Background: an optimization exercise with open tools, aiming at small area. Do not read the settings as production practice. Function was checked by simulation only, so behaviour that the tests miss may differ from the original. Not every run is shown, and edits may drop behaviour that the tests do not exercise.

==> flow/design.v <==
`timescale 1ns / 1ps
module pll(
    input wire sys_clk , 
    input wire sys_rst_n , 
    output wire vga_en 
);
reg clk_25;
always @(posedge sys_clk or negedge sys_rst_n) begin
    if (!sys_rst_n) begin
        clk_25 <= 0;
    end else begin
        clk_25 <= ~clk_25;
    end
end
assign vga_en = ~clk_25;
endmodule
`timescale 1ns / 1ps
module vga_ctrl(
    input  wire        vga_clk,     
    input  wire        vga_en,
    input  wire        sys_rst_n,   
    input  wire [15:0] pix_data,    
    output wire [9:0]  pix_x,       
    output wire [9:0]  pix_y,       
    output wire        hsync,       
    output wire        vsync,       
    output wire [15:0] rgb          
);
localparam H_SYNC_PULSE  = 10'd96;   
localparam H_BACK_PORCH  = 10'd40;  
localparam H_LEFT_BORDER = 10'd8;   
localparam H_ACTIVE      = 10'd640;  
localparam H_RIGHT_BORDER= 10'd8;    
localparam H_FRONT_PORCH = 10'd8;   
localparam H_TOTAL_CYCLES= 10'd800;  
localparam V_SYNC_PULSE  = 10'd2;   
localparam V_BACK_PORCH  = 10'd25;   
localparam V_TOP_BORDER  = 10'd8;    
localparam V_ACTIVE      = 10'd480;  
localparam V_BOTTOM_BORDER=10'd8;   
localparam V_FRONT_PORCH = 10'd2;   
localparam V_TOTAL_LINES = 10'd525;  
localparam H_SYNC_END   = H_SYNC_PULSE;
localparam H_BP_END     = H_SYNC_END + H_BACK_PORCH;
localparam H_BORDER_END = H_BP_END + H_LEFT_BORDER;
localparam H_ACTIVE_END = H_BORDER_END + H_ACTIVE;
localparam H_FP_START   = H_ACTIVE_END + H_RIGHT_BORDER;
localparam V_SYNC_END   = V_SYNC_PULSE;
localparam V_BP_END     = V_SYNC_END + V_BACK_PORCH;
localparam V_BORDER_END = V_BP_END + V_TOP_BORDER;
localparam V_ACTIVE_END = V_BORDER_END + V_ACTIVE;
localparam V_FP_START   = V_ACTIVE_END + V_BOTTOM_BORDER;
reg [9:0] h_counter;    
reg [9:0] v_counter;   
wire in_h_active_region;  
wire in_v_active_region;  
wire in_active_display;  
wire data_request_region; 
always @(posedge vga_clk or negedge sys_rst_n) begin
    if (!sys_rst_n) begin
        h_counter <= 10'd0;
    end else if (vga_en) begin
        if (h_counter == H_TOTAL_CYCLES - 1'd1) begin
            h_counter <= 10'd0;  
        end else begin
            h_counter <= h_counter + 1'd1;  
        end
    end
end
always @(posedge vga_clk or negedge sys_rst_n) begin
    if (!sys_rst_n) begin
        v_counter <= 10'd0;
    end else if (vga_en) begin
        if (h_counter == H_TOTAL_CYCLES - 1'd1) begin
            if (v_counter == V_TOTAL_LINES - 1'd1) begin
                v_counter <= 10'd0;  
            end else begin
                v_counter <= v_counter + 1'd1;  
            end
        end
    end
end
assign hsync = (h_counter < H_SYNC_PULSE) ? 1'b1 : 1'b0;
assign vsync = (v_counter < V_SYNC_PULSE) ? 1'b1 : 1'b0;
assign in_h_active_region = (h_counter >= H_BORDER_END) && 
                           (h_counter < H_ACTIVE_END);
assign in_v_active_region = (v_counter >= V_BORDER_END) && 
                           (v_counter < V_ACTIVE_END);
assign in_active_display = in_h_active_region && in_v_active_region;
assign data_request_region = ((h_counter >= H_BORDER_END - 1'd1) && 
                             (h_counter < H_ACTIVE_END - 1'd1)) &&
                             in_v_active_region;
assign pix_x = data_request_region ? 
              (h_counter - (H_BORDER_END - 1'd1)) : 10'h3FF;
assign pix_y = data_request_region ? 
              (v_counter - V_BORDER_END) : 10'h3FF;
assign rgb = in_active_display ? pix_data : 16'h0000;
endmodule
`timescale 1ns/1ps
module vga_bar_pic(
    input  wire        vga_clk,
    input  wire        vga_en,
    input  wire        sys_rst_n,
    input  wire [9:0]  pix_x,
    input  wire [9:0]  pix_y,
    output reg  [15:0] pix_data
);
    localparam COLOR_0  = 16'hF800;  
    localparam COLOR_1  = 16'hFC00;  
    localparam COLOR_2  = 16'hFFE0;  
    localparam COLOR_3  = 16'h87E0;  
    localparam COLOR_4  = 16'h07FF;  
    localparam COLOR_5  = 16'h001F;  
    localparam COLOR_6  = 16'h481F;  
    localparam COLOR_7  = 16'hF81F;  
    localparam COLOR_8  = 16'hFFFF;  
    localparam COLOR_9  = 16'h8410;  
    localparam SCREEN_WIDTH  = 10'd640;
    localparam SCREEN_HEIGHT = 10'd480;
    localparam NUM_BARS = 10;                     
    localparam BAR_WIDTH = SCREEN_WIDTH / NUM_BARS;  
    wire [3:0] bar_index;
    assign bar_index = pix_x / BAR_WIDTH;
    always @(posedge vga_clk or negedge sys_rst_n) begin
        if (!sys_rst_n)
            pix_data <= 16'h0000;  
        else if (vga_en) begin
            case (bar_index)
                4'd0: pix_data <= COLOR_0;
                4'd1: pix_data <= COLOR_1;
                4'd2: pix_data <= COLOR_2;
                4'd3: pix_data <= COLOR_3;
                4'd4: pix_data <= COLOR_4;
                4'd5: pix_data <= COLOR_5;
                4'd6: pix_data <= COLOR_6;
                4'd7: pix_data <= COLOR_7;
                4'd8: pix_data <= COLOR_8;
                4'd9: pix_data <= COLOR_9;
                default: pix_data <= 16'h0000;  
            endcase
        end
    end
endmodule
`timescale 1ns / 1ps
module vga_must_pic(
    input  wire        vga_clk,
    input  wire        vga_en,
    input  wire        sys_rst_n,
    input  wire [9:0]  pix_x,
    input  wire [9:0]  pix_y,
    output reg  [15:0] pix_data
);
    localparam BLACK  = 16'h0000;
    localparam WHITE  = 16'hFFFF;
    localparam X_START  = 10'd120;  
    localparam Y_START  = 10'd190;
    localparam LETTER_H = 10'd90;   
    localparam LETTER_W = 10'd90;   
    localparam GAP      = 10'd25;   
    localparam STROKE   = 10'd15;      
    localparam MID_STROKE = 10'd22;
    wire in_m_box = (pix_x >= X_START) &&
                    (pix_x <  X_START + LETTER_W) &&
                    (pix_y >= Y_START) &&
                    (pix_y <  Y_START + LETTER_H);
    wire [9:0] m_x_off = pix_x - X_START;
    wire [9:0] m_y_off = pix_y - Y_START;
    wire m_left_bar   = (m_x_off < STROKE + 2); 
    wire m_right_bar  = (m_x_off >= LETTER_W - STROKE - 2); 
    wire m_slope1     = (m_x_off >= STROKE - 2) && (m_x_off < LETTER_W/2) && 
                        (m_y_off >= (LETTER_H * (m_x_off - (STROKE - 2))) / (LETTER_W/2 - (STROKE - 2)) - STROKE/2) &&
                        (m_y_off <= (LETTER_H * (m_x_off - (STROKE - 2))) / (LETTER_W/2 - (STROKE - 2)) + STROKE/2) &&
                        (m_y_off >= 0);
    wire m_slope2     = (m_x_off >= LETTER_W/2) && (m_x_off < LETTER_W - STROKE + 2) && 
                        (m_y_off >= LETTER_H - (LETTER_H * (m_x_off - LETTER_W/2)) / (LETTER_W/2 - (STROKE - 2)) - STROKE/2) &&
                        (m_y_off <= LETTER_H - (LETTER_H * (m_x_off - LETTER_W/2)) / (LETTER_W/2 - (STROKE - 2)) + STROKE/2) &&
                        (m_y_off >= 0);
    wire draw_m = in_m_box && (m_left_bar || m_right_bar || m_slope1 || m_slope2);
    localparam U_X_START = X_START + LETTER_W + GAP;
    wire in_u_box = (pix_x >= U_X_START) &&
                    (pix_x < U_X_START + LETTER_W) &&
                    (pix_y >= Y_START) &&
                    (pix_y < Y_START + LETTER_H);
    wire [9:0] u_x_off = pix_x - U_X_START;
    wire [9:0] u_y_off = pix_y - Y_START;
    wire u_left_bar   = (u_x_off < STROKE);                            
    wire u_right_bar  = (u_x_off >= LETTER_W - STROKE);               
    wire u_bottom_bar = (u_y_off >= LETTER_H - STROKE) &&              
                        (u_x_off >= 0) && (u_x_off < LETTER_W);
    wire draw_u = in_u_box && (u_left_bar || u_right_bar || u_bottom_bar);
    localparam S_X_START = U_X_START + LETTER_W + GAP;
    wire in_s_box = (pix_x >= S_X_START) &&
                    (pix_x < S_X_START + LETTER_W) &&
                    (pix_y >= Y_START) &&
                    (pix_y < Y_START + LETTER_H);
    wire [9:0] s_x_off = pix_x - S_X_START;
    wire [9:0] s_y_off = pix_y - Y_START;
    wire s_top_bar = (s_y_off < STROKE) && 
                     (s_x_off >= STROKE);
    wire s_mid_bar = (s_y_off >= LETTER_H/2 - STROKE/2) &&
                     (s_y_off <= LETTER_H/2 + STROKE/2) &&
                     (s_x_off >= (s_y_off < LETTER_H/2 ? 0 : STROKE)) &&
                     (s_x_off <= (s_y_off < LETTER_H/2 ? LETTER_W - STROKE : LETTER_W));
    wire s_bottom_bar = (s_y_off > LETTER_H - STROKE) &&
                        (s_x_off <= LETTER_W - STROKE);
    wire s_left_top = (s_x_off < STROKE) &&
                      (s_y_off >= STROKE) &&
                      (s_y_off < LETTER_H/2);
    wire s_right_bottom = (s_x_off > LETTER_W - STROKE) &&
                          (s_y_off > LETTER_H/2) &&
                          (s_y_off <= LETTER_H - STROKE);
    wire draw_s = in_s_box && (s_top_bar || s_mid_bar || s_bottom_bar || s_left_top || s_right_bottom);
    localparam T_X_START = S_X_START + LETTER_W + GAP;
    wire in_t_box = (pix_x >= T_X_START) &&
                    (pix_x < T_X_START + LETTER_W) &&
                    (pix_y >= Y_START) &&
                    (pix_y < Y_START + LETTER_H);
    wire [9:0] t_x_off = pix_x - T_X_START;
    wire [9:0] t_y_off = pix_y - Y_START;
    wire t_horizontal = (t_y_off < STROKE) &&                        
                        (t_x_off >= 0) && (t_x_off < LETTER_W);
    wire t_vertical   = (t_x_off >= LETTER_W/2 - STROKE/2) &&       
                        (t_x_off <= LETTER_W/2 + STROKE/2) &&
                        (t_y_off >= STROKE);
    wire draw_t = in_t_box && (t_horizontal || t_vertical);
    always @(posedge vga_clk or negedge sys_rst_n) begin
        if (!sys_rst_n)
            pix_data <= BLACK;
        else if (vga_en)
            pix_data <= (draw_m || draw_u || draw_s || draw_t) ? WHITE : BLACK;
    end
endmodule
`timescale 1ns/1ps
module vga_end_pic(
    input  wire        vga_clk,
    input  wire        vga_en,
    input  wire        sys_rst_n,
    input  wire [9:0]  pix_x,
    input  wire [9:0]  pix_y,
    output reg  [15:0] pix_data
);
    localparam BLACK  = 16'h0000;
    localparam WHITE  = 16'hFFFF;
    localparam LETTER_H = 10'd80;     
    localparam LETTER_W = 10'd48;     
    localparam GAP      = 10'd12;     
    localparam STROKE   = 10'd10;     
    localparam TOTAL_WIDTH  = 3*LETTER_W + 2*GAP;   
    localparam X_START      = 10'd320 - (TOTAL_WIDTH/2);   
    localparam Y_START      = 10'd240 - (LETTER_H/2);      
    wire in_e_box = (pix_x >= X_START) && (pix_x < X_START + LETTER_W) &&
                    (pix_y >= Y_START) && (pix_y < Y_START + LETTER_H);
    wire in_n_box = (pix_x >= X_START + LETTER_W + GAP) && 
                    (pix_x < X_START + 2*LETTER_W + GAP) &&
                    (pix_y >= Y_START) && (pix_y < Y_START + LETTER_H);
    wire in_d_box = (pix_x >= X_START + 2*(LETTER_W + GAP)) && 
                    (pix_x < X_START + 3*LETTER_W + 2*GAP) &&
                    (pix_y >= Y_START) && (pix_y < Y_START + LETTER_H);
    wire draw_e = in_e_box && (
        (pix_x < X_START + STROKE) ||
        (pix_y < Y_START + STROKE) ||
        (pix_y > Y_START + LETTER_H - STROKE) ||
        (pix_y > Y_START + LETTER_H/2 - STROKE/2 && pix_y < Y_START + LETTER_H/2 + STROKE/2)
    );
    wire [9:0] n_x_base = X_START + LETTER_W + GAP;
    wire [9:0] n_x_off = pix_x - n_x_base;
    wire [9:0] n_y_off = pix_y - Y_START;
    wire n_diag = (n_y_off >= (LETTER_H * n_x_off) / LETTER_W - (STROKE/2)) &&
                  (n_y_off <= (LETTER_H * n_x_off) / LETTER_W + (STROKE/2));
    wire draw_n = in_n_box && (
        (pix_x < n_x_base + STROKE) ||
        (pix_x > n_x_base + LETTER_W - STROKE) ||
        n_diag
    );
    wire [9:0] d_x_base = X_START + 2*(LETTER_W + GAP);
    wire d_left  = (pix_x >= d_x_base) && (pix_x < d_x_base + STROKE);
    wire d_top   = (pix_y >= Y_START) && (pix_y < Y_START + STROKE) && 
                   (pix_x >= d_x_base) && (pix_x < d_x_base + STROKE);
    wire d_bottom= (pix_y >= Y_START + LETTER_H - STROKE) && (pix_y < Y_START + LETTER_H) && 
                   (pix_x >= d_x_base) && (pix_x < d_x_base + STROKE);
    wire [9:0] d_arc_cx = d_x_base + STROKE;
    wire [9:0] d_arc_cy = Y_START + LETTER_H/2;
    wire [9:0] d_arc_r = LETTER_H/2;   
    wire [19:0] dx_sq = (pix_x - d_arc_cx) * (pix_x - d_arc_cx);
    wire [19:0] dy_sq = (pix_y - d_arc_cy) * (pix_y - d_arc_cy);
    wire d_right_arc = (dx_sq + dy_sq <= d_arc_r * d_arc_r) && 
                       (dx_sq + dy_sq >= (d_arc_r - STROKE) * (d_arc_r - STROKE));
    wire draw_d = in_d_box && (d_left || d_top || d_bottom || d_right_arc);
    always @(posedge vga_clk or negedge sys_rst_n) begin
        if (!sys_rst_n)
            pix_data <= BLACK;
        else if (vga_en)
            pix_data <= (draw_e || draw_n || draw_d) ? WHITE : BLACK;
    end
endmodule
`timescale 1ns/1ps
module vga_ttop(
    input  wire        sys_clk, 
    input  wire        sys_rst_n, 
    input  wire        btn_next, 
    output wire        hsync, 
    output wire        vsync, 
    output wire [15:0] rgb       
);
    wire        vga_en;        
    wire [9:0]  pix_x;       
    wire [9:0]  pix_y;     
    wire [15:0] pix_data;      
    wire [15:0] bar_data;
    wire [15:0] must_data;
    wire [15:0] end_data;
    parameter S_BAR = 2'b00;
    parameter S_MUST      = 2'b01;
    parameter S_END       = 2'b10;
    reg [1:0] current_state;
    reg [1:0] next_state;
    reg [19:0] debounce_cnt;
    reg        key_reg0, key_reg1, key_reg2;
    wire       key_posedge;
    always @(posedge sys_clk or negedge sys_rst_n) begin
        if (!sys_rst_n) begin
            key_reg0 <= 1'b1;
            key_reg1 <= 1'b1;
            key_reg2 <= 1'b1;
        end else begin
            key_reg0 <= btn_next;
            key_reg1 <= key_reg0;
            key_reg2 <= key_reg1;
        end
    end
assign key_posedge = (key_reg1 == 1'b0) && (key_reg2 == 1'b1); 
    always @(posedge sys_clk or negedge sys_rst_n) begin
        if (!sys_rst_n)
            current_state <= S_BAR;
        else
            current_state <= next_state;
    end
    always @(*) begin
        case (current_state)
            S_BAR: next_state = key_posedge ? S_MUST : S_BAR;
            S_MUST:      next_state = key_posedge ? S_END  : S_MUST;
            S_END:       next_state = key_posedge ? S_BAR : S_END;
            default:     next_state = S_BAR;
        endcase
    end
    pll pll_inst (
        .sys_clk  (sys_clk),
        .sys_rst_n(sys_rst_n),
        .vga_en   (vga_en)
    );
    vga_bar_pic vga_bar_pic_inst (
        .vga_clk  (sys_clk),
        .vga_en   (vga_en),
        .sys_rst_n(sys_rst_n),
        .pix_x    (pix_x),
	     .pix_y    (pix_y),
        .pix_data (bar_data)
    );
    vga_must_pic vga_must_pic_inst (
        .vga_clk  (sys_clk),
        .vga_en   (vga_en),
        .sys_rst_n(sys_rst_n),
        .pix_x    (pix_x),
        .pix_y    (pix_y),
        .pix_data (must_data)
    );
    vga_end_pic vga_end_pic_inst (
        .vga_clk  (sys_clk),
        .vga_en   (vga_en),
        .sys_rst_n(sys_rst_n),
        .pix_x    (pix_x),
        .pix_y    (pix_y),
        .pix_data (end_data)
    );
    vga_ctrl vga_ctrl_inst (
        .vga_clk  (sys_clk),
        .vga_en   (vga_en),
        .sys_rst_n(sys_rst_n),
        .pix_data (pix_data),
        .pix_x    (pix_x),
        .pix_y    (pix_y),
        .hsync    (hsync),
        .vsync    (vsync),
        .rgb      (rgb)
    );
    assign pix_data = (current_state == S_BAR) ? bar_data :
                      (current_state == S_MUST)      ? must_data  :
                      (current_state == S_END)       ? end_data   :
                                                       16'h0000;
endmodule
==> flow/run.sh <==
#!/bin/bash
# synth_recipe.tcl (not shown) runs the flow's synth.tcl, then flattens the netlist and writes it again
# the make line also repeats each setting of config.mk as NAME=value (left out here)
make -C /OpenROAD-flow-scripts/flow DESIGN_CONFIG=/design/flow/config.mk WORK_HOME=/design/flow/orfs CLKGATE_MAP_FILE= SYNTH_SCRIPT=/design/flow/synth_recipe.tcl finish
==> flow/config.mk <==
export PLATFORM = sky130hd
export DESIGN_NAME = vga_ttop
export DESIGN_NICKNAME = vga_ttop
export VERILOG_FILES = /design/flow/design.v
export SDC_FILE = /design/flow/constraint.sdc
export NUM_CORES = 4
export LEC_CHECK = 0
export CAP_MARGIN = 20
export CORE_MARGIN = 2
export CORE_UTILIZATION = 40
export SLEW_MARGIN = 20
==> flow/constraint.sdc <==
create_clock -name core_clock -period 20.0 [get_ports {sys_clk}]
set_input_delay 4.0000 -clock core_clock [delete_from_list [all_inputs] [get_ports {sys_clk}]]
set_output_delay 4.0000 -clock core_clock [all_outputs]
set_load 0.01 [all_outputs]
**Run 1: zoomed window**

Window x 38 to 78, y 155 to 195 µm. Cells in grey, sequential cells in the stronger grey; small squares are vias.
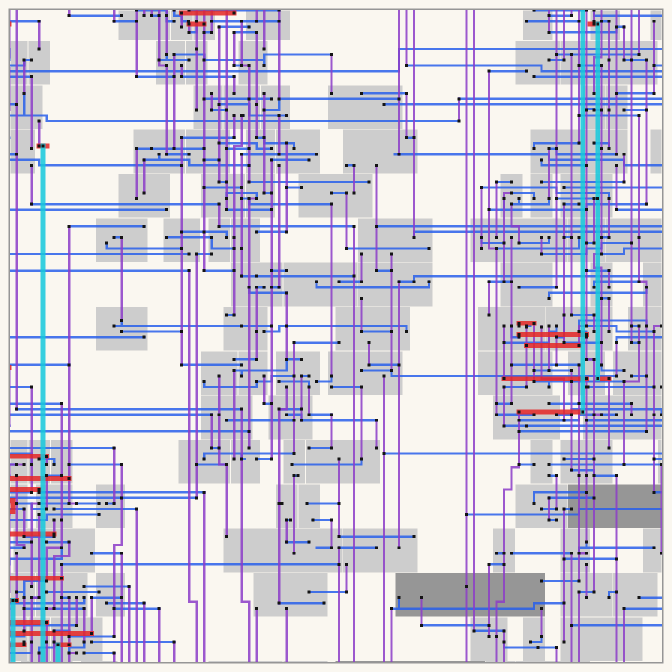
colour	layer
blue	M1
cyan	M4
purple	M2
red	M3
netlist names of flops here include	vga_ctrl_inst.h_counter (2)
sequential cells in the window	2
cells with their middle in the window	99
most frequent	ha_1 (12), nand2_1 (10), nor3_1 (7)

**Run 1: drive-strength map**

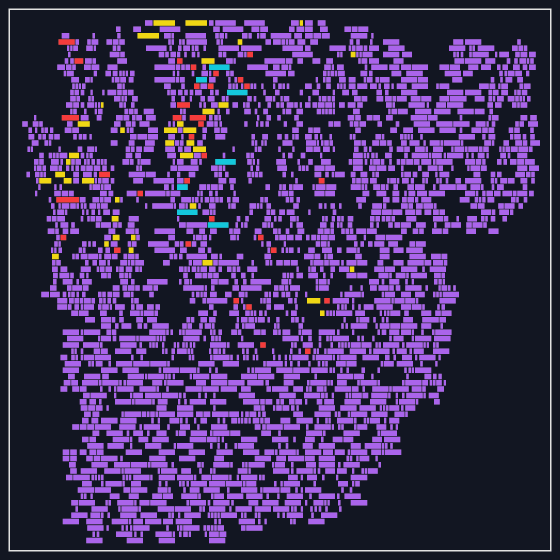
colour	size	cells
cyan	x6 and larger	7
yellow	x2	37
purple	x1 and smaller	2437
red	x3 and x4	33

**Run 1: gate-type map**

Scale bar: 50 µm.
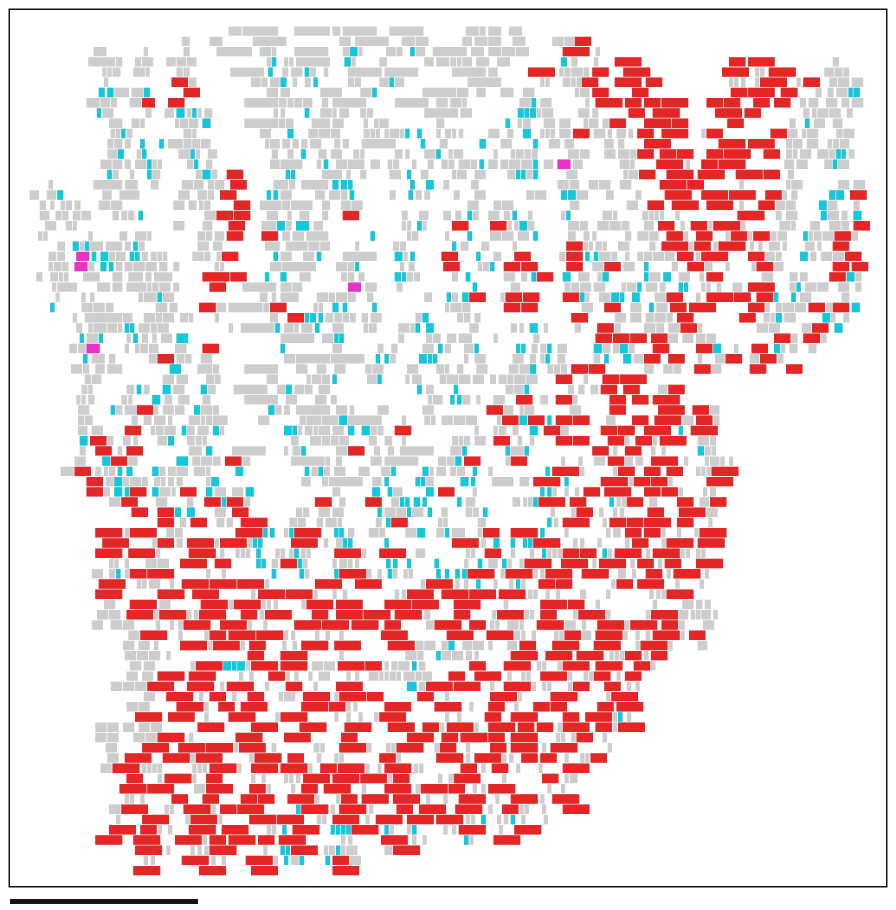
colour	family	cells	most used
magenta	mux cells	5	mux2i_1
cyan	nand cells	328	nand2_1
red	fa/ha/maj cells	584	ha_1

**Run 1: final layout**

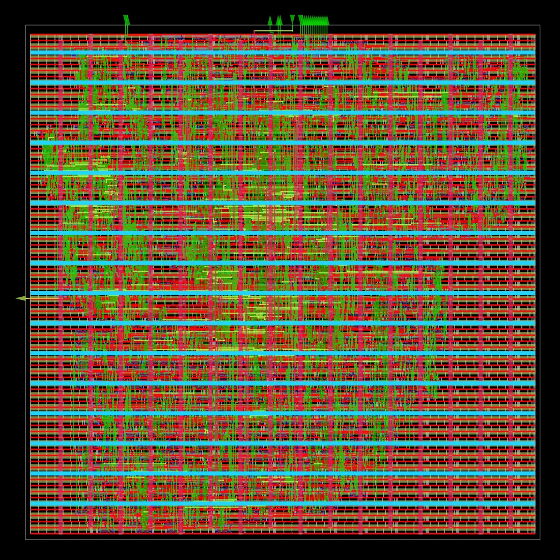
Die Ht: 233 µm
die area: 54200 µm²
Core Util, Final: 42.7%

==> qor.yml, run 1 <==
status: "no timing/DRC/antenna violations"
crit_arrival_ns: 13.22
async_flop_share_pct: 100
syn_area_um2: 20900
hold_buffers: 0
period_share_pct: 65.3
synth_top_family_by_area: "adder cells"
cts_resized: 0
synth.most_common_cell: "inv_1"
worst_slew_pin_slew_ns: 1.09
finalSetupViolCount: 0
syn_inst: 2534
root_buffer: "clkbuf_16"
drt_drc_violations_left: 0
timing.max_slew.rel_slack_pct: 27.3
cts_tree: "built"
h-tree-depth: 2
grt_max_degree: 36
yosysTopAreaCell: "fa_1"
synth_commonest_cells: "inv_1, ha_1, fa_1, nand2_1, nor2_1"
io_buffers: 20
synth.area.mux_share_pct: 0.239
fin_ws_ns: 6.95
crit_top_cell: "ha_1"
finalHoldViolCount: 0
place.gp.congestion: 0.946
fillers: 5220
synthAdderAreaFrac_pct: 45.3
n_antenna_cell: 0
hpwl_um: 48400
start_util_pct: 40.6
rows: 83
first_pass_iters: 5
end_kind: "flop"
fmax_mhz: 76.6
largestRegisters: "vga_ctrl_inst.h_counter: 10 flops, vga_ctrl_inst.v_counter: 10 flops, vga_bar_pic_inst.pix_data: 7 flops"
hp-class: "flop to flop"
core_area_um2: 51500
synthDistinctLibCells: 100
ff2ff_path_depth: 48
synth_area_leaders: "fa_1, ha_1, inv_1, xnor2_1, nand2_1"
io_pins: 21
yosys_warnings: 6
fp.dieW_um: 233
final_cells: 3194
rsz0062_at_grt: "false"
synth-compound-area-share_pct: 15.7
detail_route.wl_per_cell_um: 17.8
synth_ff_type: "dfrtp_1"
min_path_cells: 0
grt_pass1_vias: 18084
synth-edff-count: 0
fin_crit_ns: 13.05
viasPerCell: 5.49
ant_nets: 0
area_growth_pct: 5.19
place_ws_ns: 7.08
grt_usage_pct: 21.5
synth_top_area_share_pct: 27.6
clk_pin_slew_worst_paths_ns: 0.06
synth_xor_area_share_pct: 9.36
ys_ff_latch: 35
fin_tns_setup_ns: 0
routed_wl_um: 56800
grt_overflow: 0
max_cap_violations: 0
cp-start-kind: "flop"
cts_setup_buffers: 0
cp_max_fo: 32
required_ns: 20.17
crit_slowest_cell: "or4b_4"
drt_iter0_markers: 1048
skew_ns: 0.00241
cts_buffers: 5
criticalPathCategory: "flop to flop"
syn_avg_cell_area_um2: 8.26
synthSimpleGateAreaFrac_pct: 15.9
ys_seq_area_share_pct: 4.20
antenna_found_initial: 0
drive_gt1_share_pct: 3.06
routed-via-count: 17537
clockBufferDepth: 2
synthesis.nets: 3120
grt_pass1_wl_um: 93400
clkLatencyLatePin_ns: 0.29
dp.cells: 3186
clock_sinks: 35
max_stage_delay_ns: 0.62
layout.nets: 3099
slew_viol_final: 0
==> run 1: per-stage QoR <==
step	area (µm²)	hold WS [ns]
final	22000	0.356
after global placement	21800	0.346
after global routing	22000	0.361
after CTS	22000	0.358
after floorplan	20900	0.345
after detailed placement	21800	0.349
==> run 1: cell type report <==
| class | count | area (µm²) | area share, % |
|---|---|---|---|
| multi-input combinational | 1992 | 18100 | 82.3 |
| inverter | 436 | 1640 | 7.43 |
| sequential | 35 | 880 | 4.00 |
| tap | 680 | 851 | 3.86 |
| timing repair buffer | 43 | 368 | 1.67 |
| clock buffer | 7 | 153 | 0.693 |
| clock inverter | 1 | 7.51 | 0.0341 |
==> run 1: path summary, 6_finish.rpt <==
check / from / end / slack (ns)
worst max-delay path: vga_ctrl_inst.v_counter[0] / vga_end_pic_inst.pix_data[14] / 6.95
worst min-delay path: key_reg0 / key_reg1 / 0.36
worst max register to register: vga_ctrl_inst.v_counter[0] / vga_end_pic_inst.pix_data[14] / 6.95
worst min register to register: key_reg0 / key_reg1 / 0.36
max in group asynchronous: sys_rst_n / vga_ctrl_inst.v_counter[4] / 15.65
min in group asynchronous: sys_rst_n / vga_bar_pic_inst.pix_data[14] / 3.80
==> run 1: cell usage in the layout (no fill, tap or decap), types with 49 or more instances in the layout <==
cell type	count
inv_1	427
ha_1	294
fa_1	289
nand2_1	223
nor2_1	174
xnor2_1	160
a21oi_1	124
o21ai_0	98
xor2_1	57
nor3_1	53
nand3_1	49
==> run 1: critical path: cells and delay by family, from the launching register on <==
family                     cells  cell delay [ns]
adders and majority gates      7             2.27
and+or+nand+nor               12             2.18
DFF                            1             0.48
buffers and inverters          5             0.97
AOI/OAI and AO/OA             24             7.04
==> run 1: per-layer routing <==
metal	track usage, %	part of all wire (%)
met5	0	0
met4	5.21	2.4
met3	1.45	4.0
met2	37.1	49
met1	29.1	45
## Run 2: files that changed since run 1, shown whole
==> flow/design.v <==
module must_pix(pix_x, pix_y, draw);
  input [9:0] pix_x;
  wire [9:0] pix_x;
  input [9:0] pix_y;
  wire [9:0] pix_y;
  output draw;
  wire draw;
  wire _000_;
  wire _001_;
  wire _002_;
  wire _003_;
  wire _004_;
  wire _005_;
  wire _006_;
  wire _007_;
  wire _008_;
  wire _009_;
  wire _010_;
  wire _011_;
  wire _012_;
  wire _013_;
  wire _014_;
  wire _015_;
  wire _016_;
  wire _017_;
  wire _018_;
  wire _019_;
  wire _020_;
  wire _021_;
  wire _022_;
  wire _023_;
  wire _024_;
  wire _025_;
  wire _026_;
  wire _027_;
  wire _028_;
  wire _029_;
  wire _030_;
  wire _031_;
  wire _032_;
  wire _033_;
  wire _034_;
  wire _035_;
  wire _036_;
  wire _037_;
  wire _038_;
  wire _039_;
  wire _040_;
  wire _041_;
  wire _042_;
  wire _043_;
  wire _044_;
  wire _045_;
  wire _046_;
  wire _047_;
  wire _048_;
  wire _049_;
  wire _050_;
  wire _051_;
  wire _052_;
  wire _053_;
  wire _054_;
  wire _055_;
  wire _056_;
  wire _057_;
  wire _058_;
  wire _059_;
  wire _060_;
  wire _061_;
  wire _062_;
  wire _063_;
  wire _064_;
  wire _065_;
  wire _066_;
  wire _067_;
  wire _068_;
  wire _069_;
  wire _070_;
  wire _071_;
  wire _072_;
  wire _073_;
  wire _074_;
  wire _075_;
  wire _076_;
  wire _077_;
  wire _078_;
  wire _079_;
  wire _080_;
  wire _081_;
  wire _082_;
  wire _083_;
  wire _084_;
  wire _085_;
  wire _086_;
  wire _087_;
  wire _088_;
  wire _089_;
  wire _090_;
  wire _091_;
  wire _092_;
  wire _093_;
  wire _094_;
  wire _095_;
  wire _096_;
  wire _097_;
  wire _098_;
  wire _099_;
  wire _100_;
  wire _101_;
  wire _102_;
  wire _103_;
  wire _104_;
  wire _105_;
  wire _106_;
  wire _107_;
  wire _108_;
  wire _109_;
  wire _110_;
  wire _111_;
  wire _112_;
  wire _113_;
  wire _114_;
  wire _115_;
  wire _116_;
  wire _117_;
  wire _118_;
  wire _119_;
  wire _120_;
  wire _121_;
  wire _122_;
  wire _123_;
  wire _124_;
  wire _125_;
  wire _126_;
  wire _127_;
  wire _128_;
  wire _129_;
  wire _130_;
  wire _131_;
  wire _132_;
  wire _133_;
  wire _134_;
  wire _135_;
  wire _136_;
  wire _137_;
  wire _138_;
  wire _139_;
  wire _140_;
  wire _141_;
  wire _142_;
  wire _143_;
  wire _144_;
  wire _145_;
  wire _146_;
  wire _147_;
  wire _148_;
  wire _149_;
  wire _150_;
  wire _151_;
  wire _152_;
  wire _153_;
  wire _154_;
  wire _155_;
  wire _156_;
  wire _157_;
  wire _158_;
  wire _159_;
  wire _160_;
  wire _161_;
  wire _162_;
  wire _163_;
  wire _164_;
  wire _165_;
  wire _166_;
  wire _167_;
  wire _168_;
  wire _169_;
  wire _170_;
  wire _171_;
  wire _172_;
  wire _173_;
  wire _174_;
  wire _175_;
  wire _176_;
  wire _177_;
  wire _178_;
  wire _179_;
  wire _180_;
  wire _181_;
  wire _182_;
  wire _183_;
  wire _184_;
  wire _185_;
  wire _186_;
  wire _187_;
  wire _188_;
  wire _189_;
  wire _190_;
  wire _191_;
  wire _192_;
  wire _193_;
  wire _194_;
  wire _195_;
  wire _196_;
  wire _197_;
  wire _198_;
  wire _199_;
  wire _200_;
  wire _201_;
  wire _202_;
  wire _203_;
  wire _204_;
  wire _205_;
  wire _206_;
  wire _207_;
  wire _208_;
  wire _209_;
  wire _210_;
  wire _211_;
  wire _212_;
  wire _213_;
  wire _214_;
  wire _215_;
  wire _216_;
  wire _217_;
  wire _218_;
  wire _219_;
  wire _220_;
  wire _221_;
  wire _222_;
  wire _223_;
  wire _224_;
  wire _225_;
  wire _226_;
  wire _227_;
  wire _228_;
  wire _229_;
  wire _230_;
  wire _231_;
  wire _232_;
  wire _233_;
  wire _234_;
  wire _235_;
  wire _236_;
  wire _237_;
  wire _238_;
  wire _239_;
  wire _240_;
  wire _241_;
  wire _242_;
  wire _243_;
  wire _244_;
  wire _245_;
  wire _246_;
  wire _247_;
  wire _248_;
  wire _249_;
  wire _250_;
  wire _251_;
  wire _252_;
  wire _253_;
  wire _254_;
  wire _255_;
  wire _256_;
  wire _257_;
  wire _258_;
  wire _259_;
  wire _260_;
  wire _261_;
  wire _262_;
  wire _263_;
  wire _264_;
  wire _265_;
  wire _266_;
  wire _267_;
  wire _268_;
  wire _269_;
  wire _270_;
  wire _271_;
  wire _272_;
  wire _273_;
  wire _274_;
  wire _275_;
  wire _276_;
  wire _277_;
  wire _278_;
  wire _279_;
  wire _280_;
  wire _281_;
  wire _282_;
  wire _283_;
  wire _284_;
  wire _285_;
  wire _286_;
  wire _287_;
  wire _288_;
  wire _289_;
  wire _290_;
  wire [8:0] hi;
  wire [8:0] lo;
  wire [9:0] x;
  wire [8:0] y;
  assign _110_ = 4'h8 >> pix_x[5:4];
  assign _121_ = 4'h2 >> { _110_, pix_x[2] };
  assign _132_ = 4'h2 >> { _121_, pix_x[3] };
  assign _143_ = 4'h2 >> { _132_, pix_x[4] };
  assign _154_ = 4'h8 >> { pix_x[0], pix_x[1] };
  assign _165_ = 4'h8 >> { _154_, pix_x[3] };
  assign _176_ = 4'h1 >> { pix_x[5], pix_x[3] };
  assign _187_ = 4'h4 >> { _176_, pix_x[1] };
  assign _198_ = 4'h1 >> { _187_, _165_ };
  assign _209_ = 4'h8 >> { _154_, _121_ };
  assign _220_ = 4'h2 >> { _209_, _198_ };
  assign _223_ = 4'h8 >> pix_x[2:1];
  assign _224_ = 4'h8 >> { pix_x[0], pix_x[4] };
  assign _225_ = 4'h8 >> { _224_, _223_ };
  assign _226_ = 4'h8 >> { _225_, _220_ };
  assign _227_ = 4'h2 >> { pix_x[1], pix_x[3] };
  assign _228_ = 4'h1 >> { pix_x[2], pix_x[5] };
  assign _229_ = 4'h8 >> { _228_, pix_x[4] };
  assign _230_ = 4'h4 >> { _229_, _227_ };
  assign _231_ = 4'h8 >> { pix_x[2], pix_x[3] };
  assign _232_ = 4'h4 >> { _231_, _110_ };
  assign _233_ = 4'h8 >> { _232_, pix_x[5] };
  assign _234_ = 4'h1 >> { _233_, _230_ };
  assign _235_ = 4'h4 >> { _234_, _226_ };
  assign _236_ = 4'h1 >> { _235_, _143_ };
  assign _237_ = 4'h8 >> { pix_x[5], pix_x[3] };
  assign _238_ = 4'h2 >> { _237_, pix_x[4] };
  assign _239_ = 4'h8 >> { _238_, _235_ };
  assign _240_ = 4'h1 >> { _239_, _236_ };
  assign _241_ = 4'h8 >> { _240_, _110_ };
  assign _242_ = 4'h8 >> { pix_y[2], pix_y[3] };
  assign _243_ = 4'h1 >> { _242_, pix_y[4] };
  assign _244_ = 4'h1 >> { pix_y[0], pix_y[1] };
  assign _245_ = 4'h4 >> { _244_, pix_y[4] };
  assign _246_ = 4'h1 >> { _245_, pix_y[5] };
  assign _247_ = 4'h4 >> { _246_, _243_ };
  assign _248_ = 4'h1 >> pix_y[6:5];
  assign _249_ = 4'h8 >> pix_y[6:5];
  assign _250_ = 4'h1 >> { _249_, _248_ };
  assign _251_ = 4'h4 >> { _250_, _247_ };
  assign _252_ = 4'h1 >> { pix_x[0], pix_x[1] };
  assign _253_ = 4'h2 >> { _252_, pix_x[4] };
  assign _254_ = 4'h1 >> { _253_, pix_x[5] };
  assign _255_ = 4'h8 >> { _254_, _240_ };
  assign _256_ = 4'h2 >> { _255_, _251_ };
  assign _257_ = 4'h1 >> { _256_, _241_ };
  assign _258_ = 4'h1 >> { _223_, pix_x[3] };
  assign _259_ = 4'h2 >> { _258_, _110_ };
  assign _260_ = 4'h2 >> { _244_, pix_y[3] };
  assign _261_ = 4'h2 >> { _260_, _243_ };
  assign _262_ = 4'h2 >> { _261_, pix_y[8] };
  assign _263_ = 4'h1 >> { _262_, _259_ };
  assign _264_ = 4'h1 >> { _263_, pix_x[6] };
  assign _265_ = 4'h1 >> { pix_x[1], pix_x[4] };
  assign _266_ = 4'h1 >> { _265_, _253_ };
  assign _267_ = 4'h2 >> { _266_, pix_x[3] };
  assign _268_ = 4'h2 >> { _267_, pix_x[2] };
  assign _269_ = 4'h8 >> { _265_, pix_x[0] };
  assign _270_ = 4'h1 >> { _269_, pix_x[3] };
  assign _271_ = 4'h2 >> { _270_, _268_ };
  assign _272_ = 4'h1 >> pix_x[2:1];
  assign _273_ = 4'h4 >> pix_x[4:3];
  assign _274_ = 4'h8 >> { _273_, _272_ };
  assign _275_ = 4'h1 >> { _274_, _271_ };
  assign _276_ = 4'h1 >> pix_x[5:4];
  assign _277_ = 4'h8 >> { _276_, _258_ };
  assign _278_ = 4'h8 >> { _277_, pix_x[6] };
  assign _279_ = 4'h8 >> { _278_, _275_ };
  assign _280_ = 4'h1 >> { _279_, _264_ };
  assign _281_ = 4'h8 >> { _280_, pix_x[7] };
  assign _282_ = 4'h4 >> { _281_, _257_ };
  assign _283_ = 4'h1 >> { _280_, pix_x[7] };
  assign _284_ = 4'h2 >> { _272_, _237_ };
  assign _285_ = 4'h1 >> { _284_, _110_ };
  assign _286_ = 4'h1 >> { _285_, pix_x[6] };
  assign _287_ = 4'h1 >> { pix_y[2], pix_y[3] };
  assign _288_ = 4'h2 >> { _287_, pix_y[5] };
  assign _289_ = 4'h1 >> { _288_, pix_y[8] };
  assign _290_ = 4'h1 >> { _289_, _286_ };
  assign _000_ = 4'h2 >> { _252_, pix_x[3] };
  assign _001_ = 4'h8 >> { pix_x[2], pix_x[5] };
  assign _002_ = 4'h1 >> { _001_, _228_ };
  assign _003_ = 4'h2 >> { _002_, _000_ };
  assign _004_ = 4'h2 >> { _110_, pix_x[6] };
  assign _005_ = 4'h4 >> { _004_, _003_ };
  assign _006_ = 4'h1 >> { _005_, _290_ };
  assign _007_ = 4'h8 >> { pix_y[0], pix_y[1] };
  assign _008_ = 4'h8 >> { _007_, pix_y[3] };
  assign _009_ = 4'h8 >> { _243_, pix_y[5] };
  assign _010_ = 4'h4 >> { _009_, _008_ };
  assign _011_ = 4'h1 >> pix_y[2:1];
  assign _012_ = 4'h8 >> { pix_y[8], pix_y[3] };
  assign _013_ = 4'h4 >> { _012_, _011_ };
  assign _014_ = 4'h8 >> { _237_, pix_x[4] };
  assign _015_ = 4'h4 >> { _014_, pix_x[6] };
  assign _016_ = 4'h1 >> { _015_, _013_ };
  assign _017_ = 4'h4 >> { _016_, _247_ };
  assign _018_ = 4'h4 >> { _017_, _010_ };
  assign _019_ = 4'h1 >> { _018_, _006_ };
  assign _020_ = 4'h2 >> { _007_, _287_ };
  assign _021_ = 4'h2 >> { _020_, pix_y[4] };
  assign _022_ = 4'h4 >> { _021_, pix_y[6] };
  assign _023_ = 4'h2 >> { _021_, pix_y[6] };
  assign _024_ = 4'h1 >> { _023_, _286_ };
  assign _025_ = 4'h4 >> { _024_, _022_ };
  assign _026_ = 4'h4 >> { _018_, _005_ };
  assign _027_ = 4'h4 >> { _026_, _025_ };
  assign _028_ = 4'h1 >> { _027_, _019_ };
  assign _029_ = 4'h1 >> pix_x[7:6];
  assign _030_ = 4'h8 >> pix_x[4:3];
  assign _031_ = 4'h8 >> { _030_, _223_ };
  assign _032_ = 4'h1 >> { _031_, pix_x[5] };
  assign _033_ = 4'h1 >> { _032_, pix_x[7] };
  assign _034_ = 4'h2 >> { _033_, pix_x[6] };
  assign _035_ = 4'h1 >> { _034_, _029_ };
  assign _036_ = 4'h4 >> { _035_, _028_ };
  assign _037_ = 4'h2 >> { _036_, pix_x[8] };
  assign _038_ = 4'h4 >> { _037_, _283_ };
  assign _039_ = 4'h4 >> { _038_, _282_ };
  assign _040_ = 4'h1 >> { _231_, pix_x[4] };
  assign _041_ = 4'h8 >> { _040_, _198_ };
  assign _042_ = 4'h2 >> { _041_, pix_x[5] };
  assign _043_ = 4'h4 >> { _030_, _272_ };
  assign _044_ = 4'h4 >> { _043_, _262_ };
  assign _045_ = 4'h2 >> { _044_, _042_ };
  assign _046_ = 4'h1 >> { pix_x[2], pix_x[3] };
  assign _047_ = 4'h8 >> { _252_, pix_x[6] };
  assign _048_ = 4'h8 >> { _047_, _046_ };
  assign _049_ = 4'h2 >> { _048_, _276_ };
  assign _050_ = 4'h2 >> pix_x[8:7];
  assign _051_ = 4'h4 >> { _050_, _274_ };
  assign _052_ = 4'h4 >> { _051_, _049_ };
  assign _053_ = 4'h4 >> { _052_, _045_ };
  assign _054_ = 4'h4 >> { _040_, _000_ };
  assign _055_ = 4'h1 >> { _054_, pix_x[6] };
  assign _056_ = 4'h1 >> { _014_, pix_x[7] };
  assign _057_ = 4'h1 >> { _056_, _055_ };
  assign _058_ = 4'h1 >> { pix_x[8], pix_x[9] };
  assign _059_ = 4'h4 >> { _058_, _057_ };
  assign _060_ = 4'h1 >> { _059_, _053_ };
  assign _061_ = 4'h4 >> { _060_, _039_ };
  assign _062_ = 4'h1 >> { pix_x[0], pix_x[4] };
  assign _063_ = 4'h2 >> { _062_, _002_ };
  assign _064_ = 4'h1 >> { _252_, pix_x[3] };
  assign _065_ = 4'h1 >> { _064_, _265_ };
  assign _066_ = 4'h8 >> { _065_, _063_ };
  assign _067_ = 4'h2 >> { _066_, _235_ };
  assign _068_ = 4'h1 >> { _067_, pix_y[4] };
  assign _069_ = 4'h8 >> { _067_, pix_y[4] };
  assign _070_ = 4'h1 >> { _069_, _068_ };
  assign _071_ = 4'h8 >> { _067_, pix_x[0] };
  assign _072_ = 4'h1 >> { _071_, _132_ };
  assign _073_ = 4'h8 >> { _071_, _132_ };
  assign _074_ = 4'h1 >> { _073_, pix_x[1] };
  assign _075_ = 4'h4 >> { _074_, _072_ };
  assign _076_ = 4'h1 >> { _276_, _220_ };
  assign _077_ = 4'h2 >> { pix_x[0], pix_x[1] };
  assign _078_ = 4'h8 >> { _046_, pix_x[5] };
  assign _079_ = 4'h1 >> { _276_, _232_ };
  assign _080_ = 4'h4 >> { _079_, _078_ };
  assign _081_ = 4'h2 >> { _080_, _077_ };
  assign _082_ = 4'h1 >> { _081_, _076_ };
  assign _083_ = 4'h4 >> { _082_, _075_ };
  assign _084_ = 4'h4 >> { _083_, pix_y[1] };
  assign _085_ = 4'h1 >> { _062_, _224_ };
  assign _086_ = 4'h1 >> { _258_, _231_ };
  assign _087_ = 4'h4 >> { _086_, _165_ };
  assign _088_ = 4'h2 >> { _087_, _085_ };
  assign _089_ = 4'h4 >> { _087_, _085_ };
  assign _090_ = 4'h1 >> { _089_, _088_ };
  assign _091_ = 4'h8 >> { _090_, pix_y[0] };
  assign _092_ = 4'h4 >> { _077_, _040_ };
  assign _093_ = 4'h1 >> { _002_, _269_ };
  assign _094_ = 4'h4 >> { _093_, _092_ };
  assign _095_ = 4'h1 >> { _252_, _154_ };
  assign _096_ = 4'h1 >> { _095_, pix_x[3] };
  assign _097_ = 4'h4 >> { _063_, _209_ };
  assign _098_ = 4'h4 >> { _097_, _096_ };
  assign _099_ = 4'h1 >> { _098_, _094_ };
  assign _100_ = 4'h1 >> { _143_, pix_x[1] };
  assign _101_ = 4'h8 >> { _231_, _224_ };
  assign _102_ = 4'h4 >> { _101_, _100_ };
  assign _103_ = 4'h1 >> { _176_, _110_ };
  assign _104_ = 4'h8 >> { _272_, pix_x[0] };
  assign _105_ = 4'h4 >> { _104_, _103_ };
  assign _106_ = 4'h4 >> { pix_x[2], pix_x[0] };
  assign _107_ = 4'h8 >> { _106_, _014_ };
  assign _108_ = 4'h1 >> { pix_x[2], pix_x[4] };
  assign _109_ = 4'h8 >> { _154_, pix_x[5] };
  assign _111_ = 4'h8 >> { _109_, _108_ };
  assign _112_ = 4'h1 >> { _111_, _107_ };
  assign _113_ = 4'h4 >> { _112_, _105_ };
  assign _114_ = 4'h4 >> { _113_, _102_ };
  assign _115_ = 4'h4 >> { _114_, _099_ };
  assign _116_ = 4'h2 >> { _115_, pix_y[2] };
  assign _117_ = 4'h1 >> { _116_, _091_ };
  assign _118_ = 4'h8 >> { _117_, _084_ };
  assign _119_ = 4'h1 >> { _115_, _083_ };
  assign _120_ = 4'h4 >> { _115_, pix_y[2] };
  assign _122_ = 4'h1 >> { _120_, _119_ };
  assign _123_ = 4'h4 >> { _122_, _118_ };
  assign _124_ = 4'h2 >> { _083_, pix_y[1] };
  assign _125_ = 4'h1 >> { _115_, pix_y[2] };
  assign _126_ = 4'h2 >> { _125_, _091_ };
  assign _127_ = 4'h8 >> { _126_, _124_ };
  assign _128_ = 4'h1 >> { _127_, _123_ };
  assign _129_ = 4'h4 >> { _128_, pix_y[3] };
  assign _130_ = 4'h1 >> { _253_, pix_x[3] };
  assign _131_ = 4'h8 >> { _130_, _121_ };
  assign _133_ = 4'h8 >> { _046_, _253_ };
  assign _134_ = 4'h8 >> { _133_, _198_ };
  assign _135_ = 4'h8 >> { _106_, _276_ };
  assign _136_ = 4'h1 >> { _135_, _111_ };
  assign _137_ = 4'h4 >> { _136_, _134_ };
  assign _138_ = 4'h4 >> { _137_, _131_ };
  assign _139_ = 4'h4 >> { _138_, _226_ };
  assign _140_ = 4'h1 >> { _107_, _143_ };
  assign _141_ = 4'h2 >> { _140_, _000_ };
  assign _142_ = 4'h1 >> { _108_, _105_ };
  assign _144_ = 4'h8 >> { _142_, _100_ };
  assign _145_ = 4'h1 >> { _144_, _141_ };
  assign _146_ = 4'h8 >> { _145_, _139_ };
  assign _147_ = 4'h4 >> { _146_, _129_ };
  assign _148_ = 4'h2 >> { _128_, pix_y[3] };
  assign _149_ = 4'h1 >> { _148_, _147_ };
  assign _150_ = 4'h8 >> { _149_, _070_ };
  assign _151_ = 4'h1 >> { _149_, _070_ };
  assign _152_ = 4'h8 >> { _108_, pix_x[0] };
  assign _153_ = 4'h2 >> { _152_, _227_ };
  assign _155_ = 4'h4 >> { _153_, _268_ };
  assign _156_ = 4'h1 >> { _228_, pix_x[1] };
  assign _157_ = 4'h2 >> { _106_, _064_ };
  assign _158_ = 4'h4 >> { _157_, _156_ };
  assign _159_ = 4'h8 >> { _062_, _001_ };
  assign _160_ = 4'h1 >> { _159_, _031_ };
  assign _161_ = 4'h4 >> { _160_, _158_ };
  assign _162_ = 4'h4 >> { _161_, _155_ };
  assign _163_ = 4'h8 >> { _162_, pix_y[3] };
  assign _164_ = 4'h1 >> { _090_, pix_y[0] };
  assign _166_ = 4'h1 >> { _164_, _084_ };
  assign _167_ = 4'h1 >> { _124_, _116_ };
  assign _168_ = 4'h4 >> { _167_, _166_ };
  assign _169_ = 4'h1 >> { _168_, _120_ };
  assign _170_ = 4'h1 >> { _169_, _163_ };
  assign _171_ = 4'h1 >> { _275_, pix_y[4] };
  assign _172_ = 4'h1 >> { _162_, pix_y[3] };
  assign _173_ = 4'h8 >> { pix_y[3], pix_y[4] };
  assign _174_ = 4'h4 >> { _173_, pix_y[6] };
  assign _175_ = 4'h1 >> { _174_, _172_ };
  assign _177_ = 4'h4 >> { _175_, _171_ };
  assign _178_ = 4'h4 >> { _177_, _170_ };
  assign _179_ = 4'h8 >> { _069_, _275_ };
  assign _180_ = 4'h1 >> { _240_, pix_y[5] };
  assign _181_ = 4'h8 >> { _240_, pix_y[5] };
  assign _182_ = 4'h1 >> { _181_, _180_ };
  assign _183_ = 4'h4 >> { _182_, _179_ };
  assign _184_ = 4'h4 >> { _183_, _178_ };
  assign _185_ = 4'h1 >> { _180_, pix_y[8] };
  assign _186_ = 4'h2 >> { _108_, pix_y[5] };
  assign _188_ = 4'h4 >> { _186_, _225_ };
  assign _189_ = 4'h1 >> { _030_, pix_x[5] };
  assign _190_ = 4'h1 >> { _189_, _259_ };
  assign _191_ = 4'h4 >> { _190_, _188_ };
  assign _192_ = 4'h1 >> { _191_, _185_ };
  assign _193_ = 4'h1 >> { _182_, _068_ };
  assign _194_ = 4'h4 >> { _191_, pix_y[8] };
  assign _195_ = 4'h2 >> { _276_, pix_x[6] };
  assign _196_ = 4'h2 >> { _195_, _050_ };
  assign _197_ = 4'h4 >> { _196_, _194_ };
  assign _199_ = 4'h4 >> { _197_, _193_ };
  assign _200_ = 4'h4 >> { _199_, _192_ };
  assign _201_ = 4'h4 >> { _200_, _184_ };
  assign _202_ = 4'h4 >> { _201_, _151_ };
  assign _203_ = 4'h4 >> { _202_, _150_ };
  assign _204_ = 4'h1 >> { _203_, _061_ };
  assign _205_ = 4'h8 >> pix_y[2:1];
  assign _206_ = 4'h8 >> { _205_, _173_ };
  assign _207_ = 4'h1 >> { _206_, pix_y[6] };
  assign _208_ = 4'h4 >> { pix_y[7], pix_y[8] };
  assign _210_ = 4'h4 >> { _208_, _248_ };
  assign _211_ = 4'h4 >> { _210_, _207_ };
  assign _212_ = 4'h2 >> { pix_y[7], pix_y[8] };
  assign _213_ = 4'h8 >> { _212_, _248_ };
  assign _214_ = 4'h4 >> { _213_, _173_ };
  assign _215_ = 4'h1 >> { _214_, _211_ };
  assign _216_ = 4'h1 >> { _277_, _251_ };
  assign _217_ = 4'h4 >> { _029_, pix_x[8] };
  assign _218_ = 4'h4 >> { _217_, _042_ };
  assign _219_ = 4'h4 >> { _218_, _216_ };
  assign _221_ = 4'h2 >> { _219_, pix_x[9] };
  assign _222_ = 4'h1 >> { _221_, _215_ };
  assign draw = 4'h4 >> { _222_, _204_ };
  assign hi[7] = hi[6];
  assign lo[0] = hi[0];
  assign y = pix_y[8:0];
  assign x = pix_x;
endmodule
module end_pix(pix_x, pix_y, draw);
  input [9:0] pix_x;
  wire [9:0] pix_x;
  input [9:0] pix_y;
  wire [9:0] pix_y;
  output draw;
  wire draw;
  wire _000_;
  wire _001_;
  wire _002_;
  wire _003_;
  wire _004_;
  wire _005_;
  wire _006_;
  wire _007_;
  wire _008_;
  wire _009_;
  wire _010_;
  wire _011_;
  wire _012_;
  wire _013_;
  wire _014_;
  wire _015_;
  wire _016_;
  wire _017_;
  wire _018_;
  wire _019_;
  wire _020_;
  wire _021_;
  wire _022_;
  wire _023_;
  wire _024_;
  wire _025_;
  wire _026_;
  wire _027_;
  wire _028_;
  wire _029_;
  wire _030_;
  wire _031_;
  wire _032_;
  wire _033_;
  wire _034_;
  wire _035_;
  wire _036_;
  wire _037_;
  wire _038_;
  wire _039_;
  wire _040_;
  wire _041_;
  wire _042_;
  wire _043_;
  wire _044_;
  wire _045_;
  wire _046_;
  wire _047_;
  wire _048_;
  wire _049_;
  wire _050_;
  wire _051_;
  wire _052_;
  wire _053_;
  wire _054_;
  wire _055_;
  wire _056_;
  wire _057_;
  wire _058_;
  wire _059_;
  wire _060_;
  wire _061_;
  wire _062_;
  wire _063_;
  wire _064_;
  wire _065_;
  wire _066_;
  wire _067_;
  wire _068_;
  wire _069_;
  wire _070_;
  wire _071_;
  wire _072_;
  wire _073_;
  wire _074_;
  wire _075_;
  wire _076_;
  wire _077_;
  wire _078_;
  wire _079_;
  wire _080_;
  wire _081_;
  wire _082_;
  wire _083_;
  wire _084_;
  wire _085_;
  wire _086_;
  wire _087_;
  wire _088_;
  wire _089_;
  wire _090_;
  wire _091_;
  wire _092_;
  wire _093_;
  wire _094_;
  wire _095_;
  wire _096_;
  wire _097_;
  wire _098_;
  wire _099_;
  wire _100_;
  wire _101_;
  wire _102_;
  wire _103_;
  wire _104_;
  wire _105_;
  wire _106_;
  wire _107_;
  wire _108_;
  wire _109_;
  wire _110_;
  wire _111_;
  wire _112_;
  wire _113_;
  wire _114_;
  wire _115_;
  wire _116_;
  wire _117_;
  wire _118_;
  wire _119_;
  wire _120_;
  wire _121_;
  wire _122_;
  wire _123_;
  wire _124_;
  wire _125_;
  wire _126_;
  wire _127_;
  wire _128_;
  wire _129_;
  wire _130_;
  wire _131_;
  wire _132_;
  wire _133_;
  wire _134_;
  wire _135_;
  wire _136_;
  wire _137_;
  wire _138_;
  wire _139_;
  wire _140_;
  wire _141_;
  wire _142_;
  wire _143_;
  wire _144_;
  wire _145_;
  wire _146_;
  wire _147_;
  wire _148_;
  wire _149_;
  wire _150_;
  wire _151_;
  wire _152_;
  wire _153_;
  wire _154_;
  wire _155_;
  wire _156_;
  wire _157_;
  wire _158_;
  wire _159_;
  wire _160_;
  wire _161_;
  wire _162_;
  wire _163_;
  wire _164_;
  wire _165_;
  wire _166_;
  wire _167_;
  wire _168_;
  wire _169_;
  wire _170_;
  wire _171_;
  wire _172_;
  wire _173_;
  wire _174_;
  wire _175_;
  wire _176_;
  wire _177_;
  wire _178_;
  wire _179_;
  wire _180_;
  wire _181_;
  wire _182_;
  wire _183_;
  wire _184_;
  wire _185_;
  wire _186_;
  wire _187_;
  wire _188_;
  wire _189_;
  wire _190_;
  wire _191_;
  wire _192_;
  wire _193_;
  wire _194_;
  wire _195_;
  wire _196_;
  wire _197_;
  wire _198_;
  wire _199_;
  wire _200_;
  wire _201_;
  wire _202_;
  wire _203_;
  wire _204_;
  wire _205_;
  wire _206_;
  wire _207_;
  wire _208_;
  wire _209_;
  wire _210_;
  wire _211_;
  wire _212_;
  wire _213_;
  wire _214_;
  wire _215_;
  wire _216_;
  wire _217_;
  wire _218_;
  wire _219_;
  wire _220_;
  wire _221_;
  wire _222_;
  wire _223_;
  wire _224_;
  wire _225_;
  wire _226_;
  wire _227_;
  wire _228_;
  wire _229_;
  wire _230_;
  wire _231_;
  wire _232_;
  wire _233_;
  wire _234_;
  wire _235_;
  wire _236_;
  wire _237_;
  wire _238_;
  wire _239_;
  wire _240_;
  wire _241_;
  wire _242_;
  wire _243_;
  wire _244_;
  wire _245_;
  wire _246_;
  wire _247_;
  wire _248_;
  wire _249_;
  wire _250_;
  wire _251_;
  wire _252_;
  wire _253_;
  wire _254_;
  wire _255_;
  wire _256_;
  wire _257_;
  wire _258_;
  wire _259_;
  wire _260_;
  wire _261_;
  wire _262_;
  wire _263_;
  wire _264_;
  wire _265_;
  wire _266_;
  wire _267_;
  wire _268_;
  wire _269_;
  wire _270_;
  wire _271_;
  wire _272_;
  wire _273_;
  wire _274_;
  wire _275_;
  wire _276_;
  wire _277_;
  wire _278_;
  wire _279_;
  wire _280_;
  wire _281_;
  wire _282_;
  wire _283_;
  wire _284_;
  wire _285_;
  wire _286_;
  wire _287_;
  wire _288_;
  wire _289_;
  wire _290_;
  wire _291_;
  wire _292_;
  wire _293_;
  wire _294_;
  wire _295_;
  wire _296_;
  wire _297_;
  wire _298_;
  wire _299_;
  wire _300_;
  wire _301_;
  wire _302_;
  wire _303_;
  wire _304_;
  wire _305_;
  wire _306_;
  wire _307_;
  wire _308_;
  wire _309_;
  wire _310_;
  wire _311_;
  wire _312_;
  wire _313_;
  wire _314_;
  wire _315_;
  wire _316_;
  wire _317_;
  wire _318_;
  wire _319_;
  wire _320_;
  wire _321_;
  wire _322_;
  wire _323_;
  wire _324_;
  wire _325_;
  wire _326_;
  wire _327_;
  wire _328_;
  wire _329_;
  wire _330_;
  wire _331_;
  wire _332_;
  wire _333_;
  wire _334_;
  wire _335_;
  wire _336_;
  wire _337_;
  wire _338_;
  wire _339_;
  wire _340_;
  wire _341_;
  wire _342_;
  wire _343_;
  wire _344_;
  wire _345_;
  wire _346_;
  wire _347_;
  wire _348_;
  wire _349_;
  wire _350_;
  wire _351_;
  wire _352_;
  wire _353_;
  wire _354_;
  wire _355_;
  wire _356_;
  wire _357_;
  wire _358_;
  wire [5:0] dx;
  wire [6:0] dyo;
  wire [8:0] nhi;
  wire [8:0] nlo;
  wire [5:0] nx;
  wire [9:0] x;
  wire [8:0] y;
  assign _110_ = 4'h8 >> pix_x[3:2];
  assign _121_ = 4'h8 >> { _110_, pix_x[4] };
  assign _132_ = 4'h4 >> { pix_x[2], pix_x[4] };
  assign _143_ = 4'h4 >> { _132_, pix_x[0] };
  assign _154_ = 4'h2 >> { pix_x[2], pix_x[4] };
  assign _165_ = 4'h1 >> { _154_, _143_ };
  assign _176_ = 4'h2 >> { pix_x[1], pix_x[3] };
  assign _187_ = 4'h4 >> { pix_x[1], pix_x[3] };
  assign _198_ = 4'h1 >> { _187_, _176_ };
  assign _209_ = 4'h2 >> { _198_, _165_ };
  assign _220_ = 4'h2 >> { _165_, pix_x[3] };
  assign _231_ = 4'h2 >> { _220_, pix_x[1] };
  assign _242_ = 4'h2 >> { _132_, pix_x[0] };
  assign _253_ = 4'h1 >> { _242_, _143_ };
  assign _264_ = 4'h1 >> { _165_, pix_x[1] };
  assign _275_ = 4'h1 >> { _264_, _253_ };
  assign _286_ = 4'h4 >> { _275_, _231_ };
  assign _297_ = 4'h1 >> { _286_, _209_ };
  assign _298_ = 4'h1 >> { _297_, _121_ };
  assign _299_ = 4'h1 >> { _110_, pix_x[4] };
  assign _300_ = 4'h1 >> { _299_, pix_x[1] };
  assign _301_ = 4'h4 >> { _300_, _298_ };
  assign _302_ = 4'h4 >> { pix_x[1], pix_x[4] };
  assign _303_ = 4'h1 >> { _302_, pix_x[0] };
  assign _304_ = 4'h8 >> { pix_x[1], pix_x[2] };
  assign _305_ = 4'h1 >> { pix_x[1], pix_x[2] };
  assign _306_ = 4'h1 >> { _305_, _304_ };
  assign _307_ = 4'h2 >> { _154_, pix_x[0] };
  assign _308_ = 4'h8 >> { _307_, _306_ };
  assign _309_ = 4'h1 >> { _308_, _303_ };
  assign _310_ = 4'h4 >> { _309_, pix_x[3] };
  assign _311_ = 4'h2 >> { _309_, _121_ };
  assign _312_ = 4'h8 >> { pix_x[0], pix_x[1] };
  assign _313_ = 4'h1 >> { _187_, pix_x[4] };
  assign _314_ = 4'h8 >> { _313_, _312_ };
  assign _315_ = 4'h1 >> { _314_, _311_ };
  assign _316_ = 4'h4 >> { _315_, _310_ };
  assign _317_ = 4'h4 >> { _316_, _301_ };
  assign _318_ = 4'h8 >> { _317_, pix_y[2] };
  assign _319_ = 4'h1 >> { _220_, _176_ };
  assign _320_ = 4'h8 >> { _319_, _253_ };
  assign _321_ = 4'h1 >> { _319_, _253_ };
  assign _322_ = 4'h1 >> { _321_, _320_ };
  assign _323_ = 4'h4 >> { _322_, _318_ };
  assign _324_ = 4'h2 >> { _317_, pix_y[2] };
  assign _325_ = 4'h2 >> { _297_, pix_y[0] };
  assign _326_ = 4'h1 >> { _322_, pix_y[1] };
  assign _327_ = 4'h4 >> { _326_, _325_ };
  assign _328_ = 4'h4 >> { _327_, _324_ };
  assign _329_ = 4'h1 >> { _328_, _323_ };
  assign _330_ = 4'h1 >> { _317_, pix_y[2] };
  assign _331_ = 4'h8 >> { _322_, pix_y[1] };
  assign _332_ = 4'h4 >> { _297_, pix_y[0] };
  assign _333_ = 4'h1 >> { _332_, _326_ };
  assign _334_ = 4'h1 >> { _333_, _331_ };
  assign _335_ = 4'h4 >> { _334_, _318_ };
  assign _336_ = 4'h1 >> { _335_, _330_ };
  assign _337_ = 4'h8 >> { pix_y[0], pix_y[1] };
  assign _338_ = 4'h4 >> { _337_, _297_ };
  assign _339_ = 4'h8 >> { _338_, _336_ };
  assign _340_ = 4'h1 >> { _339_, _329_ };
  assign _341_ = 4'h1 >> { _322_, pix_y[2] };
  assign _342_ = 4'h8 >> { _341_, _317_ };
  assign _343_ = 4'h8 >> { pix_y[4], pix_x[3] };
  assign _344_ = 4'h1 >> { pix_y[4], pix_x[3] };
  assign _345_ = 4'h1 >> { _344_, _343_ };
  assign _346_ = 4'h4 >> { pix_y[3], pix_x[2] };
  assign _347_ = 4'h2 >> { _346_, _345_ };
  assign _348_ = 4'h4 >> { _176_, pix_x[0] };
  assign _349_ = 4'h1 >> { _348_, _313_ };
  assign _350_ = 4'h2 >> { pix_y[3], pix_x[2] };
  assign _351_ = 4'h1 >> { _350_, _349_ };
  assign _352_ = 4'h2 >> { _351_, _347_ };
  assign _353_ = 4'h4 >> { _346_, _345_ };
  assign _354_ = 4'h1 >> { _349_, _347_ };
  assign _355_ = 4'h1 >> { _354_, _353_ };
  assign _356_ = 4'h4 >> { _355_, _352_ };
  assign _357_ = 4'h4 >> { _356_, _342_ };
  assign _358_ = 4'h4 >> { _357_, _340_ };
  assign _000_ = 4'h2 >> { pix_x[3], pix_x[4] };
  assign _001_ = 4'h8 >> { _000_, pix_y[4] };
  assign _002_ = 4'h4 >> { _001_, _297_ };
  assign _003_ = 4'h1 >> { _304_, pix_x[4] };
  assign _004_ = 4'h1 >> { _003_, _305_ };
  assign _005_ = 4'h8 >> { pix_x[0], pix_x[2] };
  assign _006_ = 4'h2 >> { _005_, _343_ };
  assign _007_ = 4'h4 >> { _006_, _004_ };
  assign _008_ = 4'h8 >> { _312_, _110_ };
  assign _009_ = 4'h1 >> { _312_, pix_x[3] };
  assign _010_ = 4'h4 >> { _009_, pix_x[4] };
  assign _011_ = 4'h1 >> { _010_, _008_ };
  assign _012_ = 4'h1 >> { _011_, pix_y[4] };
  assign _013_ = 4'h1 >> { _012_, _007_ };
  assign _014_ = 4'h4 >> { _013_, _002_ };
  assign _015_ = 4'h1 >> { _004_, pix_y[4] };
  assign _016_ = 4'h1 >> { pix_x[2], pix_x[4] };
  assign _017_ = 4'h1 >> { _016_, pix_y[3] };
  assign _018_ = 4'h8 >> { _017_, _345_ };
  assign _019_ = 4'h4 >> { _018_, _015_ };
  assign _020_ = 4'h2 >> { _019_, _014_ };
  assign _021_ = 4'h1 >> { _020_, _336_ };
  assign _022_ = 4'h1 >> { _350_, _345_ };
  assign _023_ = 4'h1 >> { _022_, _354_ };
  assign _024_ = 4'h2 >> { _023_, _014_ };
  assign _025_ = 4'h1 >> { _014_, pix_y[3] };
  assign _026_ = 4'h4 >> pix_y[5:4];
  assign _027_ = 4'h2 >> pix_y[5:4];
  assign _028_ = 4'h1 >> { _027_, _026_ };
  assign _029_ = 4'h8 >> { _110_, pix_y[4] };
  assign _030_ = 4'h2 >> { _029_, _028_ };
  assign _031_ = 4'h1 >> { _030_, pix_x[6] };
  assign _032_ = 4'h2 >> { _031_, pix_x[4] };
  assign _033_ = 4'h1 >> pix_x[3:2];
  assign _034_ = 4'h2 >> { _033_, _026_ };
  assign _035_ = 4'h1 >> { pix_y[5], pix_y[8] };
  assign _036_ = 4'h2 >> { _035_, pix_x[6] };
  assign _037_ = 4'h4 >> { _036_, _034_ };
  assign _038_ = 4'h1 >> { _037_, pix_x[4] };
  assign _039_ = 4'h1 >> { _009_, pix_y[4] };
  assign _040_ = 4'h2 >> { _039_, pix_y[8] };
  assign _041_ = 4'h8 >> { _027_, _110_ };
  assign _042_ = 4'h1 >> { _041_, _040_ };
  assign _043_ = 4'h4 >> { _042_, _038_ };
  assign _044_ = 4'h4 >> { _043_, _032_ };
  assign _045_ = 4'h4 >> { _044_, _025_ };
  assign _046_ = 4'h4 >> { _045_, _024_ };
  assign _047_ = 4'h4 >> { _046_, _021_ };
  assign _048_ = 4'h4 >> { _047_, _358_ };
  assign _049_ = 4'h2 >> { _305_, pix_x[5] };
  assign _050_ = 4'h2 >> { _049_, _000_ };
  assign _051_ = 4'h4 >> { pix_x[3], pix_x[6] };
  assign _052_ = 4'h8 >> { pix_x[5], pix_x[6] };
  assign _053_ = 4'h1 >> { _052_, _051_ };
  assign _054_ = 4'h4 >> { _053_, _008_ };
  assign _055_ = 4'h1 >> { _054_, pix_x[4] };
  assign _056_ = 4'h1 >> { _055_, _050_ };
  assign _057_ = 4'h4 >> { _056_, _048_ };
  assign _058_ = 4'h8 >> { _110_, pix_x[1] };
  assign _059_ = 4'h1 >> { _058_, _033_ };
  assign _060_ = 4'h2 >> { _059_, _052_ };
  assign _061_ = 4'h4 >> pix_x[8:7];
  assign _062_ = 4'h1 >> { pix_x[5], pix_x[6] };
  assign _063_ = 4'h2 >> { _062_, _061_ };
  assign _064_ = 4'h4 >> { _063_, _060_ };
  assign _065_ = 4'h4 >> { _064_, _057_ };
  assign _066_ = 4'h8 >> { pix_y[6], pix_y[4] };
  assign _067_ = 4'h4 >> pix_y[6:5];
  assign _068_ = 4'h1 >> { _067_, pix_y[4] };
  assign _069_ = 4'h1 >> { _068_, _066_ };
  assign _070_ = 4'h8 >> pix_y[4:3];
  assign _071_ = 4'h1 >> { _337_, pix_y[6] };
  assign _072_ = 4'h8 >> pix_y[3:2];
  assign _073_ = 4'h4 >> { _072_, _071_ };
  assign _074_ = 4'h1 >> { pix_y[0], pix_y[1] };
  assign _075_ = 4'h2 >> { _074_, pix_y[2] };
  assign _076_ = 4'h1 >> pix_y[2:1];
  assign _077_ = 4'h1 >> { _076_, pix_y[5] };
  assign _078_ = 4'h2 >> { _077_, pix_y[4] };
  assign _079_ = 4'h4 >> { _078_, _075_ };
  assign _080_ = 4'h1 >> { _079_, _073_ };
  assign _081_ = 4'h1 >> { _080_, _070_ };
  assign _082_ = 4'h1 >> { _081_, _069_ };
  assign _083_ = 4'h1 >> { _304_, pix_x[3] };
  assign _084_ = 4'h2 >> { _083_, pix_x[4] };
  assign _085_ = 4'h1 >> { _084_, pix_x[8] };
  assign _086_ = 4'h2 >> { _085_, _082_ };
  assign _087_ = 4'h2 >> pix_x[8:7];
  assign _088_ = 4'h8 >> { _087_, _052_ };
  assign _089_ = 4'h4 >> { _088_, _299_ };
  assign _090_ = 4'h8 >> { _062_, _061_ };
  assign _091_ = 4'h4 >> { _090_, _121_ };
  assign _092_ = 4'h1 >> { _091_, _089_ };
  assign _093_ = 4'h1 >> { _092_, _086_ };
  assign _094_ = 4'h1 >> { _083_, _058_ };
  assign _095_ = 4'h1 >> { _337_, pix_y[2] };
  assign _096_ = 4'h8 >> { _337_, pix_y[2] };
  assign _097_ = 4'h4 >> { pix_y[6], pix_y[3] };
  assign _098_ = 4'h4 >> { _097_, _096_ };
  assign _099_ = 4'h4 >> { _098_, _095_ };
  assign _100_ = 4'h1 >> pix_y[4:3];
  assign _101_ = 4'h2 >> { pix_y[4], pix_y[1] };
  assign _102_ = 4'h4 >> { _101_, pix_y[6] };
  assign _103_ = 4'h1 >> { _102_, _100_ };
  assign _104_ = 4'h1 >> { _103_, pix_y[2] };
  assign _105_ = 4'h1 >> { pix_y[6], pix_y[1] };
  assign _106_ = 4'h8 >> { _105_, _072_ };
  assign _107_ = 4'h8 >> pix_y[2:1];
  assign _108_ = 4'h8 >> { _107_, _070_ };
  assign _109_ = 4'h1 >> { _108_, pix_y[5] };
  assign _111_ = 4'h4 >> { _109_, _106_ };
  assign _112_ = 4'h4 >> { _111_, _104_ };
  assign _113_ = 4'h4 >> { _112_, _099_ };
  assign _114_ = 4'h8 >> { _113_, _094_ };
  assign _115_ = 4'h1 >> { _096_, _076_ };
  assign _116_ = 4'h2 >> { _115_, _082_ };
  assign _117_ = 4'h2 >> pix_y[4:3];
  assign _118_ = 4'h4 >> { _117_, pix_y[5] };
  assign _119_ = 4'h4 >> { _027_, pix_y[3] };
  assign _120_ = 4'h1 >> { _119_, _118_ };
  assign _122_ = 4'h1 >> { _120_, _116_ };
  assign _123_ = 4'h2 >> { _122_, _299_ };
  assign _124_ = 4'h4 >> { _122_, _299_ };
  assign _125_ = 4'h1 >> { _124_, _123_ };
  assign _126_ = 4'h1 >> { _113_, _094_ };
  assign _127_ = 4'h4 >> { _074_, pix_y[2] };
  assign _128_ = 4'h4 >> { _127_, pix_y[5] };
  assign _129_ = 4'h1 >> { _118_, _108_ };
  assign _130_ = 4'h4 >> { _129_, _128_ };
  assign _131_ = 4'h1 >> { _337_, pix_y[4] };
  assign _133_ = 4'h2 >> { _131_, pix_y[5] };
  assign _134_ = 4'h2 >> { _133_, _104_ };
  assign _135_ = 4'h1 >> { _134_, _130_ };
  assign _136_ = 4'h1 >> { _074_, _337_ };
  assign _137_ = 4'h8 >> { _136_, pix_y[6] };
  assign _138_ = 4'h2 >> { _137_, pix_y[4] };
  assign _139_ = 4'h2 >> { _138_, pix_y[2] };
  assign _140_ = 4'h1 >> { _133_, pix_y[3] };
  assign _141_ = 4'h4 >> { _140_, _139_ };
  assign _142_ = 4'h1 >> { _141_, _135_ };
  assign _144_ = 4'h4 >> { _142_, _306_ };
  assign _145_ = 4'h1 >> { _144_, _126_ };
  assign _146_ = 4'h1 >> { _145_, _121_ };
  assign _147_ = 4'h4 >> { _146_, _125_ };
  assign _148_ = 4'h1 >> { _123_, pix_x[4] };
  assign _149_ = 4'h4 >> pix_y[3:2];
  assign _150_ = 4'h1 >> { _149_, _117_ };
  assign _151_ = 4'h1 >> { _150_, pix_y[0] };
  assign _152_ = 4'h8 >> { _108_, pix_y[0] };
  assign _153_ = 4'h1 >> { _072_, pix_y[1] };
  assign _155_ = 4'h2 >> { _153_, _067_ };
  assign _156_ = 4'h4 >> { _155_, _152_ };
  assign _157_ = 4'h4 >> { _156_, _151_ };
  assign _158_ = 4'h2 >> { pix_y[5], pix_y[2] };
  assign _159_ = 4'h1 >> { _149_, pix_y[1] };
  assign _160_ = 4'h4 >> { _159_, _158_ };
  assign _161_ = 4'h1 >> { _160_, pix_y[0] };
  assign _162_ = 4'h1 >> { _107_, _028_ };
  assign _163_ = 4'h8 >> { _076_, pix_y[0] };
  assign _164_ = 4'h2 >> { _163_, _028_ };
  assign _166_ = 4'h1 >> { _164_, _162_ };
  assign _167_ = 4'h1 >> { _166_, _161_ };
  assign _168_ = 4'h4 >> { _167_, _157_ };
  assign _169_ = 4'h2 >> { _167_, pix_x[0] };
  assign _170_ = 4'h1 >> { _169_, _168_ };
  assign _171_ = 4'h8 >> { _170_, pix_x[1] };
  assign _172_ = 4'h2 >> { _337_, pix_y[4] };
  assign _173_ = 4'h8 >> { _172_, _158_ };
  assign _174_ = 4'h1 >> { _173_, pix_y[6] };
  assign _175_ = 4'h1 >> { _174_, _130_ };
  assign _177_ = 4'h2 >> { _173_, _130_ };
  assign _178_ = 4'h1 >> { _177_, _175_ };
  assign _179_ = 4'h2 >> pix_y[3:2];
  assign _180_ = 4'h1 >> { _179_, _149_ };
  assign _181_ = 4'h2 >> { _180_, _105_ };
  assign _182_ = 4'h4 >> { _181_, _178_ };
  assign _183_ = 4'h2 >> { _181_, _178_ };
  assign _184_ = 4'h8 >> { _127_, pix_y[3] };
  assign _185_ = 4'h4 >> { _100_, _095_ };
  assign _186_ = 4'h2 >> { _107_, _070_ };
  assign _188_ = 4'h2 >> { _186_, pix_y[5] };
  assign _189_ = 4'h4 >> { _188_, _185_ };
  assign _190_ = 4'h4 >> { _189_, _184_ };
  assign _191_ = 4'h1 >> { _190_, _183_ };
  assign _192_ = 4'h4 >> { _191_, _182_ };
  assign _193_ = 4'h4 >> { _192_, _171_ };
  assign _194_ = 4'h2 >> { _075_, pix_y[3] };
  assign _195_ = 4'h4 >> { _194_, _127_ };
  assign _196_ = 4'h8 >> { _100_, _076_ };
  assign _197_ = 4'h1 >> { _196_, pix_y[6] };
  assign _199_ = 4'h8 >> { _136_, pix_y[4] };
  assign _200_ = 4'h2 >> { _199_, _197_ };
  assign _201_ = 4'h4 >> { _200_, _195_ };
  assign _202_ = 4'h2 >> { _101_, _067_ };
  assign _203_ = 4'h4 >> { _202_, _179_ };
  assign _204_ = 4'h4 >> { _203_, _096_ };
  assign _205_ = 4'h1 >> { _204_, _201_ };
  assign _206_ = 4'h4 >> { _205_, _306_ };
  assign _207_ = 4'h8 >> { _206_, _082_ };
  assign _208_ = 4'h1 >> { _207_, _142_ };
  assign _210_ = 4'h1 >> { _170_, pix_x[1] };
  assign _211_ = 4'h2 >> { _210_, _145_ };
  assign _212_ = 4'h4 >> { _211_, _208_ };
  assign _213_ = 4'h4 >> { _212_, _193_ };
  assign _214_ = 4'h4 >> { _213_, _148_ };
  assign _215_ = 4'h1 >> { _214_, _147_ };
  assign _216_ = 4'h1 >> { _215_, _114_ };
  assign _217_ = 4'h2 >> { _127_, _069_ };
  assign _218_ = 4'h8 >> { _217_, _094_ };
  assign _219_ = 4'h2 >> { _218_, pix_x[7] };
  assign _221_ = 4'h8 >> { _121_, pix_x[1] };
  assign _222_ = 4'h1 >> { _221_, _124_ };
  assign _223_ = 4'h2 >> { _222_, _052_ };
  assign _224_ = 4'h1 >> { _223_, _219_ };
  assign _225_ = 4'h8 >> { _118_, pix_y[2] };
  assign _226_ = 4'h1 >> { _074_, pix_y[6] };
  assign _227_ = 4'h2 >> { _226_, _119_ };
  assign _228_ = 4'h1 >> { _100_, pix_y[2] };
  assign _229_ = 4'h8 >> { _228_, _226_ };
  assign _230_ = 4'h1 >> { _229_, _227_ };
  assign _232_ = 4'h4 >> { _230_, _225_ };
  assign _233_ = 4'h1 >> { _058_, pix_x[4] };
  assign _234_ = 4'h4 >> { _233_, _232_ };
  assign _235_ = 4'h4 >> { _232_, _122_ };
  assign _236_ = 4'h1 >> { _235_, _234_ };
  assign _237_ = 4'h2 >> { _236_, _062_ };
  assign _238_ = 4'h2 >> { _237_, pix_x[7] };
  assign _239_ = 4'h4 >> { _067_, pix_y[2] };
  assign _240_ = 4'h4 >> { _239_, _070_ };
  assign _241_ = 4'h1 >> { _240_, _196_ };
  assign _243_ = 4'h4 >> { _241_, _178_ };
  assign _244_ = 4'h1 >> { _243_, pix_y[0] };
  assign _245_ = 4'h8 >> { _066_, pix_y[0] };
  assign _246_ = 4'h1 >> { _245_, _105_ };
  assign _247_ = 4'h8 >> { _246_, _115_ };
  assign _248_ = 4'h1 >> { _097_, pix_y[5] };
  assign _249_ = 4'h4 >> { _248_, _247_ };
  assign _250_ = 4'h4 >> { _249_, _178_ };
  assign _251_ = 4'h1 >> { _250_, _244_ };
  assign _252_ = 4'h1 >> { _107_, pix_y[3] };
  assign _254_ = 4'h8 >> { _136_, pix_y[3] };
  assign _255_ = 4'h1 >> { _254_, _252_ };
  assign _256_ = 4'h2 >> { pix_y[0], pix_y[4] };
  assign _257_ = 4'h2 >> { _256_, _197_ };
  assign _258_ = 4'h4 >> { _257_, _255_ };
  assign _259_ = 4'h1 >> { _258_, _157_ };
  assign _260_ = 4'h2 >> { _259_, pix_x[1] };
  assign _261_ = 4'h2 >> { _260_, pix_x[0] };
  assign _262_ = 4'h4 >> { _261_, _251_ };
  assign _263_ = 4'h2 >> { _205_, _306_ };
  assign _265_ = 4'h4 >> { _259_, pix_x[1] };
  assign _266_ = 4'h1 >> { _265_, _263_ };
  assign _267_ = 4'h4 >> { _266_, _262_ };
  assign _268_ = 4'h2 >> { _217_, _083_ };
  assign _269_ = 4'h2 >> { _268_, _234_ };
  assign _270_ = 4'h4 >> { _217_, _094_ };
  assign _271_ = 4'h2 >> { _233_, _232_ };
  assign _272_ = 4'h4 >> { _271_, _270_ };
  assign _273_ = 4'h1 >> { _272_, _269_ };
  assign _274_ = 4'h1 >> { _273_, _206_ };
  assign _276_ = 4'h4 >> { _274_, _267_ };
  assign _277_ = 4'h8 >> { _232_, _084_ };
  assign _278_ = 4'h4 >> { _277_, _218_ };
  assign _279_ = 4'h2 >> { _278_, pix_x[8] };
  assign _280_ = 4'h4 >> { _279_, _276_ };
  assign _281_ = 4'h4 >> { _280_, _238_ };
  assign _282_ = 4'h4 >> { _281_, _224_ };
  assign _283_ = 4'h4 >> { _282_, _216_ };
  assign _284_ = 4'h1 >> { _283_, _093_ };
  assign _285_ = 4'h4 >> { _284_, _065_ };
  assign _287_ = 4'h1 >> { pix_y[5], pix_y[7] };
  assign _288_ = 4'h4 >> { _287_, pix_y[6] };
  assign _289_ = 4'h4 >> { _288_, _070_ };
  assign _290_ = 4'h2 >> { _289_, pix_y[8] };
  assign _291_ = 4'h8 >> { _100_, _035_ };
  assign _292_ = 4'h8 >> { pix_y[6], pix_y[7] };
  assign _293_ = 4'h1 >> { _292_, pix_y[8] };
  assign _294_ = 4'h1 >> { _293_, pix_x[9] };
  assign _295_ = 4'h4 >> { _294_, _291_ };
  assign _296_ = 4'h4 >> { _295_, _290_ };
  assign draw = 4'h4 >> { _296_, _285_ };
  assign dx[0] = pix_x[0];
  assign dyo[2:0] = pix_y[2:0];
  assign nhi[7] = nhi[6];
  assign { nlo[7], nlo[0] } = { nlo[6], nhi[0] };
  assign nx[2:0] = pix_x[2:0];
  assign y = pix_y[8:0];
  assign x = pix_x;
endmodule
`timescale 1ns/1ps
module vga_ttop(
    input  wire        sys_clk,
    input  wire        sys_rst_n,
    input  wire        btn_next,
    output wire        hsync,
    output wire        vsync,
    output wire [15:0] rgb
);
    reg key_reg0, key_reg1, key_reg2;
    always @(posedge sys_clk or negedge sys_rst_n) begin
        if (!sys_rst_n) begin
            key_reg0 <= 1'b1;
            key_reg1 <= 1'b1;
            key_reg2 <= 1'b1;
        end else begin
            key_reg0 <= btn_next;
            key_reg1 <= key_reg0;
            key_reg2 <= key_reg1;
        end
    end
    wire key_edge = ~key_reg1 & key_reg2;
    reg sel_must, sel_end;
    always @(posedge sys_clk or negedge sys_rst_n) begin
        if (!sys_rst_n) begin
            sel_must <= 1'b0;
            sel_end  <= 1'b0;
        end else if (key_edge) begin
            sel_must <= ~sel_must & ~sel_end;
            sel_end  <= sel_must;
        end
    end
    wire sel_bar = ~sel_must & ~sel_end;
    reg [10:0] hc;
    wire [10:0] hc_inc = hc + 11'd1;
    wire hwrap = hc[10] & ~hc[9] & hc[8] & (&hc[4:0]);    
    always @(posedge sys_clk or negedge sys_rst_n) begin
        if (!sys_rst_n)
            hc <= 11'd1761;
        else
            hc <= {hc_inc[10], hc_inc[9] | hwrap, hc_inc[8] & ~hwrap,
                   hc_inc[7] | hwrap, hc_inc[6] | hwrap, hc_inc[5:0]};
    end
    reg [9:0] vc;
    wire [9:0] vc_inc = vc + 10'd1;
    wire vwrap = vc[9] & vc[3] & vc[2];                   
    always @(posedge sys_clk or negedge sys_rst_n) begin
        if (!sys_rst_n)
            vc <= 10'd490;
        else if (hwrap)
            vc <= vwrap ? 10'd0 : vc_inc;
    end
    wire [9:0] x = hc[10:1];
    wire [9:0] y = vc;
    assign hsync = x[9] & x[8] & ~(x[7] & x[6] & (x[5] | x[4]));    
    assign vsync = (y[9:1] == 9'd245);                               
    wire active = (~x[9] | (~x[8] & ~x[7])) & ~y[9] & ~(y[8] & y[7] & y[6] & y[5]);
    reg [15:0] bar;
    always @(*) begin
        case (x[9:6])
            4'd0: bar = 16'hF800;
            4'd1: bar = 16'hFC00;
            4'd2: bar = 16'hFFE0;
            4'd3: bar = 16'h87E0;
            4'd4: bar = 16'h07FF;
            4'd5: bar = 16'h001F;
            4'd6: bar = 16'h481F;
            4'd7: bar = 16'hF81F;
            4'd8: bar = 16'hFFFF;
            default: bar = 16'h8410;
        endcase
    end
    wire mpix, epix;
    must_pix u_must (.pix_x(x), .pix_y(y), .draw(mpix));
    end_pix  u_end  (.pix_x(x), .pix_y(y), .draw(epix));
    wire white = (sel_must & mpix) | (sel_end & epix);
    assign rgb = active ? ((sel_bar ? bar : 16'h0000) | {16{white}}) : 16'h0000;
endmodule
**Run 2: gate-type map**

Scale bar: 20 µm.
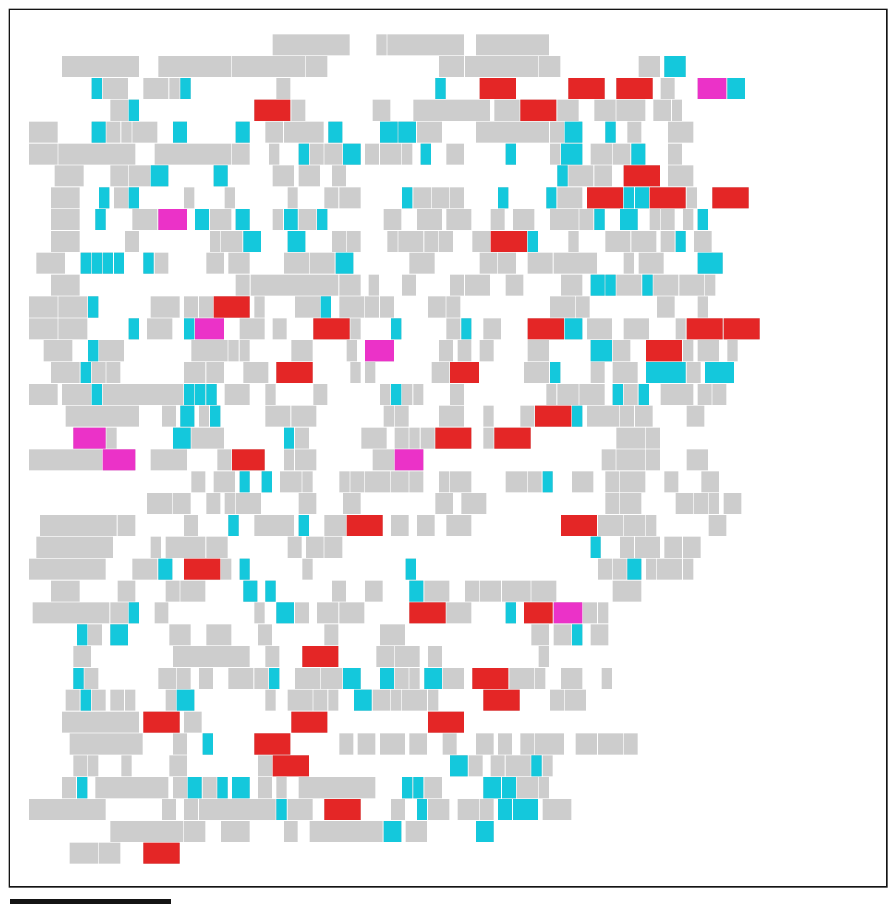
Layout Cells excl Fill: 730
multi-input combinational area share: 72.8%
most common cell after layout, fill and taps aside: nand2_1

**Run 2: zoomed window**

Window x 7 to 47, y 62 to 102 µm. Cells in grey, sequential cells in the stronger grey; small squares are vias.
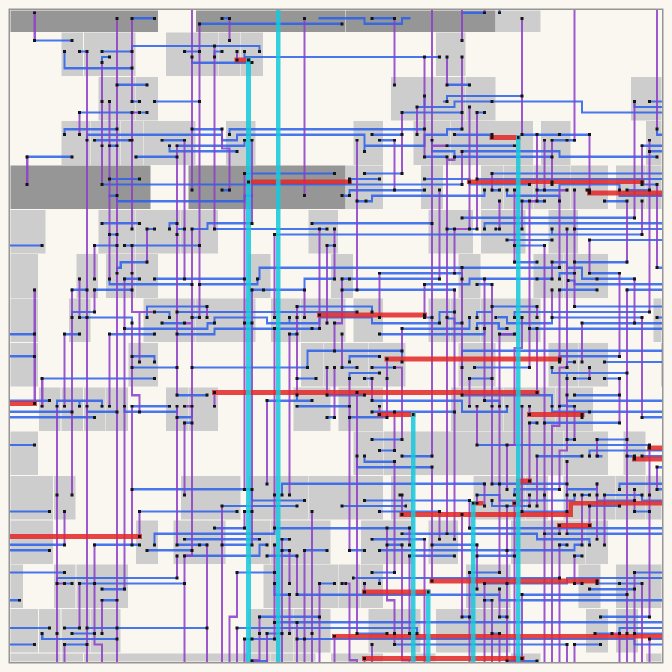
colour	layer
red	M3
cyan	M4
blue	M1
purple	M2
netlist names of flops here include	hc (2)
most frequent	nand2_1 (19), o21ai_0 (13), nor2_1 (9)
cells with their middle in the window	115
sequential cells in the window	2

==> run 2 against run 1 <==
Compared with the run above: still clean; critical path depth fell by 33; final area fell by 79%; fmax rose by 38%; sequential cell count fell by 9; global-route usage rose by 4.0 points; utilization fell by 0.37 points.
==> qor.yml, run 2 <==
grt_usage_pct: 25.5
fin_crit_ns: 9.45
syn_area_um2: 4410
first_pass_iters: 6
ys_ff_latch: 26
yosys_warnings: 1
ys_seq_area_share_pct: 15.2
yosysTopAreaCell: "ha_1"
synth.most_common_cell: "nand2_1"
async_flop_share_pct: 100
skew_ns: 0.00501
max_cap_violations: 0
cp_max_fo: 18
antenna_found_initial: 0
cts_tree: "built"
cts_buffers: 3
syn_avg_cell_area_um2: 7.12
cp-start-kind: "flop"
n_antenna_cell: 0
crit_arrival_ns: 5.45
dieArea_um2: 11900
layout.nets: 628
required_ns: 16.00
synthDistinctLibCells: 83
hpwl_um: 10700
die_height_um: 109
synth_area_leaders: "ha_1, dfstp_2, o21ai_0, dfrtp_1, nand2_1"
postLayoutCellArea_um2: 4570
r2r_slack_ns: 17.00
io_buffers: 20
routed_wl_um: 15000
largest_register_ffs: 11
synth_commonest_cells: "nand2_1, o21ai_0, nor2_1, a21oi_1, ha_1"
h-tree-depth: 1
grt_pass1_wl_um: 23800
synth_top_area_share_pct: 9.64
clockBufferDepth: 2
viasPerCell: 6.50
criticalPathCategory: "flop to primary output"
grt_pass1_vias: 4312
fin_tns_setup_ns: 0
fp.dieW_um: 109
drt_iter0_markers: 551
end_kind: "primary output"
root_buffer: "clkbuf_8"
worst_slew_pin_slew_ns: 0.983
clock_sinks: 26
placed_cell_area_um2: 4500
drive_gt1_share_pct: 7.63
start_util_pct: 40.9
cts_setup_buffers: 0
timing.max_slew.rel_slack_pct: 34.5
top_register: "hc"
detail_route.wl_per_cell_um: 20.5
r2r-end: "vc[4]"
rows: 38
synth-edff-count: 0
largestRegisters: "hc: 11 flops, vc: 10 flops"
ff2ff_path_depth: 7
synthesis.nets: 657
layout_common_cells: "nand2_1, o21ai_0, nor2_1"
period_share_pct: 47.2
slew_viol_final: 0
syn_inst: 620
io_pins: 21
status: "no timing/DRC/antenna violations"
fmax_mhz: 106
rsz0062_at_grt: "false"
hp-class: "flop to flop"
core_area_um2: 10800
cp-startpoint: "vc[0]"
timing.rr.start: "hc[2]"
cts_resized: 0
routed-via-count: 4746
synth_ff_type: "dfstp_2"
clkLatencyLatePin_ns: 0.29
ant_nets: 0
grt_max_degree: 40
finalHoldViolCount: 0
area_growth_pct: 3.60
whs_ns: 0.363
grt_overflow: 0
place.gp.congestion: 0.949
clk_pin_slew_worst_paths_ns: 0.10
hold_buffers: 0
finalSetupViolCount: 0
drt_drc_violations_left: 0
cp-endpoint: "rgb[8]"
run 2: cells by family after synthesis:
group | count (synthesis) | synth area share, %
mux | 8 | 1.87
buf+inv | 84 | 9.41
xor+xnor | 10 | 1.98
compound gates | 227 | 35.0
fa+ha+maj | 37 | 10.3
flops | 26 | 15.2
simple gates | 228 | 26.2
run 2: cell type report:
type	count	area, µm²
Clock buffer	3	41.3
Clock inverter	1	30.0
Timing Repair Buffer	24	230
Fill cell	1084	6220
Inverter	26	97.6
Multi-Input combinational cell	510	3330
Tap cell	140	175
Sequential cell	26	669
run 2: worst min-delay path by stage:
| stage | from | end | slack, ns | cells past startpoint |
|---|---|---|---|---|
| final | key_reg0 | key_reg1 | 0.36 | 0 |
| after CTS | key_reg0 | key_reg1 | 0.37 | 0 |
| after global routing | key_reg0 | key_reg1 | 0.37 | 0 |
| after global placement | key_reg0 | key_reg1 | 0.35 | 0 |
| after floorplan | key_reg0 | key_reg1 | 0.35 | 0 |
| after detailed placement | key_reg0 | key_reg1 | 0.35 | 0 |
run 2: worst max-delay path: stages (launching register included):
cell and delay, ns:
dfrtp_1 0.74, clkinv_1 0.42, ha_1 0.38, nand2b_1 0.18, a21boi_0 0.17, o41ai_1 0.59
a21oi_1 0.26, ha_1 0.35, a2111oi_0 0.42, a32oi_1 0.09, and4_1 0.22, o211ai_1 0.18
a31oi_2 0.17, a41oi_4 0.29, nand2_1 0.17, clkdlybuf4s50_1 0.52
run 2: metrics by stage:
step                setup slack (ns)  utilization (%)  instances
global placement               10.85             41.7        726
global route                   10.07             42.4        730
CTS                            10.53             42.4        730
detailed placement             10.89             41.7        726
finish                         10.55             42.4        730
floorplan                      12.45                -        620
run 2: metal layers:
metal / track usage, % / vias up / routed length (µm)
met2: 40.1 / 228 / 6820
li1: - / 2246 / -
met5: 0 / - / 0
met3: 2.81 / 18 / 1230
met1: 36.2 / 2254 / 6590
met4: 8.15 / 0 / 354
--- run 3 (diff from run 2) ---
==> flow/flow/run.sh (new file) <==
#!/bin/bash
# Own layout flow: the standard synthesis, its combinational logic re-mapped for
# area (flip-flops untouched), then the standard ORFS layout with port buffers
# of the smallest buffer and a clock tree without dummy loads.
set -euo pipefail
W=$PWD
R=$W/orfs/results/$FLOW_PLATFORM/vga_ttop/base
LIB=$FLOW_HOME/platforms/$FLOW_PLATFORM/lib/sky130_fd_sc_hd__tt_025C_1v80.lib

bash standard.sh "$R/1_2_yosys.v" > synth.log 2>&1
cp "$R/1_2_yosys.v" std_netlist.v
ln -sf "$LIB" lib.lib
python3 flow/mkmodels.py "$LIB" models.v > models.log 2>&1
yosys -s flow/reopt.ys > reopt.log 2>&1
cp reopt_netlist.v "$R/1_2_yosys.v"

export BUFFER_PORTS_ARGS="-buffer_cell sky130_fd_sc_hd__buf_1"
export CTS_ARGS="-sink_clustering_enable -repair_clock_nets -dont_use_dummy_load"
bash standard.sh finish > layout.log 2>&1
==> flow/flow/area.abc (new file) <==
strash
&get -n
&deepsyn -T 60
&put
dch -f
map -a
topo
==> flow/flow/mkmodels.py (new file) <==
#!/usr/bin/env python3
"""Write Verilog models of the liberty's combinational cells (for re-mapping) and blackbox
stubs of its sequential cells. usage: mkmodels.py LIB OUT.v"""
import re, sys
lib = open(sys.argv[1]).read()
out = []
def conv(f):
    f = f.strip().strip('"')
    f = f.replace('!', '~').replace('+', '|').replace('*', '&')
    # implicit AND (space between operands)
    f = re.sub(r'(?<=[\w\)])\s+(?=[\w\(~])', ' & ', f)
    return f
for m in re.finditer(r'\n\s*cell\s*\(\s*"?(\w+)"?\s*\)\s*\{', lib):
    name = m.group(1)
    start = m.end(); depth = 1; i = start
    while depth:
        c = lib[i]
        if c == '{': depth += 1
        elif c == '}': depth -= 1
        i += 1
    body = lib[start:i]
    seq = re.search(r'\b(ff|latch|statetable)\s*\(', body) is not None
    pins = []
    for pm in re.finditer(r'\bpin\s*\(\s*"?(\w+)"?\s*\)\s*\{', body):
        ps = pm.end(); d = 1; j = ps
        while d:
            c = body[j]
            if c == '{': d += 1
            elif c == '}': d -= 1
            j += 1
        pb = body[ps:j]
        dm = re.search(r'direction\s*:\s*"?(\w+)"?', pb)
        fm = re.search(r'\bfunction\s*:\s*("[^"]*")', pb)
        pins.append((pm.group(1), dm.group(1) if dm else 'input', fm.group(1) if fm else None))
    seen=set(); pins=[p for p in pins if not (p[0] in seen or seen.add(p[0]))]
    if not pins: continue
    decl = ", ".join(p[0] for p in pins)
    lines = [f"module {name}({decl});"]
    for p, d, f in pins:
        lines.append(f"  {'output' if d == 'output' else 'input'} {p};")
    outs = [p for p in pins if p[1] == 'output']
    if seq or any(f is None for _, _, f in outs) or not outs:
        lines.insert(0, "(* blackbox *)")
    else:
        for p, d, f in outs:
            lines.append(f"  assign {p} = {conv(f)};")
    lines.append("endmodule")
    out.append("\n".join(lines))
open(sys.argv[2], 'w').write("\n\n".join(out) + "\n")
==> flow/flow/reopt.ys (new file) <==
# Re-map the combinational logic of the standard synthesis for area. Every
# flip-flop is a blackbox here, so its instance, name and cell stay as they are.
read_verilog -lib models.v
read_verilog std_netlist.v
hierarchy -top vga_ttop
read_verilog -overwrite models.v
hierarchy -top vga_ttop
tee -o reopt_before.txt stat -liberty lib.lib
flatten
opt -purge
techmap
opt -fast -purge
abc -script flow/area.abc -liberty lib.lib -dont_use sky130_fd_sc_hd__probe_p_8 -dont_use sky130_fd_sc_hd__probec_p_8 -dont_use sky130_fd_sc_hd__lpflow_*
opt_clean -purge
hilomap -singleton -hicell sky130_fd_sc_hd__conb_1 HI -locell sky130_fd_sc_hd__conb_1 LO
splitnets
opt_clean -purge
tee -o reopt_after.txt stat -liberty lib.lib
write_verilog -noattr -nohex -nodec reopt_netlist.v
==> flow/standard.sh (new file) <==
#!/bin/bash
# synth_recipe.tcl (not shown) runs the flow's synth.tcl, then flattens the netlist and writes it again
# the make line also repeats each setting of config.mk as NAME=value (left out here)
make -C /OpenROAD-flow-scripts/flow DESIGN_CONFIG=/design/flow/config.mk WORK_HOME=/design/flow/orfs CLKGATE_MAP_FILE= SYNTH_SCRIPT=/design/flow/synth_recipe.tcl "${@:-finish}"
removed: flow/run.sh
**Run 3: final layout**

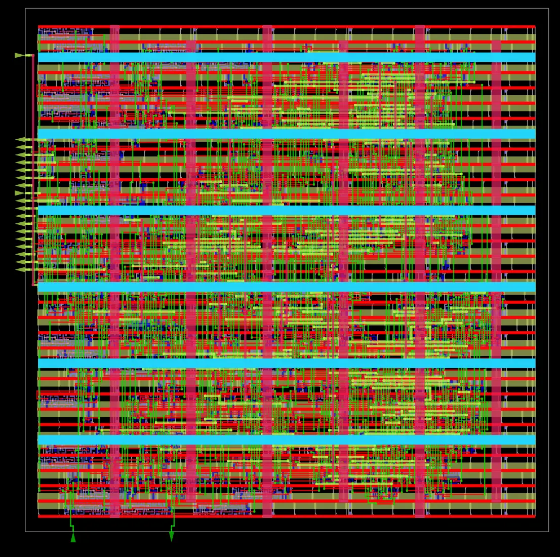
Routed WL: 13500 µm
Core Util, Final: 44.6%

**Run 3: signal wires by layer**

Scale bar: 20 µm. Only two layers are drawn.
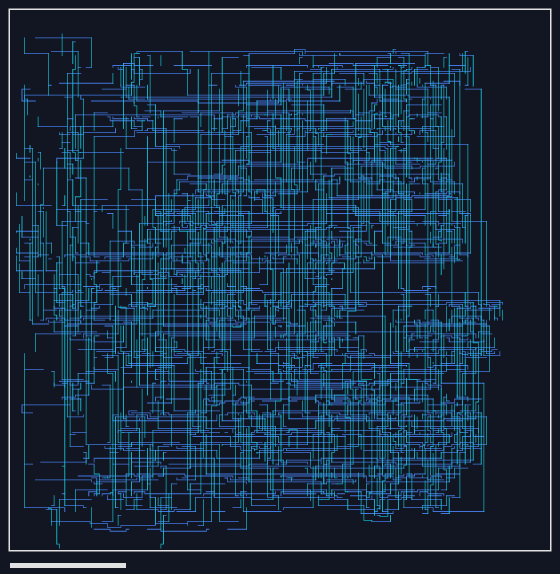
colour	layer	wire length
cyan	M2	5910 µm
blue	M1	5760 µm

==> run 3 against run 2 <==
Compared with the run above: synthesized cell count down 11%; hold slack worse by 0.00051 ns; worst setup slack better by 0.062 ns; clock skew up 0.0039 ns; highest routed layer unchanged; non-clock buffer count down 2; fmax up 0.67%; cell count down 7.1%; sequential share of layout area up 4.9 points.
==> qor.yml, run 3 <==
rows: 32
rsz0062_at_grt: "false"
slew_viol_final: 0
crit_arrival_ns: 5.38
met1_usage_pct: 45.2
cp-startpoint: "hc[5]"
worst_slew_pin_slew_ns: 1.05
fmax_mhz: 107
cts_tree: "built"
hp-class: "flop to flop"
root_buffer: "clkbuf_8"
criticalPathCategory: "flop to primary output"
area_growth_pct: 8.17
largest_register_ffs: 11
fin_tns_setup_ns: 0
layout_commonest_cell: "nor2_1"
fp.dieW_um: 93.0
status: "no timing/DRC/antenna violations"
drt_iter0_markers: 522
syn_inst: 551
r2r_slack_ns: 15.84
largestRegisters: "hc: 11 flops, vc: 10 flops"
fin_crit_ns: 9.38
io_buffers: 20
cp_max_fo: 14
h-tree-depth: 1
viasPerCell: 6.45
routed-via-count: 4371
postLayoutCellArea_um2: 3430
gr-usage-met3_pct: 3.63
hpwl_um: 10600
grt_max_degree: 27
yosys_warnings: 1
io_pins: 21
max_cap_violations: 0
cts_buffers: 3
clockBufferDepth: 2
groute.layer.met2.usage_pct: 47.3
layout_common_cells: "nor2_1, nand2_1, clkinv_1"
clkLatencyLatePin_ns: 0.27
grt_usage_pct: 31.1
core_area_um2: 7690
finalSetupViolCount: 0
drt_drc_violations_left: 0
n_antenna_cell: 0
detail_route.wl_per_cell_um: 19.9
grt_pass1_wl_um: 21100
skew_ns: 0.00888
hold_buffers: 0
timing.rr.start: "hc[3]"
ant_nets: 0
start_util_pct: 41.2
synthesis.nets: 554
first_pass_iters: 6
drive_gt1_share_pct: 4.17
period_share_pct: 46.9
grt_busiest_layer: "met2"
layout.nets: 581
top_register: "hc"
antenna_found_initial: 0
grt_overflow: 0
cts_setup_buffers: 0
required_ns: 16.00
clk_pin_slew_worst_paths_ns: 0.08
die_height_um: 93.0
min_from: "key_reg0"
placed_cell_area_um2: 3390
dieArea_um2: 8650
finalHoldViolCount: 0
clock_sinks: 26
end_kind: "primary output"
syn_avg_cell_area_um2: 5.75
place.gp.congestion: 1.01
cp-start-kind: "flop"
cts_resized: 0
syn_area_um2: 3170
timing.max_slew.rel_slack_pct: 28.9
grt_pass1_vias: 3943
[run 3: changes by cell type in the layout (fill, tap and decap cells not counted), moves of 20 or more]
cell	previous run	this run
buf_1	0	20
ha_1	34	0
clkinv_1	4	77
inv_1	21	0
nor2_1	45	139
clkdlybuf4s50_1	20	0
[run 3: layout make-up]
type	instances	area, µm²
fillers	861	4260
repair buffers	22	90.1
well taps	102	128
clock buffers	3	41.3
multi-input cells	448	2210
inverters	77	289
flip-flops and latches	26	669
[run 3: final timing paths]
check	end	cells past startpoint
worst max-delay path	rgb[10]	17
worst min-delay path	key_reg1	0
worst max register to register	vc[7]	14
worst min register to register	key_reg1	0
max in group asynchronous	hc[5]	2
min in group asynchronous	vc[0]	2
[run 3: worst max-delay path: stages (launching register included)]
cell	delay, ns
dfstp_2	0.71
clkinv_1	0.44
nor2_1	0.58
clkinv_1	0.48
o211ai_1	0.30
o21ai_0	0.26
nor3_1	0.24
a221oi_1	0.07
a21oi_1	0.36
a2111oi_0	0.17
o221ai_1	0.09
o21ai_0	0.12
nand2_1	0.08
nor2_1	0.04
o21ai_0	0.43
o21ai_0	0.35
o21bai_1	0.25
buf_1	0.13
[run 3: per-layer routing]
| metal | wire (µm) | share of wire, % |
|---|---|---|
| met5 | 0 | 0 |
| met4 | 382 | 2.8 |
| met3 | 1470 | 11 |
| met2 | 5910 | 44 |
| met1 | 5760 | 43 |
[run 3: stage by stage]
step	setup slack (ns)	hold slack (ns)	cells
floorplan	11.94	0.345	551
global placement	11.26	0.353	675
detailed placement	11.13	0.351	675
CTS	10.80	0.366	678
global route	10.29	0.367	678
finish	10.62	0.363	678
--- run 4: outline of the changes from run 3 ---
flow/design.v: 1418 -> 1279 lines; modules unchanged: 0
  must_pix: edited, 599 -> 541 lines
  end_pix: edited, 741 -> 665 lines
  vga_ttop: edited, 77 -> 72 lines
==> module vga_ttop as of run 4 <==
module vga_ttop(
    input  wire        sys_clk,
    input  wire        sys_rst_n,
    input  wire        btn_next,
    output wire        hsync,
    output wire        vsync,
    output wire [15:0] rgb
);
    reg key_reg0, key_reg1, key_reg2;
    always @(posedge sys_clk or negedge sys_rst_n) begin
        if (!sys_rst_n) begin
            key_reg0 <= 1'b1;
            key_reg1 <= 1'b1;
            key_reg2 <= 1'b1;
        end else begin
            key_reg0 <= btn_next;
            key_reg1 <= key_reg0;
            key_reg2 <= key_reg1;
        end
    end
    wire key_edge = ~key_reg1 & key_reg2;
    reg sel_must, sel_end;
    always @(posedge sys_clk or negedge sys_rst_n) begin
        if (!sys_rst_n) begin
            sel_must <= 1'b0;
            sel_end  <= 1'b0;
        end else if (key_edge) begin
            sel_must <= ~sel_must & ~sel_end;
            sel_end  <= sel_must;
        end
    end
    wire sel_bar = ~sel_must & ~sel_end;
    reg [10:0] hc;
    wire [10:0] hc_inc = hc + 11'd1;
    wire hwrap = hc[10] & ~hc[9] & hc[8] & (&hc[4:0]);    
    always @(posedge sys_clk or negedge sys_rst_n) begin
        if (!sys_rst_n)
            hc <= 11'd1761;
        else
            hc <= {hc_inc[10], hc_inc[9] | hwrap, hc_inc[8] & ~hwrap,
                   hc_inc[7] | hwrap, hc_inc[6] | hwrap, hc_inc[5:0]};
    end
    reg [9:0] vc;
    wire [9:0] vc_inc = vc + {9'd0, hwrap};
    wire vclr = hwrap & vc[9] & vc[3] & vc[2];            
    always @(posedge sys_clk or negedge sys_rst_n) begin
        if (!sys_rst_n)
            vc <= 10'd490;
        else
            vc <= vc_inc & ~({10{vclr}} & 10'b10_0000_1101);
    end
    wire [9:0] x = hc[10:1];
    wire [9:0] y = vc;
    assign hsync = x[9] & x[8] & ~(x[7] & x[6] & (x[5] | x[4]));    
    assign vsync = (y[9:1] == 9'd245);                               
    wire active = (~x[9] | (~x[8] & ~x[7])) & ~y[9] & ~(y[8] & y[7] & y[6] & y[5]);
    wire [3:0] b = x[9:6];
    wire g0  = b[2] | (b[3] & ~b[0]);                                         
    wire g4  = b[2] | b[3];                                                   
    wire g5  = (~b[2] & b[1]) | (~b[1] & ~b[0] & (b[2] | b[3]));              
    wire g10 = b[3] | (~b[2] & (b[1] | b[0])) | (b[2] & ~b[1] & ~b[0]);       
    wire lo3 = ~b[3] & ~b[2] & ~(b[1] & b[0]);                                
    wire g11 = lo3 | (b[2] & b[1]) | (b[3] & ~b[0]);                          
    wire g12 = lo3 | (b[2] & b[1] & b[0]) | (b[3] & ~b[0]);                   
    wire g15 = ~b[2] | (b[1] & b[0]);                                         
    wire [15:0] bar = {g15, g11, g12, g12, g11, g10, g5, g5, g5, g5, g5, g4, g0, g0, g0, g0};
    wire mpix, epix;
    must_pix u_must (.pix_x(x), .pix_y(y), .draw(mpix));
    end_pix  u_end  (.pix_x(x), .pix_y(y), .draw(epix));
    wire white = (sel_must & mpix) | (sel_end & epix);
    assign rgb = active ? ((sel_bar ? bar : 16'h0000) | {16{white}}) : 16'h0000;
endmodule
--- a/flow/flow/run.sh
+++ b/flow/flow/run.sh
@@ -16,4 +16,4 @@
 
 export BUFFER_PORTS_ARGS="-buffer_cell sky130_fd_sc_hd__buf_1"
-export CTS_ARGS="-sink_clustering_enable -repair_clock_nets -dont_use_dummy_load"
+export CTS_ARGS="-sink_clustering_enable -repair_clock_nets -dont_use_dummy_load -sink_clustering_size 30 -sink_clustering_max_diameter 200 -buf_list sky130_fd_sc_hd__clkbuf_8 -root_buf sky130_fd_sc_hd__clkbuf_8"
 bash standard.sh finish > layout.log 2>&1
==> flow/flow/area.abc (replaced) <==
strash
&get -n
&deepsyn -T 60
&put
dch -f
amap
topo
**Run 4: gate-type map**

Scale bar: 20 µm.
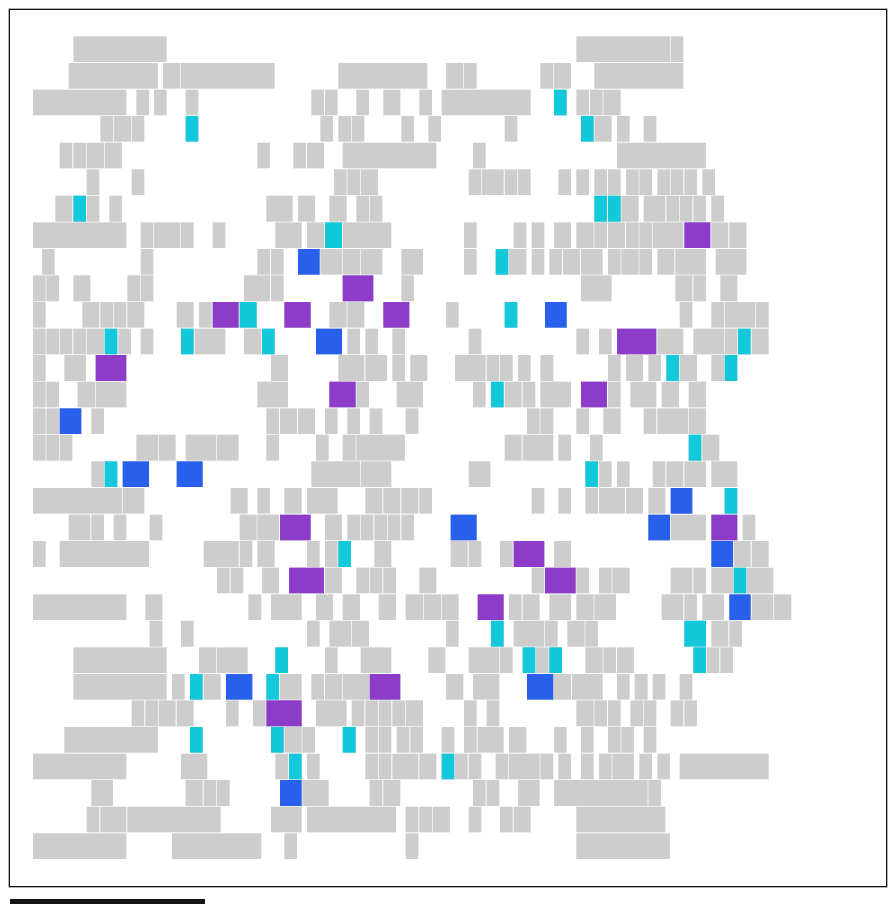
colour	family	cells	most used
blue	and/or cells	14	or4_1
purple	non-inverting ao/oa cells	17	o21a_1
cyan	nand cells	36	nand2_1

**Run 4: drive-strength map**

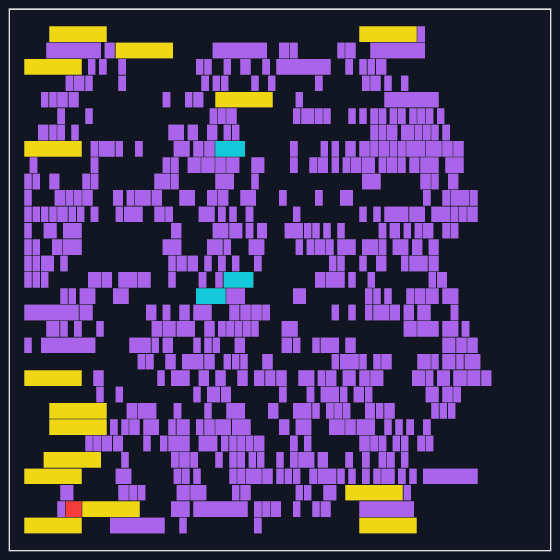
colour	size	cells
cyan	x6 and larger	3
red	x3 and x4	1
purple	x1 and smaller	495
yellow	x2	15

==> run 4 against run 3 <==
Compared with the run above: worst setup slack got worse by 0.41 ns; first-iteration DRC count increased by 4.4%.
==> qor.yml, run 4 <==
routed_wl_um: 11400
finalHoldViolCount: 0
met2_wirelength_um: 4960
cp_max_fo: 11
fp.dieW_um: 89.7
h-tree-depth: 1
slew_viol_final: 0
syn_inst: 490
drt_drc_violations_left: 0
layout_common_cells: "nor2_1, clkinv_1, o21ai_0"
drive_gt1_share_pct: 3.70
cts_setup_buffers: 0
cts_buffers: 3
timing.rr.start: "hc[3]"
synthesis.nets: 493
yosys_warnings: 1
grt_pass1_vias: 3399
r2r-end: "vc[8]"
top_layer: "met4"
n_antenna_cell: 0
viasPerCell: 6.30
largest_register_ffs: 11
fin_tns_setup_ns: 0
clkLatencyLatePin_ns: 0.29
route.met3.wl_um: 1150
ff2ff_path_depth: 14
largestRegisters: "hc: 11 flops, vc: 10 flops"
end_kind: "primary output"
first_pass_iters: 7
rows: 31
layout_commonest_cell: "nor2_1"
met1Wirelength_um: 4980
cp-startpoint: "hc[3]"
dp.cells: 610
ant_nets: 0
status: "no timing/DRC/antenna violations"
clock_sinks: 26
r2r_slack_ns: 15.67
grt_pass1_wl_um: 18300
grt_overflow: 0
antenna_found_initial: 0
cts_resized: 0
cp-endpoint: "rgb[3]"
period_share_pct: 49.0
routed-via-count: 3859
fmax_mhz: 102
criticalPathCategory: "flop to primary output"
die_height_um: 89.7
timing.max_slew.rel_slack_pct: 50.0
cp-start-kind: "flop"
area_growth_pct: 8.43
hp-class: "flop to flop"
worst_slew_pin_slew_ns: 0.747
grt_usage_pct: 27.8
clk_pin_slew_worst_paths_ns: 0.10
rsz0062_at_grt: "false"
start_util_pct: 40.9
top_register: "hc"
place.gp.congestion: 1.03
root_buffer: "clkbuf_8"
dieArea_um2: 8050
clockBufferDepth: 2
io_buffers: 20
io_pins: 21
final_cells: 613
finalSetupViolCount: 0
max_cap_violations: 0
required_ns: 16.00
detail_route.wl_per_cell_um: 18.7
layout.nets: 519
drt_iter0_markers: 545
crit_arrival_ns: 5.80
hold_buffers: 0
cts_tree: "built"
syn_avg_cell_area_um2: 6.00
hpwl_um: 8910
fin_crit_ns: 9.80
syn_area_um2: 2940
core_area_um2: 7180
grt_max_degree: 27
skew_ns: 0.0193
-- run 4: per-stage QoR --
stage	hold slack (ns)	util, %	cell area, µm²	worst slack [ns]
after detailed placement	0.356	43.8	3140	10.72
final	0.368	44.4	3190	10.20
after floorplan	0.345	-	2940	11.61
after CTS	0.375	44.4	3190	10.39
after global routing	0.378	44.4	3190	9.66
after global placement	0.358	43.8	3140	10.67
-- run 4: worst min path at each step --
stage / end / depth (start not counted) / from / slack [ns]
global route: key_reg1 / 0 / key_reg0 / 0.38
CTS: key_reg1 / 0 / key_reg0 / 0.38
floorplan: key_reg1 / 0 / key_reg0 / 0.35
finish: key_reg1 / 0 / key_reg0 / 0.37
detailed placement: key_reg1 / 0 / key_reg0 / 0.36
global placement: key_reg2 / 0 / key_reg1 / 0.36
-- run 4: critical path: stages (launching register included) --
cell	delay, ns
dfrtp_1	0.64
clkinv_1	0.35
nor2_1	0.63
nor2_1	0.27
clkinv_1	0.18
nor3_1	0.06
a2111oi_0	0.50
o21ai_0	0.32
a31oi_1	0.26
a21boi_0	0.14
a21o_1	0.20
o211ai_1	0.21
o21ai_0	0.14
o31ai_1	0.28
a31oi_1	0.17
or4_1	0.42
nor2b_1	0.17
o21ai_0	0.13
nor2b_1	0.26
buf_1	0.18
-- run 4: final cells by class --
class                   count  area [µm²]
flip-flops and latches     26         669
multi-input cells         395        2010
fillers                   777        3990
inverters                  69         259
well taps                  99         124
clock buffers               3        41.3
repair buffers             21        82.6
-- run 4: metal layers --
layer / vias up / GRT usage (%)
li1: 1801 / -
met5: - / 0
met1: 1753 / 40.6
met4: 0 / 8.33
met3: 43 / 3.60
met2: 262 / 43.0
--- run 5 (diff from run 4) ---
--- a/flow/flow/run.sh
+++ b/flow/flow/run.sh
@@ -17,3 +17,3 @@
 export BUFFER_PORTS_ARGS="-buffer_cell sky130_fd_sc_hd__buf_1"
-export CTS_ARGS="-sink_clustering_enable -repair_clock_nets -dont_use_dummy_load -sink_clustering_size 30 -sink_clustering_max_diameter 200 -buf_list sky130_fd_sc_hd__clkbuf_8 -root_buf sky130_fd_sc_hd__clkbuf_8"
+export CTS_ARGS="-sink_clustering_enable -repair_clock_nets -dont_use_dummy_load"
 bash standard.sh finish > layout.log 2>&1
**Run 5: signal wires by layer**

Scale bar: 20 µm. Only two layers are drawn.
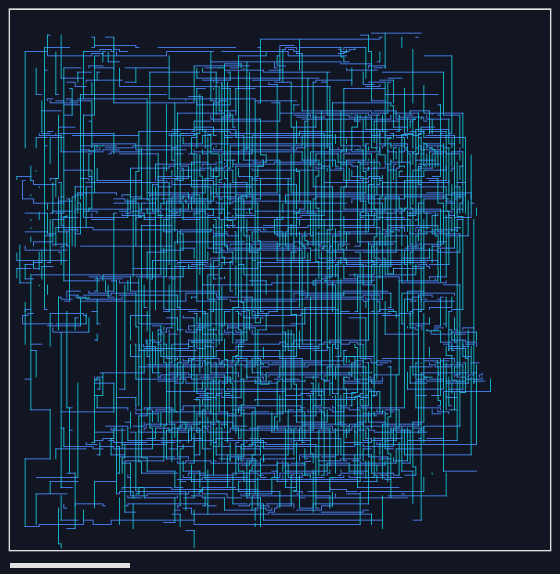
colour	layer	wire length
cyan	M2	4960 µm
blue	M1	4980 µm

**Run 5: final layout**

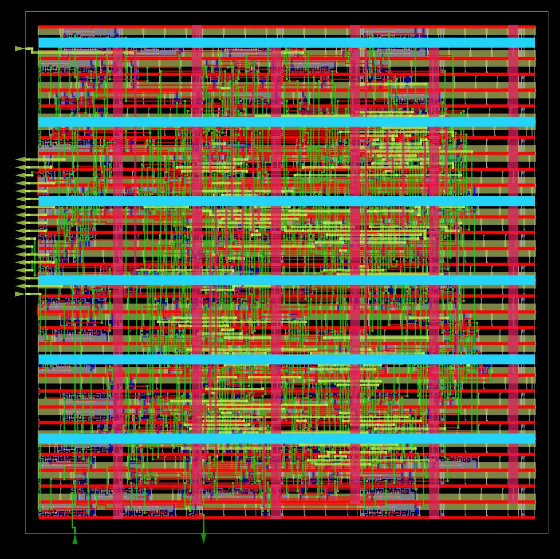
Final Instance Area: 3190 µm²
I/O Pins: 21
die area: 8050 µm²
Routed WL: 11400 µm

==> run 5 against run 4 <==
Compared with the run above: final area unchanged; hold slack is the same; global-route usage unchanged; sequential cell count is the same; first-iteration DRC count unchanged; critical path type unchanged; critical endpoint unchanged; largest cell class unchanged; highest routed layer unchanged.
==> qor.yml, run 5 <==
area_growth_pct: 8.43
core_area_um2: 7180
clk_pin_slew_worst_paths_ns: 0.10
grt_pass1_wl_um: 18300
hp-class: "flop to flop"
crit_arrival_ns: 5.80
rows: 31
cp.depth: 19
period_share_pct: 49.0
fp.dieW_um: 89.7
clock_sinks: 26
gr-usage-met3_pct: 3.60
cts_tree: "built"
layout_commonest_cell: "nor2_1"
dp.cells: 610
layout_common_cells: "nor2_1, clkinv_1, o21ai_0"
place_ws_ns: 10.72
grt_max_degree: 27
required_ns: 16.00
r2r-end: "vc[8]"
cts_setup_buffers: 0
n_antenna_cell: 0
root_buffer: "clkbuf_8"
post-route-util_pct: 44.4
syn_inst: 490
h-tree-depth: 1
fillers: 777
drive_gt1_share_pct: 3.70
status: "no timing/DRC/antenna violations"
cp-start-kind: "flop"
die_height_um: 89.7
detail_route.wl_per_cell_um: 18.7
criticalPathCategory: "flop to primary output"
start_util_pct: 40.9
timing.rr.start: "hc[3]"
yosys_warnings: 1
grt_overflow: 0
grt_busiest_layer: "met2"
syn_avg_cell_area_um2: 6.00
fin_ws_ns: 10.20
ff_latch_area_um2: 669
path_buf_inv: 3
first_pass_iters: 7
cts_resized: 0
antenna_found_initial: 0
worst_slew_pin_slew_ns: 0.747
largestRegisters: "hc: 11 flops, vc: 10 flops"
cp-startpoint: "hc[3]"
cts_buffers: 3
cp_max_fo: 11
clkLatencyLatePin_ns: 0.29
slew_viol_final: 0
fin_tns_setup_ns: 0
finalSetupViolCount: 0
whs_ns: 0.368
timing.max_slew.rel_slack_pct: 50.0
viasPerCell: 6.30
drt_drc_violations_left: 0
ant_nets: 0
met1_usage_pct: 40.6
crit_slowest_cell: "dfrtp_1"
-- run 5: area by class of cell --
class	count	share of cell area, %
clock buffer	3	1.30
sequential	26	21.0
timing repair buffer	21	2.59
inverter	69	8.13
tap	99	3.89
multi-input combinational	395	63.1
-- run 5: worst min path at each step --
stage                     startpoint       end  slack, ns  depth (start not counted)
after global placement      key_reg1  key_reg2       0.36                          0
after global routing        key_reg0  key_reg1       0.38                          0
final                       key_reg0  key_reg1       0.37                          0
after detailed placement    key_reg0  key_reg1       0.36                          0
after CTS                   key_reg0  key_reg1       0.38                          0
after floorplan             key_reg0  key_reg1       0.35                          0
-- run 5: layer usage --
metal / share of wire, % / wire [µm]
met5: 0 / 0
met4: 3.1 / 350
met3: 10 / 1150
met2: 43 / 4960
met1: 44 / 4980
## Run 6: large edit since run 5, in outline
flow/design.v: 1279 -> 1173 lines; modules unchanged: 0
  pic_pix: new, 1101 lines
  vga_ttop: edited, 72 -> 71 lines
  removed: must_pix, end_pix
==> module vga_ttop as of run 6 <==
module vga_ttop(
    input  wire        sys_clk,
    input  wire        sys_rst_n,
    input  wire        btn_next,
    output wire        hsync,
    output wire        vsync,
    output wire [15:0] rgb
);
    reg key_reg0, key_reg1, key_reg2;
    always @(posedge sys_clk or negedge sys_rst_n) begin
        if (!sys_rst_n) begin
            key_reg0 <= 1'b1;
            key_reg1 <= 1'b1;
            key_reg2 <= 1'b1;
        end else begin
            key_reg0 <= btn_next;
            key_reg1 <= key_reg0;
            key_reg2 <= key_reg1;
        end
    end
    wire key_edge = ~key_reg1 & key_reg2;
    reg sel_must, sel_end;
    always @(posedge sys_clk or negedge sys_rst_n) begin
        if (!sys_rst_n) begin
            sel_must <= 1'b0;
            sel_end  <= 1'b0;
        end else if (key_edge) begin
            sel_must <= ~sel_must & ~sel_end;
            sel_end  <= sel_must;
        end
    end
    wire sel_bar = ~sel_must & ~sel_end;
    reg [10:0] hc;
    wire [10:0] hc_inc = hc + 11'd1;
    wire hwrap = hc[10] & ~hc[9] & hc[8] & (&hc[4:0]);    
    always @(posedge sys_clk or negedge sys_rst_n) begin
        if (!sys_rst_n)
            hc <= 11'd1761;
        else
            hc <= {hc_inc[10], hc_inc[9] | hwrap, hc_inc[8] & ~hwrap,
                   hc_inc[7] | hwrap, hc_inc[6] | hwrap, hc_inc[5:0]};
    end
    reg [9:0] vc;
    wire [9:0] vc_inc = vc + {9'd0, hwrap};
    wire vclr = hwrap & vc[9] & vc[3] & vc[2];            
    always @(posedge sys_clk or negedge sys_rst_n) begin
        if (!sys_rst_n)
            vc <= 10'd490;
        else
            vc <= vc_inc & ~({10{vclr}} & 10'b10_0000_1101);
    end
    wire [9:0] x = hc[10:1];
    wire [9:0] y = vc;
    assign hsync = x[9] & x[8] & ~(x[7] & x[6] & (x[5] | x[4]));    
    assign vsync = (y[9:1] == 9'd245);                               
    wire active = (~x[9] | (~x[8] & ~x[7])) & ~y[9] & ~(y[8] & y[7] & y[6] & y[5]);
    wire [3:0] b = x[9:6];
    wire g0  = b[2] | (b[3] & ~b[0]);                                         
    wire g4  = b[2] | b[3];                                                   
    wire g5  = (~b[2] & b[1]) | (~b[1] & ~b[0] & (b[2] | b[3]));              
    wire g10 = b[3] | (~b[2] & (b[1] | b[0])) | (b[2] & ~b[1] & ~b[0]);       
    wire lo3 = ~b[3] & ~b[2] & ~(b[1] & b[0]);                                
    wire g11 = lo3 | (b[2] & b[1]) | (b[3] & ~b[0]);                          
    wire g12 = lo3 | (b[2] & b[1] & b[0]) | (b[3] & ~b[0]);                   
    wire g15 = ~b[2] | (b[1] & b[0]);                                         
    wire [15:0] bar = {g15, g11, g12, g12, g11, g10, g5, g5, g5, g5, g5, g4, g0, g0, g0, g0};
    wire pix;
    pic_pix u_pix (.sel_end(sel_end), .pix_x(x), .pix_y(y), .draw(pix));
    wire white = ~sel_bar & pix;
    assign rgb = active ? ((sel_bar ? bar : 16'h0000) | {16{white}}) : 16'h0000;
endmodule
**Run 6: signal wires by layer**

Scale bar: 20 µm. Only two layers are drawn.
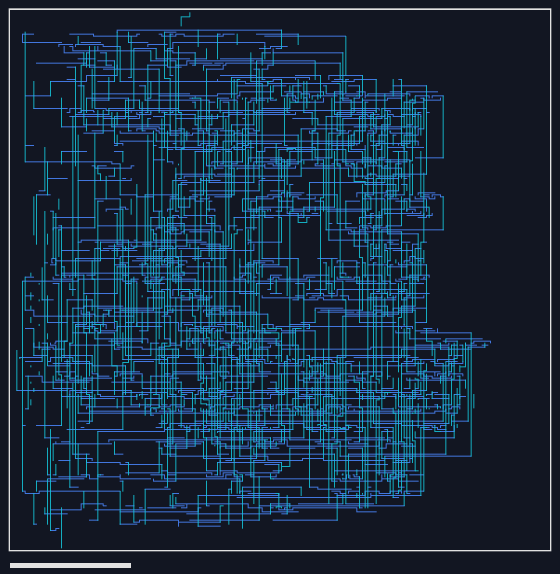
Routed WL: 9810 µm
Total GRT Usage: 25.4%
via count: 3621
Routed wire per std cell: 16.3 µm

**Run 6: gate-type map**

Scale bar: 20 µm.
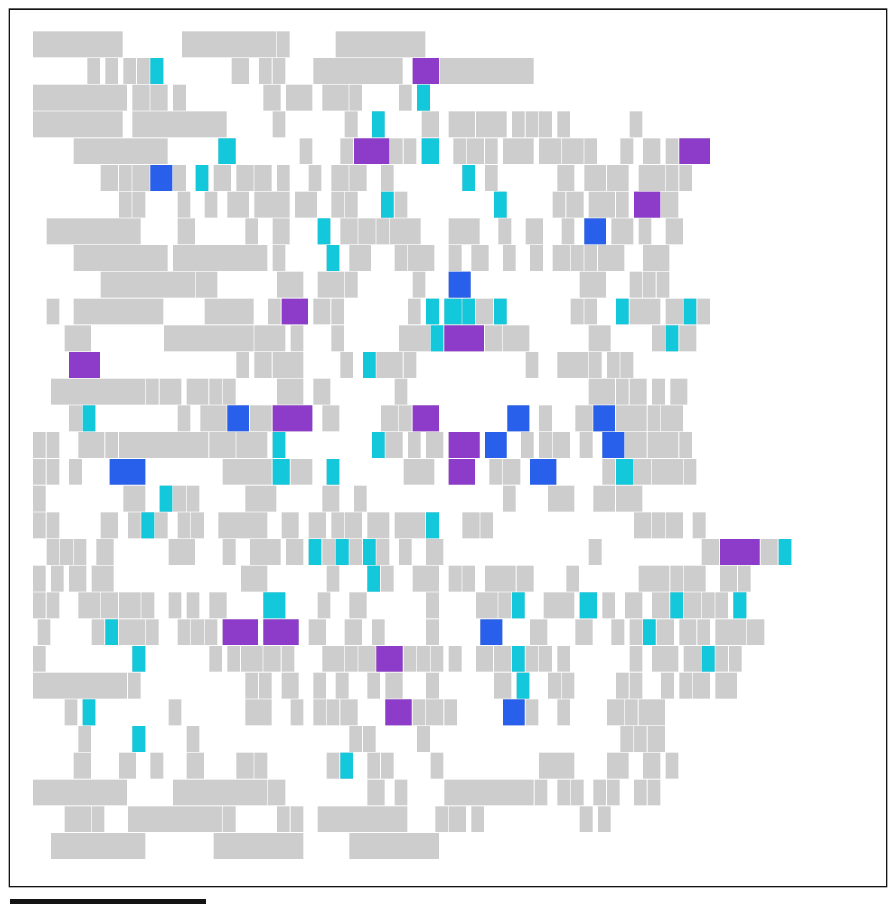
colour	family	cells	most used
purple	non-inverting ao/oa cells	16	o21a_1
blue	and/or cells	12	or2_0
cyan	nand cells	48	nand2_1

==> run 6 against run 5 <==
Compared with the run above: clock skew down 0.014 ns; hold slack worse by 0.0055 ns; first-iteration DRC count down 41%; critical path depth up 10; non-clock buffer count unchanged; register-to-register slack better by 1.0 ns; fmax down 5.3%; cell count down 2.0%; final area down 1.1%; die area down 1.2%; critical path type unchanged; highest routed layer unchanged.
==> qor.yml, run 6 <==
status: "no timing/DRC/antenna violations"
layout_commonest_cell: "nor2_1"
worst_slew_pin_slew_ns: 0.817
die_height_um: 89.2
hp-class: "flop to flop"
max_stage_delay_ns: 0.59
timing.rr.start: "hc[1]"
grt_pass1_wl_um: 16100
end_kind: "primary output"
post-route-util_pct: 44.1
period_share_pct: 51.7
syn_avg_cell_area_um2: 6.07
root_buffer: "clkbuf_8"
drive_gt1_share_pct: 3.78
max_cap_violations: 0
place.gp.congestion: 1.02
layout.nets: 507
cp-startpoint: "hc[3]"
top_register: "hc"
fin_crit_ns: 10.34
io_pins: 21
grt_overflow: 0
largest_register_ffs: 11
slew_viol_final: 0
dieArea_um2: 7950
timing.max_slew.rel_slack_pct: 45.3
syn_area_um2: 2900
groute.layer.met2.usage_pct: 40.7
met1_usage_pct: 35.8
clock_sinks: 26
drt_iter0_markers: 321
ff_latch_area_um2: 669
rows: 31
fin_ws_ns: 9.66
clk_pin_slew_worst_paths_ns: 0.09
core_area_um2: 7140
cts_resized: 0
largestRegisters: "hc: 11 flops, vc: 10 flops"
cts_setup_buffers: 0
synthesis.nets: 481
area_growth_pct: 8.54
path_buf_inv: 5
skew_ns: 0.00506
fin_tns_setup_ns: 0
finalHoldViolCount: 0
h-tree-depth: 1
drt_drc_violations_left: 0
grt_pass1_vias: 3207
finalSetupViolCount: 0
crit_top_cell: "nor2_1"
grt_busiest_layer: "met2"
hpwl_um: 7710
hold_buffers: 0
clkLatencyLatePin_ns: 0.27
first_pass_iters: 5
clockBufferDepth: 2
fp.dieW_um: 89.2
yosys_warnings: 1
ant_nets: 0
layout_common_cells: "nor2_1, clkinv_1, nand2_1, a21oi_1, o21ai_0"
rsz0062_at_grt: "false"
cts_tree: "built"
fmax_mhz: 96.7
place_ws_ns: 10.06
antenna_found_initial: 0
start_util_pct: 40.7
multi_input_area_um2: 1980
viasPerCell: 6.02
path_delay_family: "simple AND/OR/NAND/NOR gates"
criticalPathCategory: "flop to primary output"
n_antenna_cell: 0
cp_max_fo: 8
cts_buffers: 3
fillers: 807
io_buffers: 20
syn_inst: 478
min_from: "key_reg0"
grt_max_degree: 27
[run 6: stage by stage]
step                      cells  hold slack [ns]  cell area [µm²]
after floorplan             478            0.345             2900
after global placement      598            0.349             3110
after detailed placement    598            0.350             3110
after CTS                   601            0.364             3150
after global routing        601            0.365             3150
final                       601            0.362             3150
[run 6: path summary, 6_finish.rpt]
kind,to,slack (ns),cells after the start
min reg2reg,key_reg1,0.36,0
max in group asynchronous,vc[1],15.99,2
min in group asynchronous,hc[1],3.71,2
min,key_reg1,0.36,0
max,rgb[7],9.66,29
max reg2reg,vc[6],16.68,14
[run 6: final cells by class]
cell class                      count  share of cell area (%)
Multi-Input combinational cell    385                    62.9
Timing Repair Buffer               21                    2.62
Tap cell                           99                    3.93
Sequential cell                    26                    21.3
Inverter                           67                    7.99
Clock buffer                        3                    1.31
[run 6: per-layer routing]
metal  routed length, µm  part of all wire (%)
met1                4570                    47
met2                4390                    45
met3                 597                   6.1
met4                 255                   2.6
met5                   0                     0

port drivers added, routing unchanged:
Ports are ideal in the flow. The routed layouts listed here were re-timed in OpenROAD.
Step 1 sets driving cells, clkbuf_16 on the clock port and buf_2 on the other inputs (assumed; they add their load-dependent delay and slew).
Step 2 moves the port delays by t, midway between the first and last clock arrival at a register: inputs arrive t later, outputs are due t later. That takes back most of the time a late clock gives input paths.
Slacks: ideal / step 1 / step 2; pairs: ideal / step 1.
run | t, ns | setup WS [ns] | worst setup path after step 2 | latest minus earliest clock arrival (ns) | slew at the worst register clock pin (ns)
run 1 | 0.324 | 6.947 / 6.947 / 6.947 | register to register | 0.002 / 0.003 | 0.06 / 0.06
run 2 | 0.321 | 10.553 / 10.521 / 10.841 | register to output | 0.005 / 0.005 | 0.10 / 0.10
run 3 | 0.293 | 10.616 / 10.589 / 10.882 | register to output | 0.009 / 0.009 | 0.09 / 0.09
run 4 | 0.309 | 10.203 / 10.173 / 10.482 | register to output | 0.020 / 0.020 | 0.10 / 0.10
run 5 | 0.309 | 10.203 / 10.173 / 10.482 | register to output | 0.020 / 0.020 | 0.10 / 0.10
run 6 | 0.297 | 9.660 / 9.630 / 9.928 | register to output | 0.007 / 0.007 | 0.09 / 0.09
After both steps every run listed still meets setup and hold.
